Source: an optimization exercise on an open RTL-to-GDS flow (aim: small area). Production flows keep margins and buffers that such runs may drop.
The RTL was checked by simulation tests, not by an equivalence proof against the original design.
The series may have gaps, and a smaller design here may also do less where the tests do not look.

==> flow/design.v, too long to show whole: its modules and the start of the top module <==
// module control: 29 lines
// module prbs9: 25 lines
// module polyph_filter: 287 lines
// module gng_coef: 264 lines
// module gng_lzd: 144 lines
// module add_fa: 10 lines
// module gng_smul_16_18: 869 lines
// module gng_neg: 69 lines
// module gng_scale: 343 lines
// module gng_smul_16_18_sadd_37: 765 lines
// module gng_ctg: 35 lines
// module gng_interp: 76 lines
// module gng: 28 lines
// module gng_top: 77 lines
// module fir_filter_multi: 50 lines
// module fir_core: 1320 lines
// module qpsk_chan_emu: 114 lines
module qpsk_chan_emu (
  output signed [7:0] o_nsig_I     ,
  output signed [7:0] o_nsig_Q     ,
  output signed [7:0] o_ch_I       ,
  output signed [7:0] o_ch_Q       ,
  input         [1:0] i_sel_ch_taps,
  input  signed [7:0] i_sigma      ,
  input               i_reset      ,
  input               clk
);
  // ...
==> flow/run.sh <==
#!/bin/bash
# synth_recipe.tcl (not shown) runs the flow's synth.tcl, then flattens the netlist and writes it again
# the make line also repeats each setting of config.mk as NAME=value (left out here)
make -C /OpenROAD-flow-scripts/flow DESIGN_CONFIG=/design/flow/config.mk WORK_HOME=/design/flow/orfs CLKGATE_MAP_FILE= SYNTH_SCRIPT=/design/flow/synth_recipe.tcl finish
==> flow/config.mk <==
export PLATFORM = sky130hd
export DESIGN_NAME = qpsk_chan_emu
export DESIGN_NICKNAME = qpsk_chan_emu
export VERILOG_FILES = /design/flow/design.v
export SDC_FILE = /design/flow/constraint.sdc
export NUM_CORES = 4
export LEC_CHECK = 0
export ABC_AREA = 1
export CAP_MARGIN = 20
export CORE_MARGIN = 2
export CORE_UTILIZATION = 35
export PLACE_DENSITY = 0.5
export SLEW_MARGIN = 20
export SYNTH_HIERARCHICAL = 1
export SYNTH_MEMORY_MAX_BITS = 16384
export SYNTH_MINIMUM_KEEP_SIZE = 0
==> flow/constraint.sdc <==
create_clock -name core_clock -period 20.0 [get_ports {clk}]
set_input_delay 4.0000 -clock core_clock [delete_from_list [all_inputs] [get_ports {clk}]]
set_output_delay 4.0000 -clock core_clock [all_outputs]
set_load 0.01 [all_outputs]
==> run_1/io_fan.png <==
Drawn at 1 px/um.
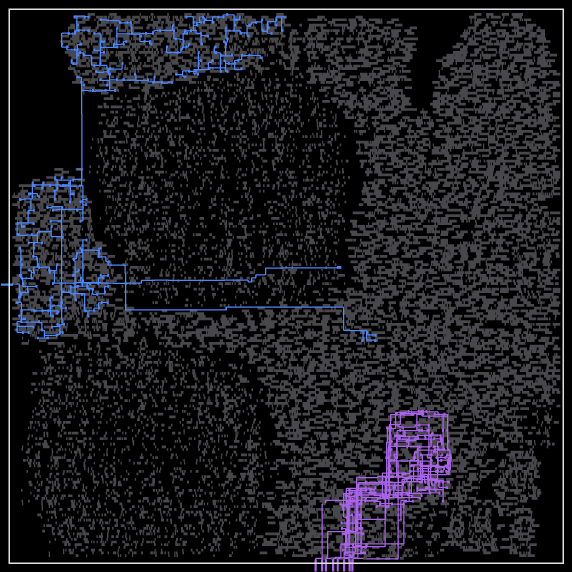
[blue] `i_reset` | bits: 1 | direction: input | edge: left | end cells: 276 | buffers: 4 | wire: 3460 um
[purple] `i_sigma` | bits: 8 | direction: input | edge: bottom | end cells: 252 | buffers: 28 | wire: 4150 um
port bufs: 43
I/O Pins: 44

==> run_1/placement_by_type.png <==
Drawn at 1 px/um.
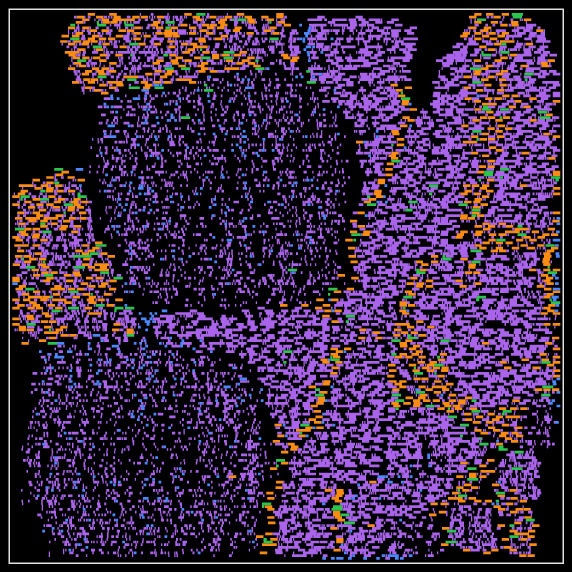
[blue] other buffers and delay cells | cells: 506 | share of their area: 3.7%
[purple] combinational and other logic | cells: 11733 | share of their area: 77%
[green] clock drivers and dummy loads | cells: 198 | share of their area: 3.5%
[orange] flops | cells: 876 | share of their area: 16%
FP Rows: 201
sequential cell area share: 15.4%
Core ar.: 300000 um^2
cell area after layout: 114000 um^2

==> run_1/by_instance.png <==
Drawn at 1 px/um. Other sequential cells in the stronger gray, the rest of the logic in the fainter gray.
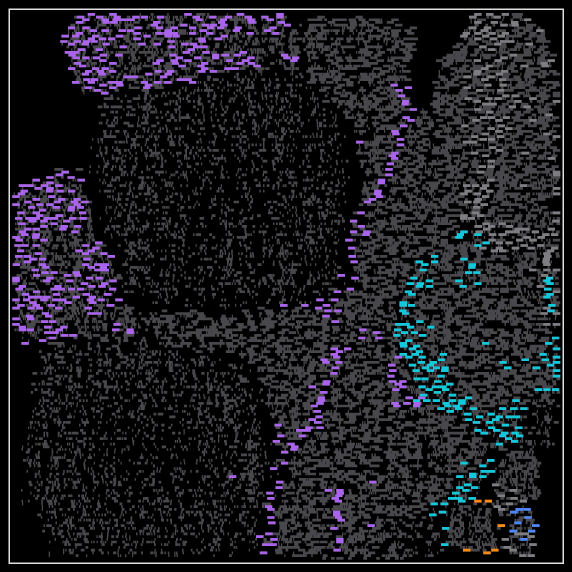
[blue] `u_tx_prbs9_I` | sequential cells: 9 | where: bottom right
[cyan] `u_ch_filt_Q` | sequential cells: 168
[purple] `u_ch_gng_top` | sequential cells: 500
[orange] `u_tx_filter_Q` | sequential cells: 6 | where: bottom right
not colored: 193
Final Core Density: 38.0%
Non-Filler Instances: 17.3k
die area: 305000 um^2

==> impl_metrics.csv, run 1 <==
group,metric,value,unit
worst_setup_path,path_depth,39,
worst_setup_path,worstPathRequired,16.00,ns
synthesis,avgSynthCellArea,7.88,um^2
drt,drtPass1Iterations,7,
layout,clk_share,3.35,%
status,status,"complete, no violations",
sta,setup_ws,0.691,ns
sta,tightest_slew,1.36,ns
sta,hold_viol_final,0,
layout,final-nonclk-buf-share,3.58,%
drt,highest_layer,"met5",
clock_network,clk_pin_slew_worst_paths,0.06,ns
sta,fin_tns_setup,0,ns
grt,grt_pass1_vias,95500,
clock_network,cts_tree,"built",
sta,fin_worst_hold_slack,0.331,ns
drt,finalWirelength,540,mm
sta,setup_viol,0,
layout,synthToLayoutAreaGrowth,8.10,%
worst_setup_path,ff2ff_path_depth,61,
place,place_area,110000,um^2
grt,grt.met3_usage,10.6,%
layout,clkbuf_count,138,
grt,top_usage_layer,"met2",
sta,rsz0062_at_grt,"no",
worst_hold_path,worstHoldPathCells,0,
worst_setup_path,max_stage_delay,0.82,ns
clock_network,clock-sinks,876,
place,hpwlAfterDp,421,mm
sta,fmax,51.8,MHz
drt,wl_met1,225,mm
synthesis,synth_area,105000,um^2
grt,grt_start_max_net_pins,148,
worst_setup_path,reg2reg_setup_slack,2.18,ns
drt,drt_drc_violations_left,0,
place,dp_cells,17100,
worst_hold_path,hold_path.class,"register to register",
floorplanning,initial_core_util,35.1,%
clock_network,cts_root_buf,"clkbuf_16",
layout,fillers,31700,
run,cap_violations,0,
synthesis,ys_warn_count,22,
floorplanning,die_width,552,um
worst_setup_path,crit_path_end_kind,"output pin",
place,place_ws,0.584,ns
grt,antenna_found_initial,46,
floorplanning,die_h,552,um
==> run_1/wires.png <==
Drawn at 1 px/um. Two of the layers only.
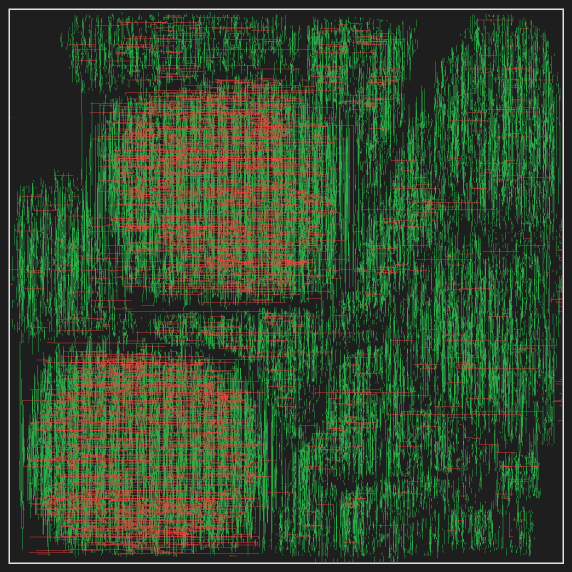

==> run 2: too many edits to list; what changed since run 1 <==
flow/design.v: 4518 -> 4475 lines; modules unchanged: 14
  gng_smul_16_18: edited, 869 -> 828 lines
  gng_smul_16_18_sadd_37: edited, 765 -> 763 lines
  gng_interp: edited, 76 -> 76 lines
==> module gng_interp as of run 2 <==
module gng_interp (
    input clk,                     
    input mask_en,                 
    input [63:0] data_in,          
    output reg signed [15:0] data_out     
);
wire [5:0] num_lzd;
wire [7:0] addr;
wire [17:0] c0;     
wire [17:0] c1;     
wire [16:0] c2;     
wire [14:0] x;      
wire [14:0] mask;
wire [14:0] xm;
reg  [3:0]  mpos_r;     
reg  [14:0] xm_r;
reg  [16:0] sum1_r;     
reg  [17:0] c0_r;
reg         sign_r;
wire [16:0] sum1_new;   
wire [14:0] sum2_rnd;   
wire [15:0] data_neg;
gng_lzd u_gng_lzd (
    .data_in(data_in[63:3]),
    .data_out(num_lzd)
);
assign addr = {num_lzd, data_in[1], data_in[2]};
assign x = {data_in[3], data_in[4], data_in[5], data_in[6], data_in[7],
            data_in[8], data_in[9], data_in[10], data_in[11], data_in[12],
            data_in[13], data_in[14], data_in[15], data_in[16], data_in[17]};
always @ (posedge clk) begin
    if (!mask_en || num_lzd < 6'd46 || num_lzd > 6'd60)
        mpos_r <= 4'd15;
    else
        mpos_r <= num_lzd[3:0] + 4'd2;     
end
genvar g;
generate
    for (g = 0; g < 15; g = g + 1) begin : gen_mask
        assign mask[g] = (mpos_r != g);
    end
endgenerate
assign xm = x & mask;
gng_coef u_gng_coef (
    .addr(addr),
    .c0(c0),
    .c1(c1),
    .c2(c2)
);
gng_smul_16_18_sadd_37 u_mac1 (
    .xm(xm),
    .c2(c2),
    .c1(c1),
    .s (sum1_new)
);
always @ (posedge clk) begin
    xm_r   <= xm;
    sum1_r <= sum1_new;
    c0_r   <= c0;
    sign_r <= data_in[0];
end
gng_smul_16_18 u_mac2 (
    .xm(xm_r),
    .s (sum1_r),
    .c0(c0_r),
    .r (sum2_rnd)
);
gng_neg u_neg (
    .r (sum2_rnd),
    .sg(sign_r),
    .d (data_neg)
);
always @ (posedge clk) begin
    data_out <= data_neg;
end
endmodule
==> run_2/wires.png <==
Drawn at 1 px/um. Two of the layers only.
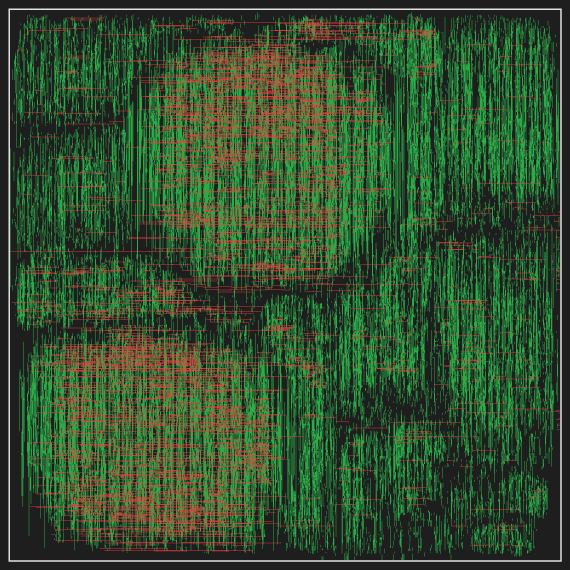
[red] metal 3 | wire length: 56.2 mm
[green] metal 2 | wire length: 245 mm
drt wl/cell: 33.4 um
via count: 94.3k
final WL: 576 mm
total track usage: 37.8%

==> run_2/io_fan.png <==
Drawn at 1 px/um.
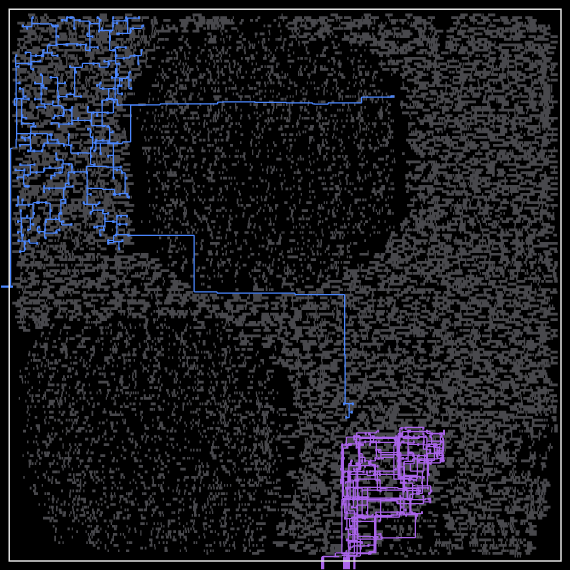
[purple] `i_sigma` | bits: 8 | direction: input | edge: bottom | end cells: 252 | buffers: 22 | wire: 4090 um
[blue] `i_reset` | bits: 1 | direction: input | edge: left | end cells: 276 | buffers: 3 | wire: 3600 um

==> run 2 against run 1 <==
Net effect: cell count decreased by 0.34%; die area down 0.77%; core utilization is 0.22 points higher; synthesized cell count down 0.60%; non-clock buffer count increased by 48; critical endpoint unchanged; largest cell class unchanged.
==> impl_metrics.csv, run 2 <==
group,metric,value,unit
status,status,"complete, no violations",
drt,drtPass1Iterations,6,
clock_network,clock-sinks,874,
synthesis,synth_area,104000,um^2
sta,fin_worst_hold_slack,0.326,ns
layout,final_cell_area,113000,um^2
floorplanning,die_width,550,um
floorplanning,die-area,303000,um^2
floorplanning,ioPinCount,44,
sta,setup_viol,0,
worst_setup_path,reg2reg_setup_slack,2.03,ns
place,place_ws,0.657,ns
drt,highest_layer,"met5",
worst_hold_path,hold_path.class,"register to register",
clock_network,clk_pin_slew_worst_paths,0.06,ns
worst_setup_path,crit_path_end_kind,"output pin",
grt,grt_pass1_vias,96800,
sta,hold_viol_final,0,
sta,rsz0062_at_grt,"no",
grt,antenna_found_initial,46,
sta,fin_tns_setup,0,ns
sta,fmax,52.2,MHz
floorplanning,initial_core_util,35.2,%
grt,top_usage_layer,"met2",
layout,final-nonclk-buf-share,3.95,%
drt,drt_drc_violations_left,0,
worst_setup_path,worstPathRequired,16.00,ns
worst_hold_path,worstHoldPathCells,0,
## Run 3: what changed since run 2
--- a/flow/config.mk
+++ b/flow/config.mk
@@ -8,8 +8,8 @@
 export ABC_AREA = 1
 export CAP_MARGIN = 20
 export CORE_MARGIN = 2
-export CORE_UTILIZATION = 35
-export PLACE_DENSITY = 0.5
+export CORE_UTILIZATION = 65
+export PLACE_DENSITY = 0.75
 export SLEW_MARGIN = 20
 export SYNTH_HIERARCHICAL = 1
 export SYNTH_MEMORY_MAX_BITS = 16384
==> run 3 against run 2 <==
Net effect: the run now fails in 5_1_grt; area after synthesis unchanged; synthesized cell count unchanged.
==> impl_metrics.csv, run 3 <==
group,metric,value,unit
status,status,"aborted with a tool error",
status,stop_stage,"5_1_grt",
status,error_line,"[ERROR GRT-0116] Global routing finished with congestion. Check the congestion regions in the DRC Viewer.",
synthesis,synth_fp_nets,15400,
place,io_buffers,43,
floorplanning,initial_core_util,65.3,%
synthesis,ys_warn_count,22,
clock_network,cts_setup_buffers,0,
place,dp_cells,15000,
place,place_congestion,1.33,
floorplanning,ioPinCount,44,
clock_network,numCtsBuffers,94,
synthesis,avgSynthCellArea,7.87,um^2
clock_network,clock-sinks,874,
place,place_area,106000,um^2
clock_network,cts_root_buf,"clkbuf_16",
grt,grt_start_max_net_pins,134,
synthesis,syn-instance-count,13300,
floorplanning,die_h,405,um
synthesis,synth_area,104000,um^2
place,place_ws,0.606,ns
clock_network,cts_resized,0,
clock_network,cts_hold_buf,0,
floorplanning,std_cell_rows,147,
clock_network,h-tree-depth,3,
clock_network,clockBufferDepth,3,
place,hpwlAfterDp,379,mm
floorplanning,die_width,405,um
--- run 4: outline of the changes from run 3 ---
flow/design.v: 4475 -> 4832 lines; modules unchanged: 14
  gng_smul_16_18_sadd_37: edited, 763 -> 1110 lines
  gng_interp: edited, 76 -> 86 lines
  qpsk_chan_emu: edited, 114 -> 114 lines
==> module qpsk_chan_emu as of run 4 <==
module qpsk_chan_emu (
  output signed [7:0] o_nsig_I     ,
  output signed [7:0] o_nsig_Q     ,
  output signed [7:0] o_ch_I       ,
  output signed [7:0] o_ch_Q       ,
  input         [1:0] i_sel_ch_taps,
  input  signed [7:0] i_sigma      ,
  input               i_reset      ,
  input               clk
);
  wire              w_reset;
  wire [1:0]        w_control_phase_select;
  wire              w_control_poly_filt;
  wire              w_control_for_rate_2;
  wire              w_control_for_rate_1;
  wire              w_save_fse_shifters;
  wire              w_tx_prbsI_bit_to_tx_filtI;
  wire              w_tx_prbsQ_bit_to_tx_filtQ;
  wire signed [7:0] w_tx_filtI_to_noiseI;
  wire signed [7:0] w_tx_filtQ_to_noiseQ;
  wire signed [7:0] w_noiseI_to_add;
  wire signed [7:0] w_noiseQ_to_add;
  wire signed [7:0] w_ch_nsigI_to_chfiltI;
  wire signed [7:0] w_ch_nsigQ_to_chfiltQ;
  reg         [1:0] r_sel_taps [0:3];
  assign w_reset = ~i_reset;
  control
    u_control (
      .o_counter          (w_control_phase_select),
      .o_count_max        (w_control_poly_filt   ),
      .o_count_half_or_max(w_control_for_rate_2  ),
      .o_count_max_rate1  (w_control_for_rate_1  ),
      .o_save_fse_shifters(w_save_fse_shifters   ),
      .i_reset            (w_reset               ),
      .clk                (clk                   )
    );
  prbs9 #(.SEED(9'h1AA)) u_tx_prbs9_I (
    .o_new_bit(w_tx_prbsI_bit_to_tx_filtI),
    .i_ctrl   (w_control_for_rate_1      ),
    .i_reset  (w_reset                   ),
    .clk      (clk                       )
  );
  prbs9 #(.SEED(9'h1FE)) u_tx_prbs9_Q (
    .o_new_bit(w_tx_prbsQ_bit_to_tx_filtQ),
    .i_ctrl   (w_control_for_rate_1      ),
    .i_reset  (w_reset                   ),
    .clk      (clk                       )
  );
  polyph_filter #(
    .NBT_COEF(8), .NBF_COEF(7), .NBT_OUT(8), .NBF_OUT(7), .NBAUD(6), .OS(4)
  ) u_tx_filter_I (
    .o_os_data           (w_tx_filtI_to_noiseI      ),
    .i_is_data           (w_tx_prbsI_bit_to_tx_filtI),
    .i_phase_num_of_coeff(w_control_phase_select    ),
    .i_ctrl              (w_control_poly_filt       ),
    .i_reset             (w_reset                   ),
    .clk                 (clk                       )
  );
  polyph_filter #(
    .NBT_COEF(8), .NBF_COEF(7), .NBT_OUT(8), .NBF_OUT(7), .NBAUD(6), .OS(4)
  ) u_tx_filter_Q (
    .o_os_data           (w_tx_filtQ_to_noiseQ      ),
    .i_is_data           (w_tx_prbsQ_bit_to_tx_filtQ),
    .i_phase_num_of_coeff(w_control_phase_select    ),
    .i_ctrl              (w_control_poly_filt       ),
    .i_reset             (w_reset                   ),
    .clk                 (clk                       )
  );
  gng_top #(
    .Z1_I(64'h00003e0000017400),
    .Z2_I(64'h00000009fffec000),
    .Z3_I(64'h095fffffd2bffe00),
    .Z1_Q(64'h00007c0000026c00),
    .Z2_Q(64'h00000013fffd8000),
    .Z3_Q(64'h12bfffffe57ffe00),
    .NBT_SIGMA(8), .NBF_SIGMA(7), .NBT_NOISE(8), .NBF_NOISE(7)
  ) u_ch_gng_top (
    .o_noise_I(w_noiseI_to_add),
    .o_noise_Q(w_noiseQ_to_add),
    .i_sigma  (i_sigma        ),
    .i_reset  (i_reset        ),
    .clk      (clk            )
  );
  assign w_ch_nsigI_to_chfiltI = w_tx_filtI_to_noiseI + w_noiseI_to_add;
  assign w_ch_nsigQ_to_chfiltQ = w_tx_filtQ_to_noiseQ + w_noiseQ_to_add;
  integer n;
  always @(posedge clk) begin
    r_sel_taps[0] <= i_sel_ch_taps;
    for (n=1; n<4; n=n+1)
      r_sel_taps[n] <= r_sel_taps[n-1];
  end
  fir_filter_multi #(
    .NUM_COEFF(17), .NBT_IN(8), .NBF_IN(7), .NBT_COEFF(8), .NBF_COEFF(7),
    .NBT_OUT(8), .NBF_OUT(7)
  ) u_ch_filt_I (
    .o_os_data (o_ch_I               ),
    .i_sel_taps(r_sel_taps[3]        ),
    .i_is_data (w_ch_nsigI_to_chfiltI),
    .i_reset   (w_reset              ),
    .clk       (clk                  )
  );
  fir_filter_multi #(
    .NUM_COEFF(17), .NBT_IN(8), .NBF_IN(7), .NBT_COEFF(8), .NBF_COEFF(7),
    .NBT_OUT(8), .NBF_OUT(7)
  ) u_ch_filt_Q (
    .o_os_data (o_ch_Q               ),
    .i_sel_taps(r_sel_taps[3]        ),
    .i_is_data (w_ch_nsigQ_to_chfiltQ),
    .i_reset   (w_reset              ),
    .clk       (clk                  )
  );
  assign o_nsig_I = w_ch_nsigI_to_chfiltI;
  assign o_nsig_Q = w_ch_nsigQ_to_chfiltQ;
endmodule
==> module gng_interp as of run 4 <==
module gng_interp (
    input clk,                     
    input mask_en,                 
    input [63:0] data_in,          
    output reg signed [15:0] data_out     
);
wire [5:0] num_lzd;
reg  [5:0] num_lzd_r;
reg  [1:0] offset_r;
reg  [14:0] x_r0;
reg         sign_r0;
wire [7:0] addr;
wire [17:0] c0;     
wire [17:0] c1;     
wire [16:0] c2;     
wire [14:0] x;      
wire [14:0] mask;
wire [14:0] xm;
reg  [3:0]  mpos_r;     
reg  [14:0] xm_r;
reg  [16:0] sum1_r;     
reg  [17:0] c0_r;
reg         sign_r;
wire [16:0] sum1_new;   
wire [14:0] sum2_rnd;   
wire [15:0] data_neg;
gng_lzd u_gng_lzd (
    .data_in(data_in[63:3]),
    .data_out(num_lzd)
);
assign x = {data_in[3], data_in[4], data_in[5], data_in[6], data_in[7],
            data_in[8], data_in[9], data_in[10], data_in[11], data_in[12],
            data_in[13], data_in[14], data_in[15], data_in[16], data_in[17]};
always @ (posedge clk) begin
    num_lzd_r <= num_lzd;
    offset_r  <= {data_in[1], data_in[2]};
    x_r0      <= x;
    sign_r0   <= data_in[0];
end
assign addr = {num_lzd_r, offset_r};
always @ (posedge clk) begin
    if (!mask_en || num_lzd_r < 6'd46 || num_lzd_r > 6'd60)
        mpos_r <= 4'd15;
    else
        mpos_r <= num_lzd_r[3:0] + 4'd2;     
end
genvar g;
generate
    for (g = 0; g < 15; g = g + 1) begin : gen_mask
        assign mask[g] = (mpos_r != g);
    end
endgenerate
assign xm = x_r0 & mask;
gng_coef u_gng_coef (
    .addr(addr),
    .c0(c0),
    .c1(c1),
    .c2(c2)
);
gng_smul_16_18_sadd_37 u_mac1 (
    .xm(xm),
    .c2(c2),
    .c1(c1),
    .s (sum1_new)
);
always @ (posedge clk) begin
    xm_r   <= xm;
    sum1_r <= sum1_new;
    c0_r   <= c0;
    sign_r <= sign_r0;
end
gng_smul_16_18 u_mac2 (
    .xm(xm_r),
    .s (sum1_r),
    .c0(c0_r),
    .r (sum2_rnd)
);
gng_neg u_neg (
    .r (sum2_rnd),
    .sg(sign_r),
    .d (data_neg)
);
always @ (posedge clk) begin
    data_out <= data_neg;
end
endmodule
==> flow/flow/run.sh (new file) <==
#!/bin/bash
# Layout flow: the standard flow (standard.sh) with ORFS's own scripts,
# except that synthesis first maps the modules listed in ABC_AREA_MODULES
# with an area-only ABC script (abc_area_only.script); these modules are not
# on the input-to-output timing path. Registers and every other step are
# those of the standard flow.
set -euo pipefail
W=$(pwd)
rm -rf "$W/scripts_area"
cp -r "$FLOW_HOME/scripts" "$W/scripts_area"
cp "$W/flow/abc_area_only.script" "$W/flow/abc_area_modules.tcl" "$W/scripts_area/"
sed -i 's|^\(  *\)log_cmd abc {\*}\$abc_args$|\1source $::env(SCRIPTS_DIR)/abc_area_modules.tcl\n&|' "$W/scripts_area/synth.tcl"
grep -n "abc_area_modules" "$W/scripts_area/synth.tcl" > "$W/run_patch.log" 2>&1 || echo "synth.tcl not patched" >> "$W/run_patch.log"
export SCRIPTS_DIR="$W/scripts_area"
export ABC_AREA_MODULES="gng_coef fir_core gng_smul_16_18 gng_lzd gng_interp gng_smul_16_18_sadd_37 gng_neg *gng_ctg *fir_filter_multi"
bash "$W/standard.sh" synth > "$W/run_synth.log" 2>&1
bash "$W/standard.sh" finish > "$W/run_finish.log" 2>&1
==> flow/flow/abc_area_modules.tcl (new file) <==
# Sourced by synth.tcl just before its abc call: maps the modules listed in
# ABC_AREA_MODULES with an area-only ABC script. Those modules are off the
# input-to-output timing path; abc then maps the rest with the standard
# script (it leaves the already mapped modules alone).
if { [info exists ::env(ABC_AREA_MODULES)] } {
  set area_only_args [list -script $::env(SCRIPTS_DIR)/abc_area_only.script \
    {*}$lib_args {*}$lib_dont_use_args -constr $::env(OBJECTS_DIR)/abc.constr]
  foreach m $::env(ABC_AREA_MODULES) {
    log_cmd abc {*}$area_only_args $m
  }
}
==> flow/flow/abc_area_only.script (new file) <==
strash
dc2
dch -f
map -a
topo
==> flow/standard.sh (new file) <==
#!/bin/bash
# synth_recipe.tcl (not shown) runs the flow's synth.tcl, then flattens the netlist and writes it again
# the make line also repeats each setting of config.mk as NAME=value (left out here)
make -C /OpenROAD-flow-scripts/flow DESIGN_CONFIG=/design/flow/config.mk WORK_HOME=/design/flow/orfs CLKGATE_MAP_FILE= SYNTH_SCRIPT=/design/flow/synth_recipe.tcl "${@:-finish}"
--- a/flow/config.mk
+++ b/flow/config.mk
@@ -9,6 +9,6 @@
 export CAP_MARGIN = 20
 export CORE_MARGIN = 2
-export CORE_UTILIZATION = 65
-export PLACE_DENSITY = 0.75
+export CORE_UTILIZATION = 35
+export PLACE_DENSITY = 0.5
 export SLEW_MARGIN = 20
 export SYNTH_HIERARCHICAL = 1
removed: flow/run.sh
==> run_4/wires.png <==
Drawn at 1 px/um. Two of the layers only.
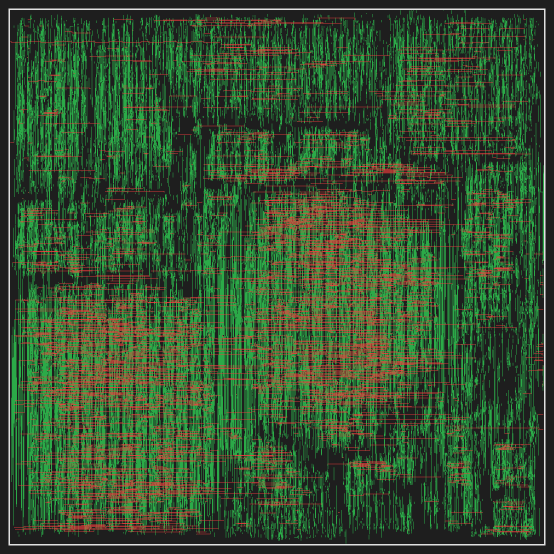
[green] metal 2 | wire length: 242 mm
[red] metal 3 | wire length: 59.1 mm
final WL: 569 mm
drt wl/cell: 36.4 um
total track usage: 39.7%
via count: 91.4k

==> run 4 against run 3 <==
Net effect: area after synthesis decreased by 5.9%; the run now finishes clean; synthesized cell count decreased by 15%.
==> impl_metrics.csv, run 4 <==
group,metric,value,unit
synthesis,synth_fp_nets,13500,
worst_setup_path,cp-start-kind,"primary input",
clock_network,cts_setup_buffers,0,
worst_hold_path,hold_path.class,"register to register",
grt,grt_start_max_net_pins,117,
sta,fin_tns_setup,0,ns
clock_network,clockBufferDepth,4,
clock_network,cts_hold_buf,0,
clock_network,cts_resized,0,
clock_network,clock-sinks,922,
floorplanning,initial_core_util,35.2,%
sta,hold_viol_final,0,
clock_network,cts_root_buf,"clkbuf_16",
sta,report.final.slew_viol_count,0,
worst_hold_path,worstHoldPathCells,0,
clock_network,h-tree-depth,3,
worst_setup_path,crit_top_cell,"fa_1",
place,hpwlAfterDp,437,mm
synthesis,syn-instance-count,11300,
place,dp_cells,15400,
synthesis,synth_area,98300,um^2
sta,fmax,51.6,MHz
synthesis,ys_warn_count,22,
clock_network,numCtsBuffers,116,
layout,inv_count,1873,
floorplanning,ioPinCount,44,
grt,grt.met3_usage,12.3,%
place,place_congestion,1.15,
place,io_buffers,43,
grt,grt_util_met2,58.8,%
layout,diodes,50,
synthesis,avgSynthCellArea,8.68,um^2
worst_setup_path,cp_top_family,"adder cells",
place,place_area,106000,um^2
status,status,"complete, no violations",
place,place_ws,0.567,ns
==> run_4/layout.png <==
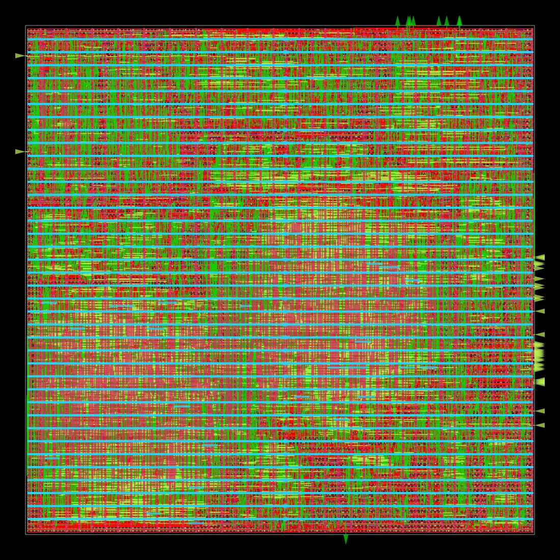
FP Rows: 194
cell area after layout: 110000 um^2
chip width: 534 um

==> run_4/io_fan.png <==
Drawn at 1 px/um.
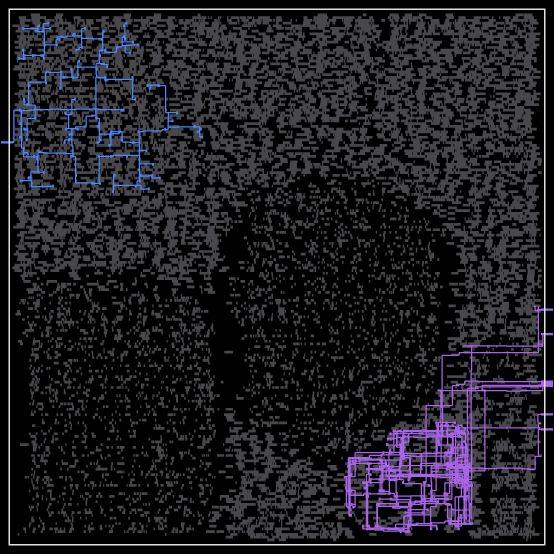

--- run 5: outline of the changes from run 4 ---
flow/design.v: 4832 -> 5508 lines; modules unchanged: 8
  prbs9: edited, 25 -> 26 lines
  gng_smul_16_18: edited, 828 -> 1120 lines
  gng_neg: edited, 69 -> 69 lines
  gng_scale: edited, 343 -> 449 lines
  gng_smul_16_18_sadd_37: edited, 1110 -> 1002 lines
  gng_interp: edited, 86 -> 82 lines
  fir_core: edited, 1320 -> 1717 lines
  qpsk_chan_emu: edited, 114 -> 116 lines
  removed: add_fa
==> module qpsk_chan_emu as of run 5 <==
module qpsk_chan_emu (
  output signed [7:0] o_nsig_I     ,
  output signed [7:0] o_nsig_Q     ,
  output signed [7:0] o_ch_I       ,
  output signed [7:0] o_ch_Q       ,
  input         [1:0] i_sel_ch_taps,
  input  signed [7:0] i_sigma      ,
  input               i_reset      ,
  input               clk
);
  wire              w_reset;
  wire [1:0]        w_control_phase_select;
  wire              w_control_poly_filt;
  wire              w_control_for_rate_2;
  wire              w_control_for_rate_1;
  wire              w_save_fse_shifters;
  wire              w_tx_prbsI_bit_to_tx_filtI;
  wire              w_tx_prbsQ_bit_to_tx_filtQ;
  wire signed [7:0] w_tx_filtI_to_noiseI;
  wire signed [7:0] w_tx_filtQ_to_noiseQ;
  wire signed [7:0] w_noiseI_to_add;
  wire signed [7:0] w_noiseQ_to_add;
  wire signed [7:0] w_ch_nsigI_to_chfiltI;
  wire signed [7:0] w_ch_nsigQ_to_chfiltQ;
  reg         [1:0] r_sel_taps [0:3];
  assign w_reset = ~i_reset;
  control
    u_control (
      .o_counter          (w_control_phase_select),
      .o_count_max        (w_control_poly_filt   ),
      .o_count_half_or_max(w_control_for_rate_2  ),
      .o_count_max_rate1  (w_control_for_rate_1  ),
      .o_save_fse_shifters(w_save_fse_shifters   ),
      .i_reset            (w_reset               ),
      .clk                (clk                   )
    );
  prbs9 #(.SEED(9'h1AA)) u_tx_prbs9_I (
    .o_new_bit(w_tx_prbsI_bit_to_tx_filtI),
    .i_ctrl   (w_control_for_rate_1      ),
    .i_en     (1'b1                      ),
    .i_reset  (w_reset                   ),
    .clk      (clk                       )
  );
  prbs9 #(.SEED(9'h1FE)) u_tx_prbs9_Q (
    .o_new_bit(w_tx_prbsQ_bit_to_tx_filtQ),
    .i_ctrl   (w_control_for_rate_1      ),
    .i_en     (1'b1                      ),
    .i_reset  (w_reset                   ),
    .clk      (clk                       )
  );
  polyph_filter #(
    .NBT_COEF(8), .NBF_COEF(7), .NBT_OUT(8), .NBF_OUT(7), .NBAUD(6), .OS(4)
  ) u_tx_filter_I (
    .o_os_data           (w_tx_filtI_to_noiseI      ),
    .i_is_data           (w_tx_prbsI_bit_to_tx_filtI),
    .i_phase_num_of_coeff(w_control_phase_select    ),
    .i_ctrl              (w_control_poly_filt       ),
    .i_reset             (w_reset                   ),
    .clk                 (clk                       )
  );
  polyph_filter #(
    .NBT_COEF(8), .NBF_COEF(7), .NBT_OUT(8), .NBF_OUT(7), .NBAUD(6), .OS(4)
  ) u_tx_filter_Q (
    .o_os_data           (w_tx_filtQ_to_noiseQ      ),
    .i_is_data           (w_tx_prbsQ_bit_to_tx_filtQ),
    .i_phase_num_of_coeff(w_control_phase_select    ),
    .i_ctrl              (w_control_poly_filt       ),
    .i_reset             (w_reset                   ),
    .clk                 (clk                       )
  );
  gng_top #(
    .Z1_I(64'hfffa0000003e0000),
    .Z2_I(64'hd8000000004fffc0),
    .Z3_I(64'h0012bfffffa57e00),
    .Z1_Q(64'hfff60000007c0000),
    .Z2_Q(64'hb0000000009fffc0),
    .Z3_Q(64'h00257fffffcafe00),
    .NBT_SIGMA(8), .NBF_SIGMA(7), .NBT_NOISE(8), .NBF_NOISE(7)
  ) u_ch_gng_top (
    .o_noise_I(w_noiseI_to_add),
    .o_noise_Q(w_noiseQ_to_add),
    .i_sigma  (i_sigma        ),
    .i_reset  (i_reset        ),
    .clk      (clk            )
  );
  assign w_ch_nsigI_to_chfiltI = w_tx_filtI_to_noiseI + w_noiseI_to_add;
  assign w_ch_nsigQ_to_chfiltQ = w_tx_filtQ_to_noiseQ + w_noiseQ_to_add;
  integer n;
  always @(posedge clk) begin
    r_sel_taps[0] <= i_sel_ch_taps;
    for (n=1; n<4; n=n+1)
      r_sel_taps[n] <= r_sel_taps[n-1];
  end
  fir_filter_multi #(
    .NUM_COEFF(17), .NBT_IN(8), .NBF_IN(7), .NBT_COEFF(8), .NBF_COEFF(7),
    .NBT_OUT(8), .NBF_OUT(7)
  ) u_ch_filt_I (
    .o_os_data (o_ch_I               ),
    .i_sel_taps(r_sel_taps[3]        ),
    .i_is_data (w_ch_nsigI_to_chfiltI),
    .i_reset   (w_reset              ),
    .clk       (clk                  )
  );
  fir_filter_multi #(
    .NUM_COEFF(17), .NBT_IN(8), .NBF_IN(7), .NBT_COEFF(8), .NBF_COEFF(7),
    .NBT_OUT(8), .NBF_OUT(7)
  ) u_ch_filt_Q (
    .o_os_data (o_ch_Q               ),
    .i_sel_taps(r_sel_taps[3]        ),
    .i_is_data (w_ch_nsigQ_to_chfiltQ),
    .i_reset   (w_reset              ),
    .clk       (clk                  )
  );
  assign o_nsig_I = w_ch_nsigI_to_chfiltI;
  assign o_nsig_Q = w_ch_nsigQ_to_chfiltQ;
endmodule
==> module gng_neg as of run 5 <==
module gng_neg (
    input [14:0] r,
    input sg,
    output [15:0] d
);
wire ng_1;
wire ng_2;
wire ng_3;
wire ng_4;
wire ng_5;
wire ng_6;
wire ng_7;
wire ng_8;
wire ng_9;
wire ng_10;
wire ng_11;
wire ng_12;
wire ng_13;
wire ng_14;
wire ng_15;
wire ng_16;
wire ng_17;
wire ng_18;
wire ng_19;
wire ng_20;
wire ng_21;
wire ng_22;
wire ng_23;
wire ng_24;
wire ng_25;
wire ng_26;
wire ng_27;
wire ng_28;
wire ng_29;
wire ng_30;
wire ng_31;
assign ng_1 = (r[0] ^ sg) & sg;
assign ng_2 = (r[0] ^ sg) ^ sg;
assign ng_3 = (r[1] ^ sg) & ng_1;
assign ng_4 = (r[1] ^ sg) ^ ng_1;
assign ng_5 = (r[2] ^ sg) & ng_3;
assign ng_6 = (r[2] ^ sg) ^ ng_3;
assign ng_7 = (r[3] ^ sg) & ng_5;
assign ng_8 = (r[3] ^ sg) ^ ng_5;
assign ng_9 = (r[4] ^ sg) & ng_7;
assign ng_10 = (r[4] ^ sg) ^ ng_7;
assign ng_11 = (r[5] ^ sg) & ng_9;
assign ng_12 = (r[5] ^ sg) ^ ng_9;
assign ng_13 = (r[6] ^ sg) & ng_11;
assign ng_14 = (r[6] ^ sg) ^ ng_11;
assign ng_15 = (r[7] ^ sg) & ng_13;
assign ng_16 = (r[7] ^ sg) ^ ng_13;
assign ng_17 = (r[8] ^ sg) & ng_15;
assign ng_18 = (r[8] ^ sg) ^ ng_15;
assign ng_19 = (r[9] ^ sg) & ng_17;
assign ng_20 = (r[9] ^ sg) ^ ng_17;
assign ng_21 = (r[10] ^ sg) & ng_19;
assign ng_22 = (r[10] ^ sg) ^ ng_19;
assign ng_23 = (r[11] ^ sg) & ng_21;
assign ng_24 = (r[11] ^ sg) ^ ng_21;
assign ng_25 = (r[12] ^ sg) & ng_23;
assign ng_26 = (r[12] ^ sg) ^ ng_23;
assign ng_27 = (r[13] ^ sg) & ng_25;
assign ng_28 = (r[13] ^ sg) ^ ng_25;
assign ng_29 = (r[14] ^ sg) & ng_27;
assign ng_30 = (r[14] ^ sg) ^ ng_27;
assign ng_31 = sg ^ ng_29;
assign d = {ng_31, ng_30, ng_28, ng_26, ng_24, ng_22, ng_20, ng_18, ng_16, ng_14, ng_12, ng_10, ng_8, ng_6, ng_4, ng_2};
endmodule
==> module gng_interp as of run 5 <==
module gng_interp (
    input clk,                     
    input mask_en,                 
    input [63:0] data_in,          
    output reg signed [15:0] data_out     
);
wire [5:0] num_lzd;
wire [7:0] addr;
wire [17:0] c0;     
wire [17:0] c1;     
wire [16:0] c2;     
wire [14:0] x;      
wire [14:0] mask;
wire [14:0] xm;
reg  [3:0]  mpos_r;     
reg  [14:0] xm_r;
reg  [17:0] sum1_r;     
reg  [7:0]  addr_r;
reg         sign_r;
wire [17:0] sum1_new;   
wire [14:0] sum2_rnd;   
wire [15:0] data_neg;
gng_lzd u_gng_lzd (
    .data_in(data_in[63:3]),
    .data_out(num_lzd)
);
assign addr = {num_lzd, data_in[1], data_in[2]};
assign x = {data_in[3], data_in[4], data_in[5], data_in[6], data_in[7],
            data_in[8], data_in[9], data_in[10], data_in[11], data_in[12],
            data_in[13], data_in[14], data_in[15], data_in[16], data_in[17]};
always @ (posedge clk) begin
    if (!mask_en || num_lzd < 6'd46 || num_lzd > 6'd60)
        mpos_r <= 4'd15;
    else
        mpos_r <= num_lzd[3:0] + 4'd2;     
end
genvar g;
generate
    for (g = 0; g < 15; g = g + 1) begin : gen_mask
        assign mask[g] = (mpos_r != g);
    end
endgenerate
assign xm = x & mask;
gng_coef u_gng_coef_1 (
    .addr(addr),
    .c0(),
    .c1(c1),
    .c2(c2)
);
gng_smul_16_18_sadd_37 u_mac1 (
    .xm(xm),
    .c2(c2),
    .c1(c1),
    .s (sum1_new)
);
always @ (posedge clk) begin
    xm_r   <= xm;
    sum1_r <= sum1_new;
    addr_r <= addr;
    sign_r <= data_in[0];
end
gng_coef u_gng_coef_0 (
    .addr(addr_r),
    .c0(c0),
    .c1(),
    .c2()
);
gng_smul_16_18 u_mac2 (
    .xm(xm_r),
    .s (sum1_r),
    .c0(c0),
    .r (sum2_rnd)
);
gng_neg u_neg (
    .r (sum2_rnd),
    .sg(sign_r),
    .d (data_neg)
);
always @ (posedge clk) begin
    data_out <= data_neg;
end
endmodule
==> module prbs9 as of run 5 <==
module prbs9 #(
    parameter SEED = 9'h1FF 
)
(
    output o_new_bit, 
    input  i_ctrl   ,
    input  i_en     , 
    input  i_reset  , 
    input  clk       
);
  reg [8:0] shiftreg;
  always @(posedge clk) begin
    if (i_reset==1'b1 || i_en==1'b0) begin
        shiftreg <= SEED;
    end
    else begin
        if (i_ctrl==1'b1) begin
            shiftreg <= {shiftreg[7:0], shiftreg[8]^shiftreg[4]};
        end
        else begin
            shiftreg <= shiftreg;
        end
    end
  end
  assign o_new_bit = shiftreg[8];
endmodule
==> flow/run.sh (new file) <==
#!/bin/bash
# synth_recipe.tcl (not shown) runs the flow's synth.tcl, then flattens the netlist and writes it again
# the make line also repeats each setting of config.mk as NAME=value (left out here)
make -C /OpenROAD-flow-scripts/flow DESIGN_CONFIG=/design/flow/config.mk WORK_HOME=/design/flow/orfs CLKGATE_MAP_FILE= SYNTH_SCRIPT=/design/flow/synth_recipe.tcl finish
--- a/flow/config.mk
+++ b/flow/config.mk
@@ -12,5 +12,3 @@
 export PLACE_DENSITY = 0.5
 export SLEW_MARGIN = 20
-export SYNTH_HIERARCHICAL = 1
 export SYNTH_MEMORY_MAX_BITS = 16384
-export SYNTH_MINIMUM_KEEP_SIZE = 0
removed: flow/flow/run.sh
removed: flow/flow/abc_area_modules.tcl
removed: flow/flow/abc_area_only.script
removed: flow/standard.sh
==> run_5/io_fan.png <==
Drawn at 1 px/um.
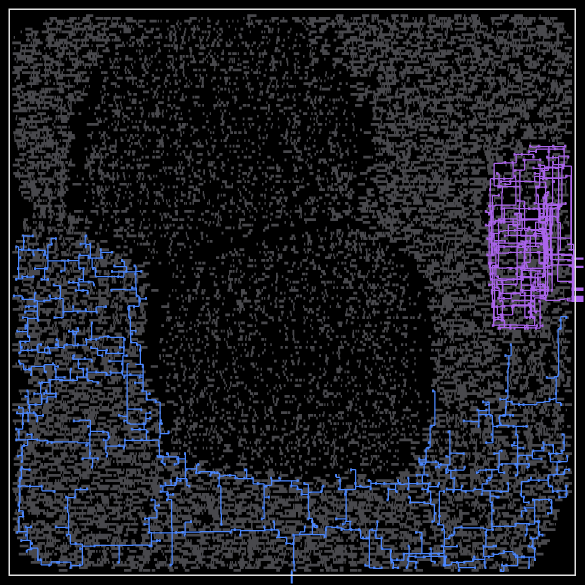
[blue] `i_reset` | bits: 1 | direction: input | edge: bottom | end cells: 635 | buffers: 7 | wire: 6670 um
[purple] `i_sigma` | bits: 8 | direction: input | edge: right | end cells: 252 | buffers: 19 | wire: 4900 um

==> run_5/by_instance.png <==
Drawn at 1 px/um. Other sequential cells in the stronger gray, the rest of the logic in the fainter gray.
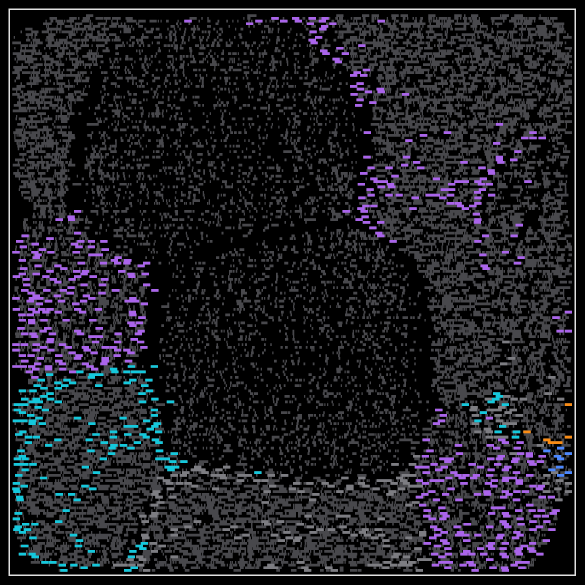
[orange] `u_tx_filter_Q` | sequential cells: 6 | where: bottom right
[purple] `u_ch_gng_top` | sequential cells: 500 | where: widely spread
[blue] `u_tx_prbs9_I` | sequential cells: 9 | where: bottom right
[cyan] `u_ch_filt_Q` | sequential cells: 168 | where: bottom left
not colored: 193
Non-Filler Instances: 19.3k
Final Core Density: 39.1%
die area: 319000 um^2

==> run 5 against run 4 <==
Net effect: synthesized cell count up 31%; global-route usage shrank 1.0 points; sequential share of layout area is 2.4 points lower; core utilization shrank 0.36 points; worst setup slack improved by 0.41 ns; first-iteration DRC count is 15% higher; wire length up 9.1%; fmax is 2.2% higher.
==> impl_metrics.csv, run 5 <==
group,metric,value,unit
status,status,"complete, no violations",
place,place_congestion,1.17,
clock_network,numCtsBuffers,112,
grt,grt.met3_usage,13.4,%
sta,fin_tns_setup,0,ns
floorplanning,std_cell_rows,205,
place,io_buffers,43,
sta,fmax,52.7,MHz
clock_network,cts_root_buf,"clkbuf_16",
place,hpwlAfterDp,501,mm
worst_hold_path,worstHoldPathCells,0,
layout,final_cell_area,122000,um^2
clock_network,clockBufferDepth,4,
place,place_area,118000,um^2
clock_network,cts_resized,0,
worst_hold_path,hold_path.class,"register to register",
worst_setup_path,crit_top_cell,"fa_1",
floorplanning,initial_core_util,35.2,%
synthesis,synth_fp_nets,17000,
synthesis,ys_warn_count,16,
synthesis,syn-instance-count,14800,
synthesis,synth_area,110000,um^2
drt,post_drt_wl_per_cell,32.2,um
drt,num_vias,104000,
worst_setup_path,cp_top_family,"adder cells",
grt,grt_start_max_net_pins,187,
worst_setup_path,cp-start-kind,"primary input",
synthesis,avgSynthCellArea,7.44,um^2
layout,diodes,51,
==> run_5/placement_by_type.png <==
Drawn at 1 px/um.
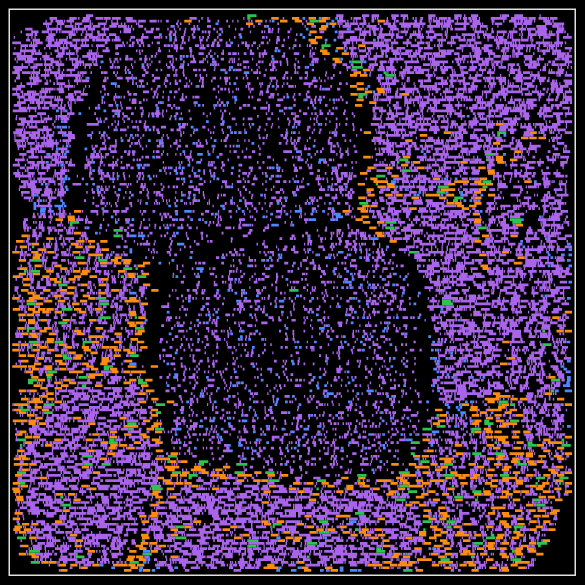

==> run 6: too many edits to list; what changed since run 5 <==
flow/design.v: 5508 -> 8199 lines; modules unchanged: 5
  prbs9: edited, 26 -> 25 lines
  gng_coef: edited, 264 -> 3633 lines
  add_fa: new, 10 lines
  gng_smul_16_18: edited, 1120 -> 828 lines
  gng_neg: edited, 69 -> 69 lines
  gng_scale: edited, 449 -> 343 lines
  gng_smul_16_18_sadd_37: edited, 1002 -> 1110 lines
  gng_ctg: edited, 35 -> 44 lines
  gng_interp: edited, 82 -> 76 lines
  fir_filter_multi: edited, 50 -> 50 lines
  fir_core: edited, 1717 -> 1320 lines
  qpsk_chan_emu: edited, 116 -> 114 lines
==> module gng_interp as of run 6 <==
module gng_interp (
    input clk,                     
    input mask_en,                 
    input [63:0] data_in,          
    output reg signed [15:0] data_out     
);
wire [5:0] num_lzd;
wire [7:0] addr;
wire [17:0] c0;     
wire [17:0] c1;     
wire [16:0] c2;     
wire [14:0] x;      
wire [14:0] mask;
wire [14:0] xm;
reg  [3:0]  mpos_r;     
reg  [14:0] xm_r;
reg  [16:0] sum1_r;     
reg  [17:0] c0_r;
reg         sign_r;
wire [16:0] sum1_new;   
wire [14:0] sum2_rnd;   
wire [15:0] data_neg;
gng_lzd u_gng_lzd (
    .data_in(data_in[63:3]),
    .data_out(num_lzd)
);
assign addr = {num_lzd, data_in[1], data_in[2]};
assign x = {data_in[3], data_in[4], data_in[5], data_in[6], data_in[7],
            data_in[8], data_in[9], data_in[10], data_in[11], data_in[12],
            data_in[13], data_in[14], data_in[15], data_in[16], data_in[17]};
always @ (posedge clk) begin
    if (!mask_en || num_lzd < 6'd46 || num_lzd > 6'd60)
        mpos_r <= 4'd15;
    else
        mpos_r <= num_lzd[3:0] + 4'd2;     
end
genvar g;
generate
    for (g = 0; g < 15; g = g + 1) begin : gen_mask
        assign mask[g] = (mpos_r != g);
    end
endgenerate
assign xm = x & mask;
gng_coef u_gng_coef (
    .addr(addr),
    .c0(c0),
    .c1(c1),
    .c2(c2)
);
gng_smul_16_18_sadd_37 u_mac1 (
    .xm(xm),
    .c2(c2),
    .c1(c1),
    .s (sum1_new)
);
always @ (posedge clk) begin
    xm_r   <= xm;
    sum1_r <= sum1_new;
    c0_r   <= c0;
    sign_r <= data_in[0];
end
gng_smul_16_18 u_mac2 (
    .xm(xm_r),
    .s (sum1_r),
    .c0(c0_r),
    .r (sum2_rnd)
);
gng_neg u_neg (
    .r (sum2_rnd),
    .sg(sign_r),
    .d (data_neg)
);
always @ (posedge clk) begin
    data_out <= data_neg;
end
endmodule
==> module add_fa as of run 6 <==
module add_fa (
    input  a,
    input  b,
    input  c,
    output s,
    output co
);
assign s  = a ^ b ^ c;
assign co = (a & b) | (a & c) | (b & c);
endmodule
==> module gng_ctg as of run 6 <==
module gng_ctg #(
    parameter INIT_Z1 = 64'd0,
    parameter INIT_Z2 = 64'd0,
    parameter INIT_Z3 = 64'd0
)
(
    input clk,                     
    input rstn,                    
    output [63:0] data_out         
);
localparam [63:0] POL1 = {15'h0000, 24'hffffff, 24'h000000, 1'b0};
localparam [63:0] POL2 = {6'h00, 13'h1fff, 13'h0000, 13'h1fff, 13'h0000, 6'h00};
localparam [63:0] POL3 = {6'h3f, 7'h00, 7'h7f, 7'h00, 7'h7f, 7'h00, 7'h7f, 7'h00, 9'h000};
reg [63:1] q1;
reg [63:6] q2;
reg [63:9] q3;
wire [63:1] z1;
wire [63:6] z2;
wire [63:9] z3;
wire [63:0] f1, f2, f3;
wire [63:0] z1_next, z2_next, z3_next;
assign z1 = q1 ^ POL1[63:1];
assign z2 = q2 ^ POL2[63:6];
assign z3 = q3 ^ POL3[63:9];
assign f1 = {z1[63:1], z1[58] ^ z1[63]};
assign f2 = {z2[63:6], z2[44:39] ^ z2[63:58]};
assign f3 = {z3[63:9], z3[39:31] ^ z3[63:55]};
assign z1_next = {f1[39:1], f1[58:34] ^ f1[63:39]};
assign z2_next = {f2[50:6], f2[44:26] ^ f2[63:45]};
assign z3_next = {f3[56:9], f3[39:24] ^ f3[63:48]};
always @ (posedge clk) begin
    if (~rstn) begin
        q1 <= INIT_Z1[63:1] ^ POL1[63:1];
        q2 <= INIT_Z2[63:6] ^ POL2[63:6];
        q3 <= INIT_Z3[63:9] ^ POL3[63:9];
    end
    else begin
        q1 <= z1_next[63:1] ^ POL1[63:1];
        q2 <= z2_next[63:6] ^ POL2[63:6];
        q3 <= z3_next[63:9] ^ POL3[63:9];
    end
end
assign data_out = f1 ^ f2 ^ f3;
endmodule
==> module prbs9 as of run 6 <==
module prbs9 #(
    parameter SEED = 9'h1FF 
)
(
    output o_new_bit, 
    input  i_ctrl   ,
    input  i_reset  , 
    input  clk       
);
  reg [8:0] shiftreg;
  always @(posedge clk) begin
    if (i_reset==1'b1) begin
        shiftreg <= SEED;
    end
    else begin
        if (i_ctrl==1'b1) begin
            shiftreg <= {shiftreg[7:0], shiftreg[8]^shiftreg[4]};
        end
        else begin
            shiftreg <= shiftreg;
        end
    end
  end
  assign o_new_bit = shiftreg[8];
endmodule
==> module fir_filter_multi as of run 6 <==
module fir_filter_multi
#(
    parameter NUM_COEFF    = 17,
    parameter NBT_IN       =  8,
    parameter NBF_IN       =  7,
    parameter NBT_COEFF    =  8,
    parameter NBF_COEFF    =  7,
    parameter NBT_OUT      =  8,
    parameter NBF_OUT      =  7
)
(
    output reg signed [NBT_OUT-1:0] o_os_data ,
    input             [        1:0] i_sel_taps,
    input      signed [ NBT_IN-1:0] i_is_data ,
    input                           i_rstn    ,   
    input                           clk
);
  localparam NDLY = 3;                   
  localparam NSH  = NUM_COEFF + NDLY;
  reg  signed [NBT_IN-1:0]  r_shifter [0:NSH-1];
  wire        [NBT_OUT-1:0] w_sat;
  integer i;
  always @(posedge clk) begin
    if (i_rstn==1'b0) begin
        for (i=0 ; i<NSH ; i=i+1)
            r_shifter[i] <= (i % 2) ? {NBT_IN{1'b1}} : {NBT_IN{1'b0}};
    end
    else begin
        r_shifter[0] <= i_is_data;
        for (i=1 ; i<NSH ; i=i+1)
            r_shifter[i] <= ~r_shifter[i-1];
    end
  end
  fir_core u_core (
    .x0 (r_shifter[NDLY+ 0]), .x1 (r_shifter[NDLY+ 1]), .x2 (r_shifter[NDLY+ 2]),
    .x3 (r_shifter[NDLY+ 3]), .x4 (r_shifter[NDLY+ 4]), .x5 (r_shifter[NDLY+ 5]),
    .x6 (r_shifter[NDLY+ 6]), .x7 (r_shifter[NDLY+ 7]), .x8 (r_shifter[NDLY+ 8]),
    .x9 (r_shifter[NDLY+ 9]), .x10(r_shifter[NDLY+10]), .x11(r_shifter[NDLY+11]),
    .x12(r_shifter[NDLY+12]), .x13(r_shifter[NDLY+13]), .x14(r_shifter[NDLY+14]),
    .x15(r_shifter[NDLY+15]), .x16(r_shifter[NDLY+16]),
    .sel(i_sel_taps),
    .y  (w_sat)
  );
  always @(posedge clk) begin
    if (i_rstn==1'b0)
        o_os_data <= {NBT_OUT{1'b0}};
    else
        o_os_data <= w_sat;
  end
endmodule
==> module gng_neg as of run 6 <==
module gng_neg (
    input [14:0] r,
    input sg,
    output [15:0] d
);
wire ng_1;
wire ng_2;
wire ng_3;
wire ng_4;
wire ng_5;
wire ng_6;
wire ng_7;
wire ng_8;
wire ng_9;
wire ng_10;
wire ng_11;
wire ng_12;
wire ng_13;
wire ng_14;
wire ng_15;
wire ng_16;
wire ng_17;
wire ng_18;
wire ng_19;
wire ng_20;
wire ng_21;
wire ng_22;
wire ng_23;
wire ng_24;
wire ng_25;
wire ng_26;
wire ng_27;
wire ng_28;
wire ng_29;
wire ng_30;
wire ng_31;
assign ng_1 = sg & (r[0] ^ sg);
assign ng_2 = sg ^ (r[0] ^ sg);
assign ng_3 = (r[1] ^ sg) & ng_1;
assign ng_4 = (r[1] ^ sg) ^ ng_1;
assign ng_5 = (r[2] ^ sg) & ng_3;
assign ng_6 = (r[2] ^ sg) ^ ng_3;
assign ng_7 = (r[3] ^ sg) & ng_5;
assign ng_8 = (r[3] ^ sg) ^ ng_5;
assign ng_9 = (r[4] ^ sg) & ng_7;
assign ng_10 = (r[4] ^ sg) ^ ng_7;
assign ng_11 = (r[5] ^ sg) & ng_9;
assign ng_12 = (r[5] ^ sg) ^ ng_9;
assign ng_13 = (r[6] ^ sg) & ng_11;
assign ng_14 = (r[6] ^ sg) ^ ng_11;
assign ng_15 = (r[7] ^ sg) & ng_13;
assign ng_16 = (r[7] ^ sg) ^ ng_13;
assign ng_17 = (r[8] ^ sg) & ng_15;
assign ng_18 = (r[8] ^ sg) ^ ng_15;
assign ng_19 = (r[9] ^ sg) & ng_17;
assign ng_20 = (r[9] ^ sg) ^ ng_17;
assign ng_21 = (r[10] ^ sg) & ng_19;
assign ng_22 = (r[10] ^ sg) ^ ng_19;
assign ng_23 = (r[11] ^ sg) & ng_21;
assign ng_24 = (r[11] ^ sg) ^ ng_21;
assign ng_25 = (r[12] ^ sg) & ng_23;
assign ng_26 = (r[12] ^ sg) ^ ng_23;
assign ng_27 = (r[13] ^ sg) & ng_25;
assign ng_28 = (r[13] ^ sg) ^ ng_25;
assign ng_29 = (r[14] ^ sg) & ng_27;
assign ng_30 = (r[14] ^ sg) ^ ng_27;
assign ng_31 = sg ^ ng_29;
assign d = {ng_31, ng_30, ng_28, ng_26, ng_24, ng_22, ng_20, ng_18, ng_16, ng_14, ng_12, ng_10, ng_8, ng_6, ng_4, ng_2};
endmodule
==> module qpsk_chan_emu as of run 6 <==
module qpsk_chan_emu (
  output signed [7:0] o_nsig_I     ,
  output signed [7:0] o_nsig_Q     ,
  output signed [7:0] o_ch_I       ,
  output signed [7:0] o_ch_Q       ,
  input         [1:0] i_sel_ch_taps,
  input  signed [7:0] i_sigma      ,
  input               i_reset      ,
  input               clk
);
  wire              w_reset;
  wire [1:0]        w_control_phase_select;
  wire              w_control_poly_filt;
  wire              w_control_for_rate_2;
  wire              w_control_for_rate_1;
  wire              w_save_fse_shifters;
  wire              w_tx_prbsI_bit_to_tx_filtI;
  wire              w_tx_prbsQ_bit_to_tx_filtQ;
  wire signed [7:0] w_tx_filtI_to_noiseI;
  wire signed [7:0] w_tx_filtQ_to_noiseQ;
  wire signed [7:0] w_noiseI_to_add;
  wire signed [7:0] w_noiseQ_to_add;
  wire signed [7:0] w_ch_nsigI_to_chfiltI;
  wire signed [7:0] w_ch_nsigQ_to_chfiltQ;
  reg         [1:0] r_sel_taps [0:3];
  assign w_reset = ~i_reset;
  control
    u_control (
      .o_counter          (w_control_phase_select),
      .o_count_max        (w_control_poly_filt   ),
      .o_count_half_or_max(w_control_for_rate_2  ),
      .o_count_max_rate1  (w_control_for_rate_1  ),
      .o_save_fse_shifters(w_save_fse_shifters   ),
      .i_reset            (w_reset               ),
      .clk                (clk                   )
    );
  prbs9 #(.SEED(9'h1AA)) u_tx_prbs9_I (
    .o_new_bit(w_tx_prbsI_bit_to_tx_filtI),
    .i_ctrl   (w_control_for_rate_1      ),
    .i_reset  (w_reset                   ),
    .clk      (clk                       )
  );
  prbs9 #(.SEED(9'h1FE)) u_tx_prbs9_Q (
    .o_new_bit(w_tx_prbsQ_bit_to_tx_filtQ),
    .i_ctrl   (w_control_for_rate_1      ),
    .i_reset  (w_reset                   ),
    .clk      (clk                       )
  );
  polyph_filter #(
    .NBT_COEF(8), .NBF_COEF(7), .NBT_OUT(8), .NBF_OUT(7), .NBAUD(6), .OS(4)
  ) u_tx_filter_I (
    .o_os_data           (w_tx_filtI_to_noiseI      ),
    .i_is_data           (w_tx_prbsI_bit_to_tx_filtI),
    .i_phase_num_of_coeff(w_control_phase_select    ),
    .i_ctrl              (w_control_poly_filt       ),
    .i_reset             (w_reset                   ),
    .clk                 (clk                       )
  );
  polyph_filter #(
    .NBT_COEF(8), .NBF_COEF(7), .NBT_OUT(8), .NBF_OUT(7), .NBAUD(6), .OS(4)
  ) u_tx_filter_Q (
    .o_os_data           (w_tx_filtQ_to_noiseQ      ),
    .i_is_data           (w_tx_prbsQ_bit_to_tx_filtQ),
    .i_phase_num_of_coeff(w_control_phase_select    ),
    .i_ctrl              (w_control_poly_filt       ),
    .i_reset             (w_reset                   ),
    .clk                 (clk                       )
  );
  gng_top #(
    .Z1_I(64'hfffa0000003e0000),
    .Z2_I(64'hd8000000004fffc0),
    .Z3_I(64'h0012bfffffa57e00),
    .Z1_Q(64'hfff60000007c0000),
    .Z2_Q(64'hb0000000009fffc0),
    .Z3_Q(64'h00257fffffcafe00),
    .NBT_SIGMA(8), .NBF_SIGMA(7), .NBT_NOISE(8), .NBF_NOISE(7)
  ) u_ch_gng_top (
    .o_noise_I(w_noiseI_to_add),
    .o_noise_Q(w_noiseQ_to_add),
    .i_sigma  (i_sigma        ),
    .i_reset  (i_reset        ),
    .clk      (clk            )
  );
  assign w_ch_nsigI_to_chfiltI = w_tx_filtI_to_noiseI + w_noiseI_to_add;
  assign w_ch_nsigQ_to_chfiltQ = w_tx_filtQ_to_noiseQ + w_noiseQ_to_add;
  integer n;
  always @(posedge clk) begin
    r_sel_taps[0] <= i_sel_ch_taps;
    for (n=1; n<4; n=n+1)
      r_sel_taps[n] <= r_sel_taps[n-1];
  end
  fir_filter_multi #(
    .NUM_COEFF(17), .NBT_IN(8), .NBF_IN(7), .NBT_COEFF(8), .NBF_COEFF(7),
    .NBT_OUT(8), .NBF_OUT(7)
  ) u_ch_filt_I (
    .o_os_data (o_ch_I               ),
    .i_sel_taps(r_sel_taps[3]        ),
    .i_is_data (w_ch_nsigI_to_chfiltI),
    .i_rstn    (i_reset              ),
    .clk       (clk                  )
  );
  fir_filter_multi #(
    .NUM_COEFF(17), .NBT_IN(8), .NBF_IN(7), .NBT_COEFF(8), .NBF_COEFF(7),
    .NBT_OUT(8), .NBF_OUT(7)
  ) u_ch_filt_Q (
    .o_os_data (o_ch_Q               ),
    .i_sel_taps(r_sel_taps[3]        ),
    .i_is_data (w_ch_nsigQ_to_chfiltQ),
    .i_rstn    (i_reset              ),
    .clk       (clk                  )
  );
  assign o_nsig_I = w_ch_nsigI_to_chfiltI;
  assign o_nsig_Q = w_ch_nsigQ_to_chfiltQ;
endmodule
--- a/flow/config.mk
+++ b/flow/config.mk
@@ -9,6 +9,10 @@
 export CAP_MARGIN = 20
 export CORE_MARGIN = 2
-export CORE_UTILIZATION = 35
-export PLACE_DENSITY = 0.5
+export CORE_UTILIZATION = 40
+export CTS_CLUSTER_DIAMETER = 60
+export CTS_CLUSTER_SIZE = 25
+export PLACE_DENSITY = 0.55
 export SLEW_MARGIN = 20
+export SYNTH_HIERARCHICAL = 1
 export SYNTH_MEMORY_MAX_BITS = 16384
+export SYNTH_MINIMUM_KEEP_SIZE = 0
==> run_6/placement_by_type.png <==
Drawn at 1 px/um.
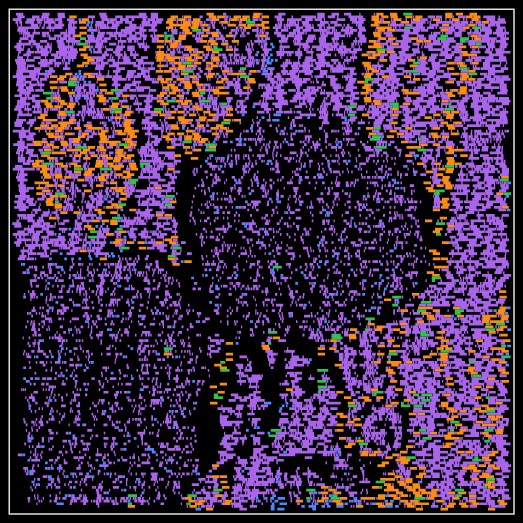
[green] clock drivers and dummy loads | cells: 168 | share of their area: 3.4%
[blue] other buffers and delay cells | cells: 407 | share of their area: 3.2%
[purple] combinational and other logic | cells: 10469 | share of their area: 76%
[orange] flops | cells: 874 | share of their area: 17%
cell area after layout: 107000 um^2
FP Rows: 183

==> run_6/by_instance.png <==
Drawn at 1 px/um. Other sequential cells in the stronger gray, the rest of the logic in the fainter gray.
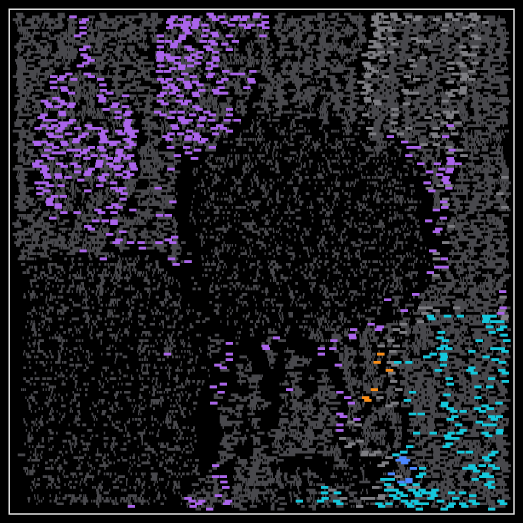
[orange] `u_tx_filter_Q` | sequential cells: 6 | where: bottom right
[cyan] `u_ch_filt_Q` | sequential cells: 168 | where: bottom right
[purple] `u_ch_gng_top` | sequential cells: 498
[blue] `u_tx_prbs9_I` | sequential cells: 9 | where: bottom right
not colored: 193
Final Core Density: 43.0%
Non-Filler Instances: 15.3k

==> run 6 against run 5 <==
Net effect: still clean on timing, DRC and antenna; synthesized cell count is 18% lower; non-clock buffer count is 251 lower; core utilization is 3.9 points higher; area after synthesis is 9.3% lower; sequential share of layout area is 2.0 points higher; critical endpoint is now o_nsig_I[4]; largest cell class unchanged.
==> impl_metrics.csv, run 6 <==
group,metric,value,unit
drt,post_drt_wl_per_cell,34.4,um
layout,register_area,17500,um^2
worst_setup_path,cp-start-kind,"primary input",
grt,grt_start_max_net_pins,97,
synthesis,synth_fp_nets,14300,
sta,fin_worst_hold_slack,0.334,ns
grt,grt_util_all_layers,41.2,%
worst_hold_path,worstHoldPathCells,0,
grt,grt.met3_usage,13.0,%
sta,fin_tns_setup,0,ns
layout,diodes,40,
drt,wl_met2,229,mm
drt,drtPass1Iterations,12,
layout,final_common_cell,"nand2_1",
synthesis,synth_area,99700,um^2
layout,final-nonclk-buf-share,3.06,%
drt,num_vias,91400,
place,io_buffers,43,
place,hpwlAfterDp,401,mm
sta,fmax,51.9,MHz
place,place_congestion,1.13,
sta,tightest_slew,1.25,ns
sta,setup_viol,0,
layout,seq_cell_count,874,
grt,grt_util_met2,62.8,%
place,place_area,103000,um^2
synthesis,avgSynthCellArea,8.26,um^2
floorplanning,initial_core_util,40.2,%
layout,multi_input_cells,9282,
worst_setup_path,path_depth,40,
place,place_ws,0.610,ns
layout,final_cell_mix,"nand2_1, fa_1, inv_1",
status,status,"complete, no violations",
clock_network,cts_root_buf,"clkbuf_16",
drt,wl_met3,57.3,mm
layout,clk_share,3.23,%
worst_hold_path,hold_path.class,"register to register",
clock_network,numCtsBuffers,90,
clock_network,clockBufferDepth,3,
floorplanning,die_width,503,um
synthesis,syn-instance-count,12100,
clock_network,cts_resized,0,
layout,signal_buffers,407,
worst_setup_path,cp_top_family,"adder cells",
synthesis,ys_warn_count,21,
worst_setup_path,cp.arrival,15.25,ns
drt,highest_layer,"met5",
floorplanning,die-area,253000,um^2
grt,grt_pass1_vias,93600,
worst_setup_path,crit_top_cell,"fa_1",
==> run_6/wires.png <==
Drawn at 1 px/um. Two of the layers only.
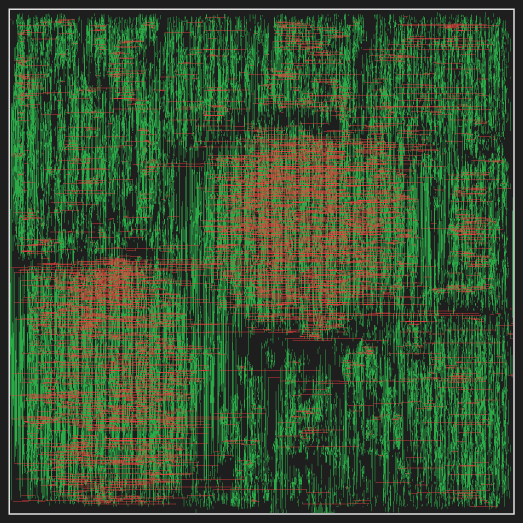

## Run 7: what changed since run 6
--- a/flow/config.mk
+++ b/flow/config.mk
@@ -8,10 +8,10 @@
 export ABC_AREA = 1
 export CAP_MARGIN = 20
 export CORE_MARGIN = 2
-export CORE_UTILIZATION = 40
+export CORE_UTILIZATION = 45
 export CTS_CLUSTER_DIAMETER = 60
 export CTS_CLUSTER_SIZE = 25
-export PLACE_DENSITY = 0.55
+export PLACE_DENSITY = 0.58
 export SLEW_MARGIN = 20
 export SYNTH_HIERARCHICAL = 1
 export SYNTH_MEMORY_MAX_BITS = 16384
==> run_7/wires.png <==
Drawn at 1 px/um. Two of the layers only.
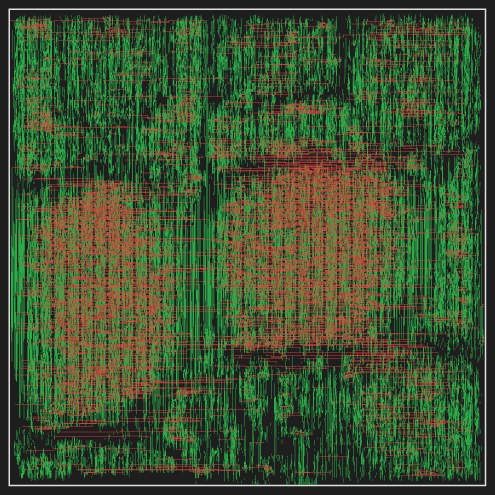
[green] metal 2 | wire length: 209 mm
[red] metal 3 | wire length: 70.7 mm
total track usage: 45.3%
drt wl/cell: 34.4 um
via count: 93.6k

==> run_7/layout.png <==
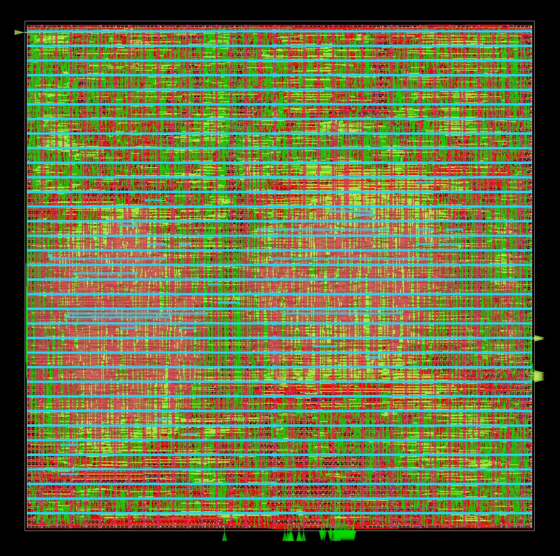
Final Core Density: 48.0%
FP Rows: 172
cell area after layout: 106000 um^2
die span in y: 475 um
die area: 225000 um^2

==> run 7 against run 6 <==
Net effect: critical path depth up 4; sequential share of layout area is 0.16 points higher; via count increased by 2.4%; still clean on timing, DRC and antenna; design area fell by 0.95%.
==> impl_metrics.csv, run 7 <==
group,metric,value,unit
status,status,"complete, no violations",
clock_network,cts_root_buf,"clkbuf_16",
clock_network,cts_resized,0,
grt,grt_start_max_net_pins,108,
worst_hold_path,worstHoldPathCells,0,
place,io_buffers,43,
clock_network,clockBufferDepth,3,
layout,clk_share,2.96,%
place,place_area,102000,um^2
worst_setup_path,cp.arrival,15.36,ns
place,hpwlAfterDp,380,mm
layout,final-nonclk-buf-share,2.84,%
layout,final_common_cell,"nand2_1",
layout,final-instance-count-excl-fill,14900,
worst_setup_path,cp-start-kind,"primary input",
drt,wl_met3,70.7,mm
layout,multi_input_cells,9282,
layout,register_area,17500,um^2
worst_setup_path,path_depth,44,
drt,wl_met2,209,mm
synthesis,avgSynthCellArea,8.26,um^2
grt,grt_pass1_vias,94300,
worst_setup_path,crit_top_cell,"fa_1",
sta,tightest_slew,1.36,ns
grt,grt_util_met2,64.1,%
synthesis,syn-instance-count,12100,
synthesis,ys_warn_count,21,
floorplanning,die_width,475,um
layout,signal_buffers,366,
grt,grt.met3_usage,20.2,%

## separate check: timing with driven ports
The flow's constraints put no driver on any port. The routed layouts listed below were extracted and timed again, unchanged, in two steps.
Step 1, drivers: a clkbuf_16 drives clk and a buf_2 each remaining input, both assumed.
Step 2 also shifts input and output timing later by t, the mid clock arrival at the registers, as if the neighbouring blocks saw the same clock.
Three values: ideal ports, drivers, drivers and shift; two values: the first two.
| run | t (ns) | slack for setup (ns) | worst setup path after step 2 | latest minus earliest clock arrival (ns) | pins driven straight from the clock port |
|---|---|---|---|---|---|
| run 1 | 0.929 | 0.691 / 0.635 / 0.635 | input to output | 0.111 / 0.111 | 1 |
| run 2 | 0.896 | 0.847 / 0.811 / 0.811 | input to output | 0.117 / 0.118 | 1 |
| run 4 | 0.964 | 0.625 / 0.588 / 0.588 | input to output | 0.074 / 0.074 | 1 |
| run 5 | 0.945 | 1.039 / 1.000 / 1.000 | input to output | 0.093 / 0.093 | 1 |
| run 6 | 0.889 | 0.748 / 0.724 / 0.724 | input to output | 0.095 / 0.095 | 1 |
| run 7 | 0.839 | 0.639 / 0.593 / 0.593 | input to output | 0.093 / 0.093 | 1 |
After both steps every run listed still meets setup and hold. For run 1, which loses most, drivers alone change the setup slack by -0.056 ns; drivers and shift together by -0.056 ns.
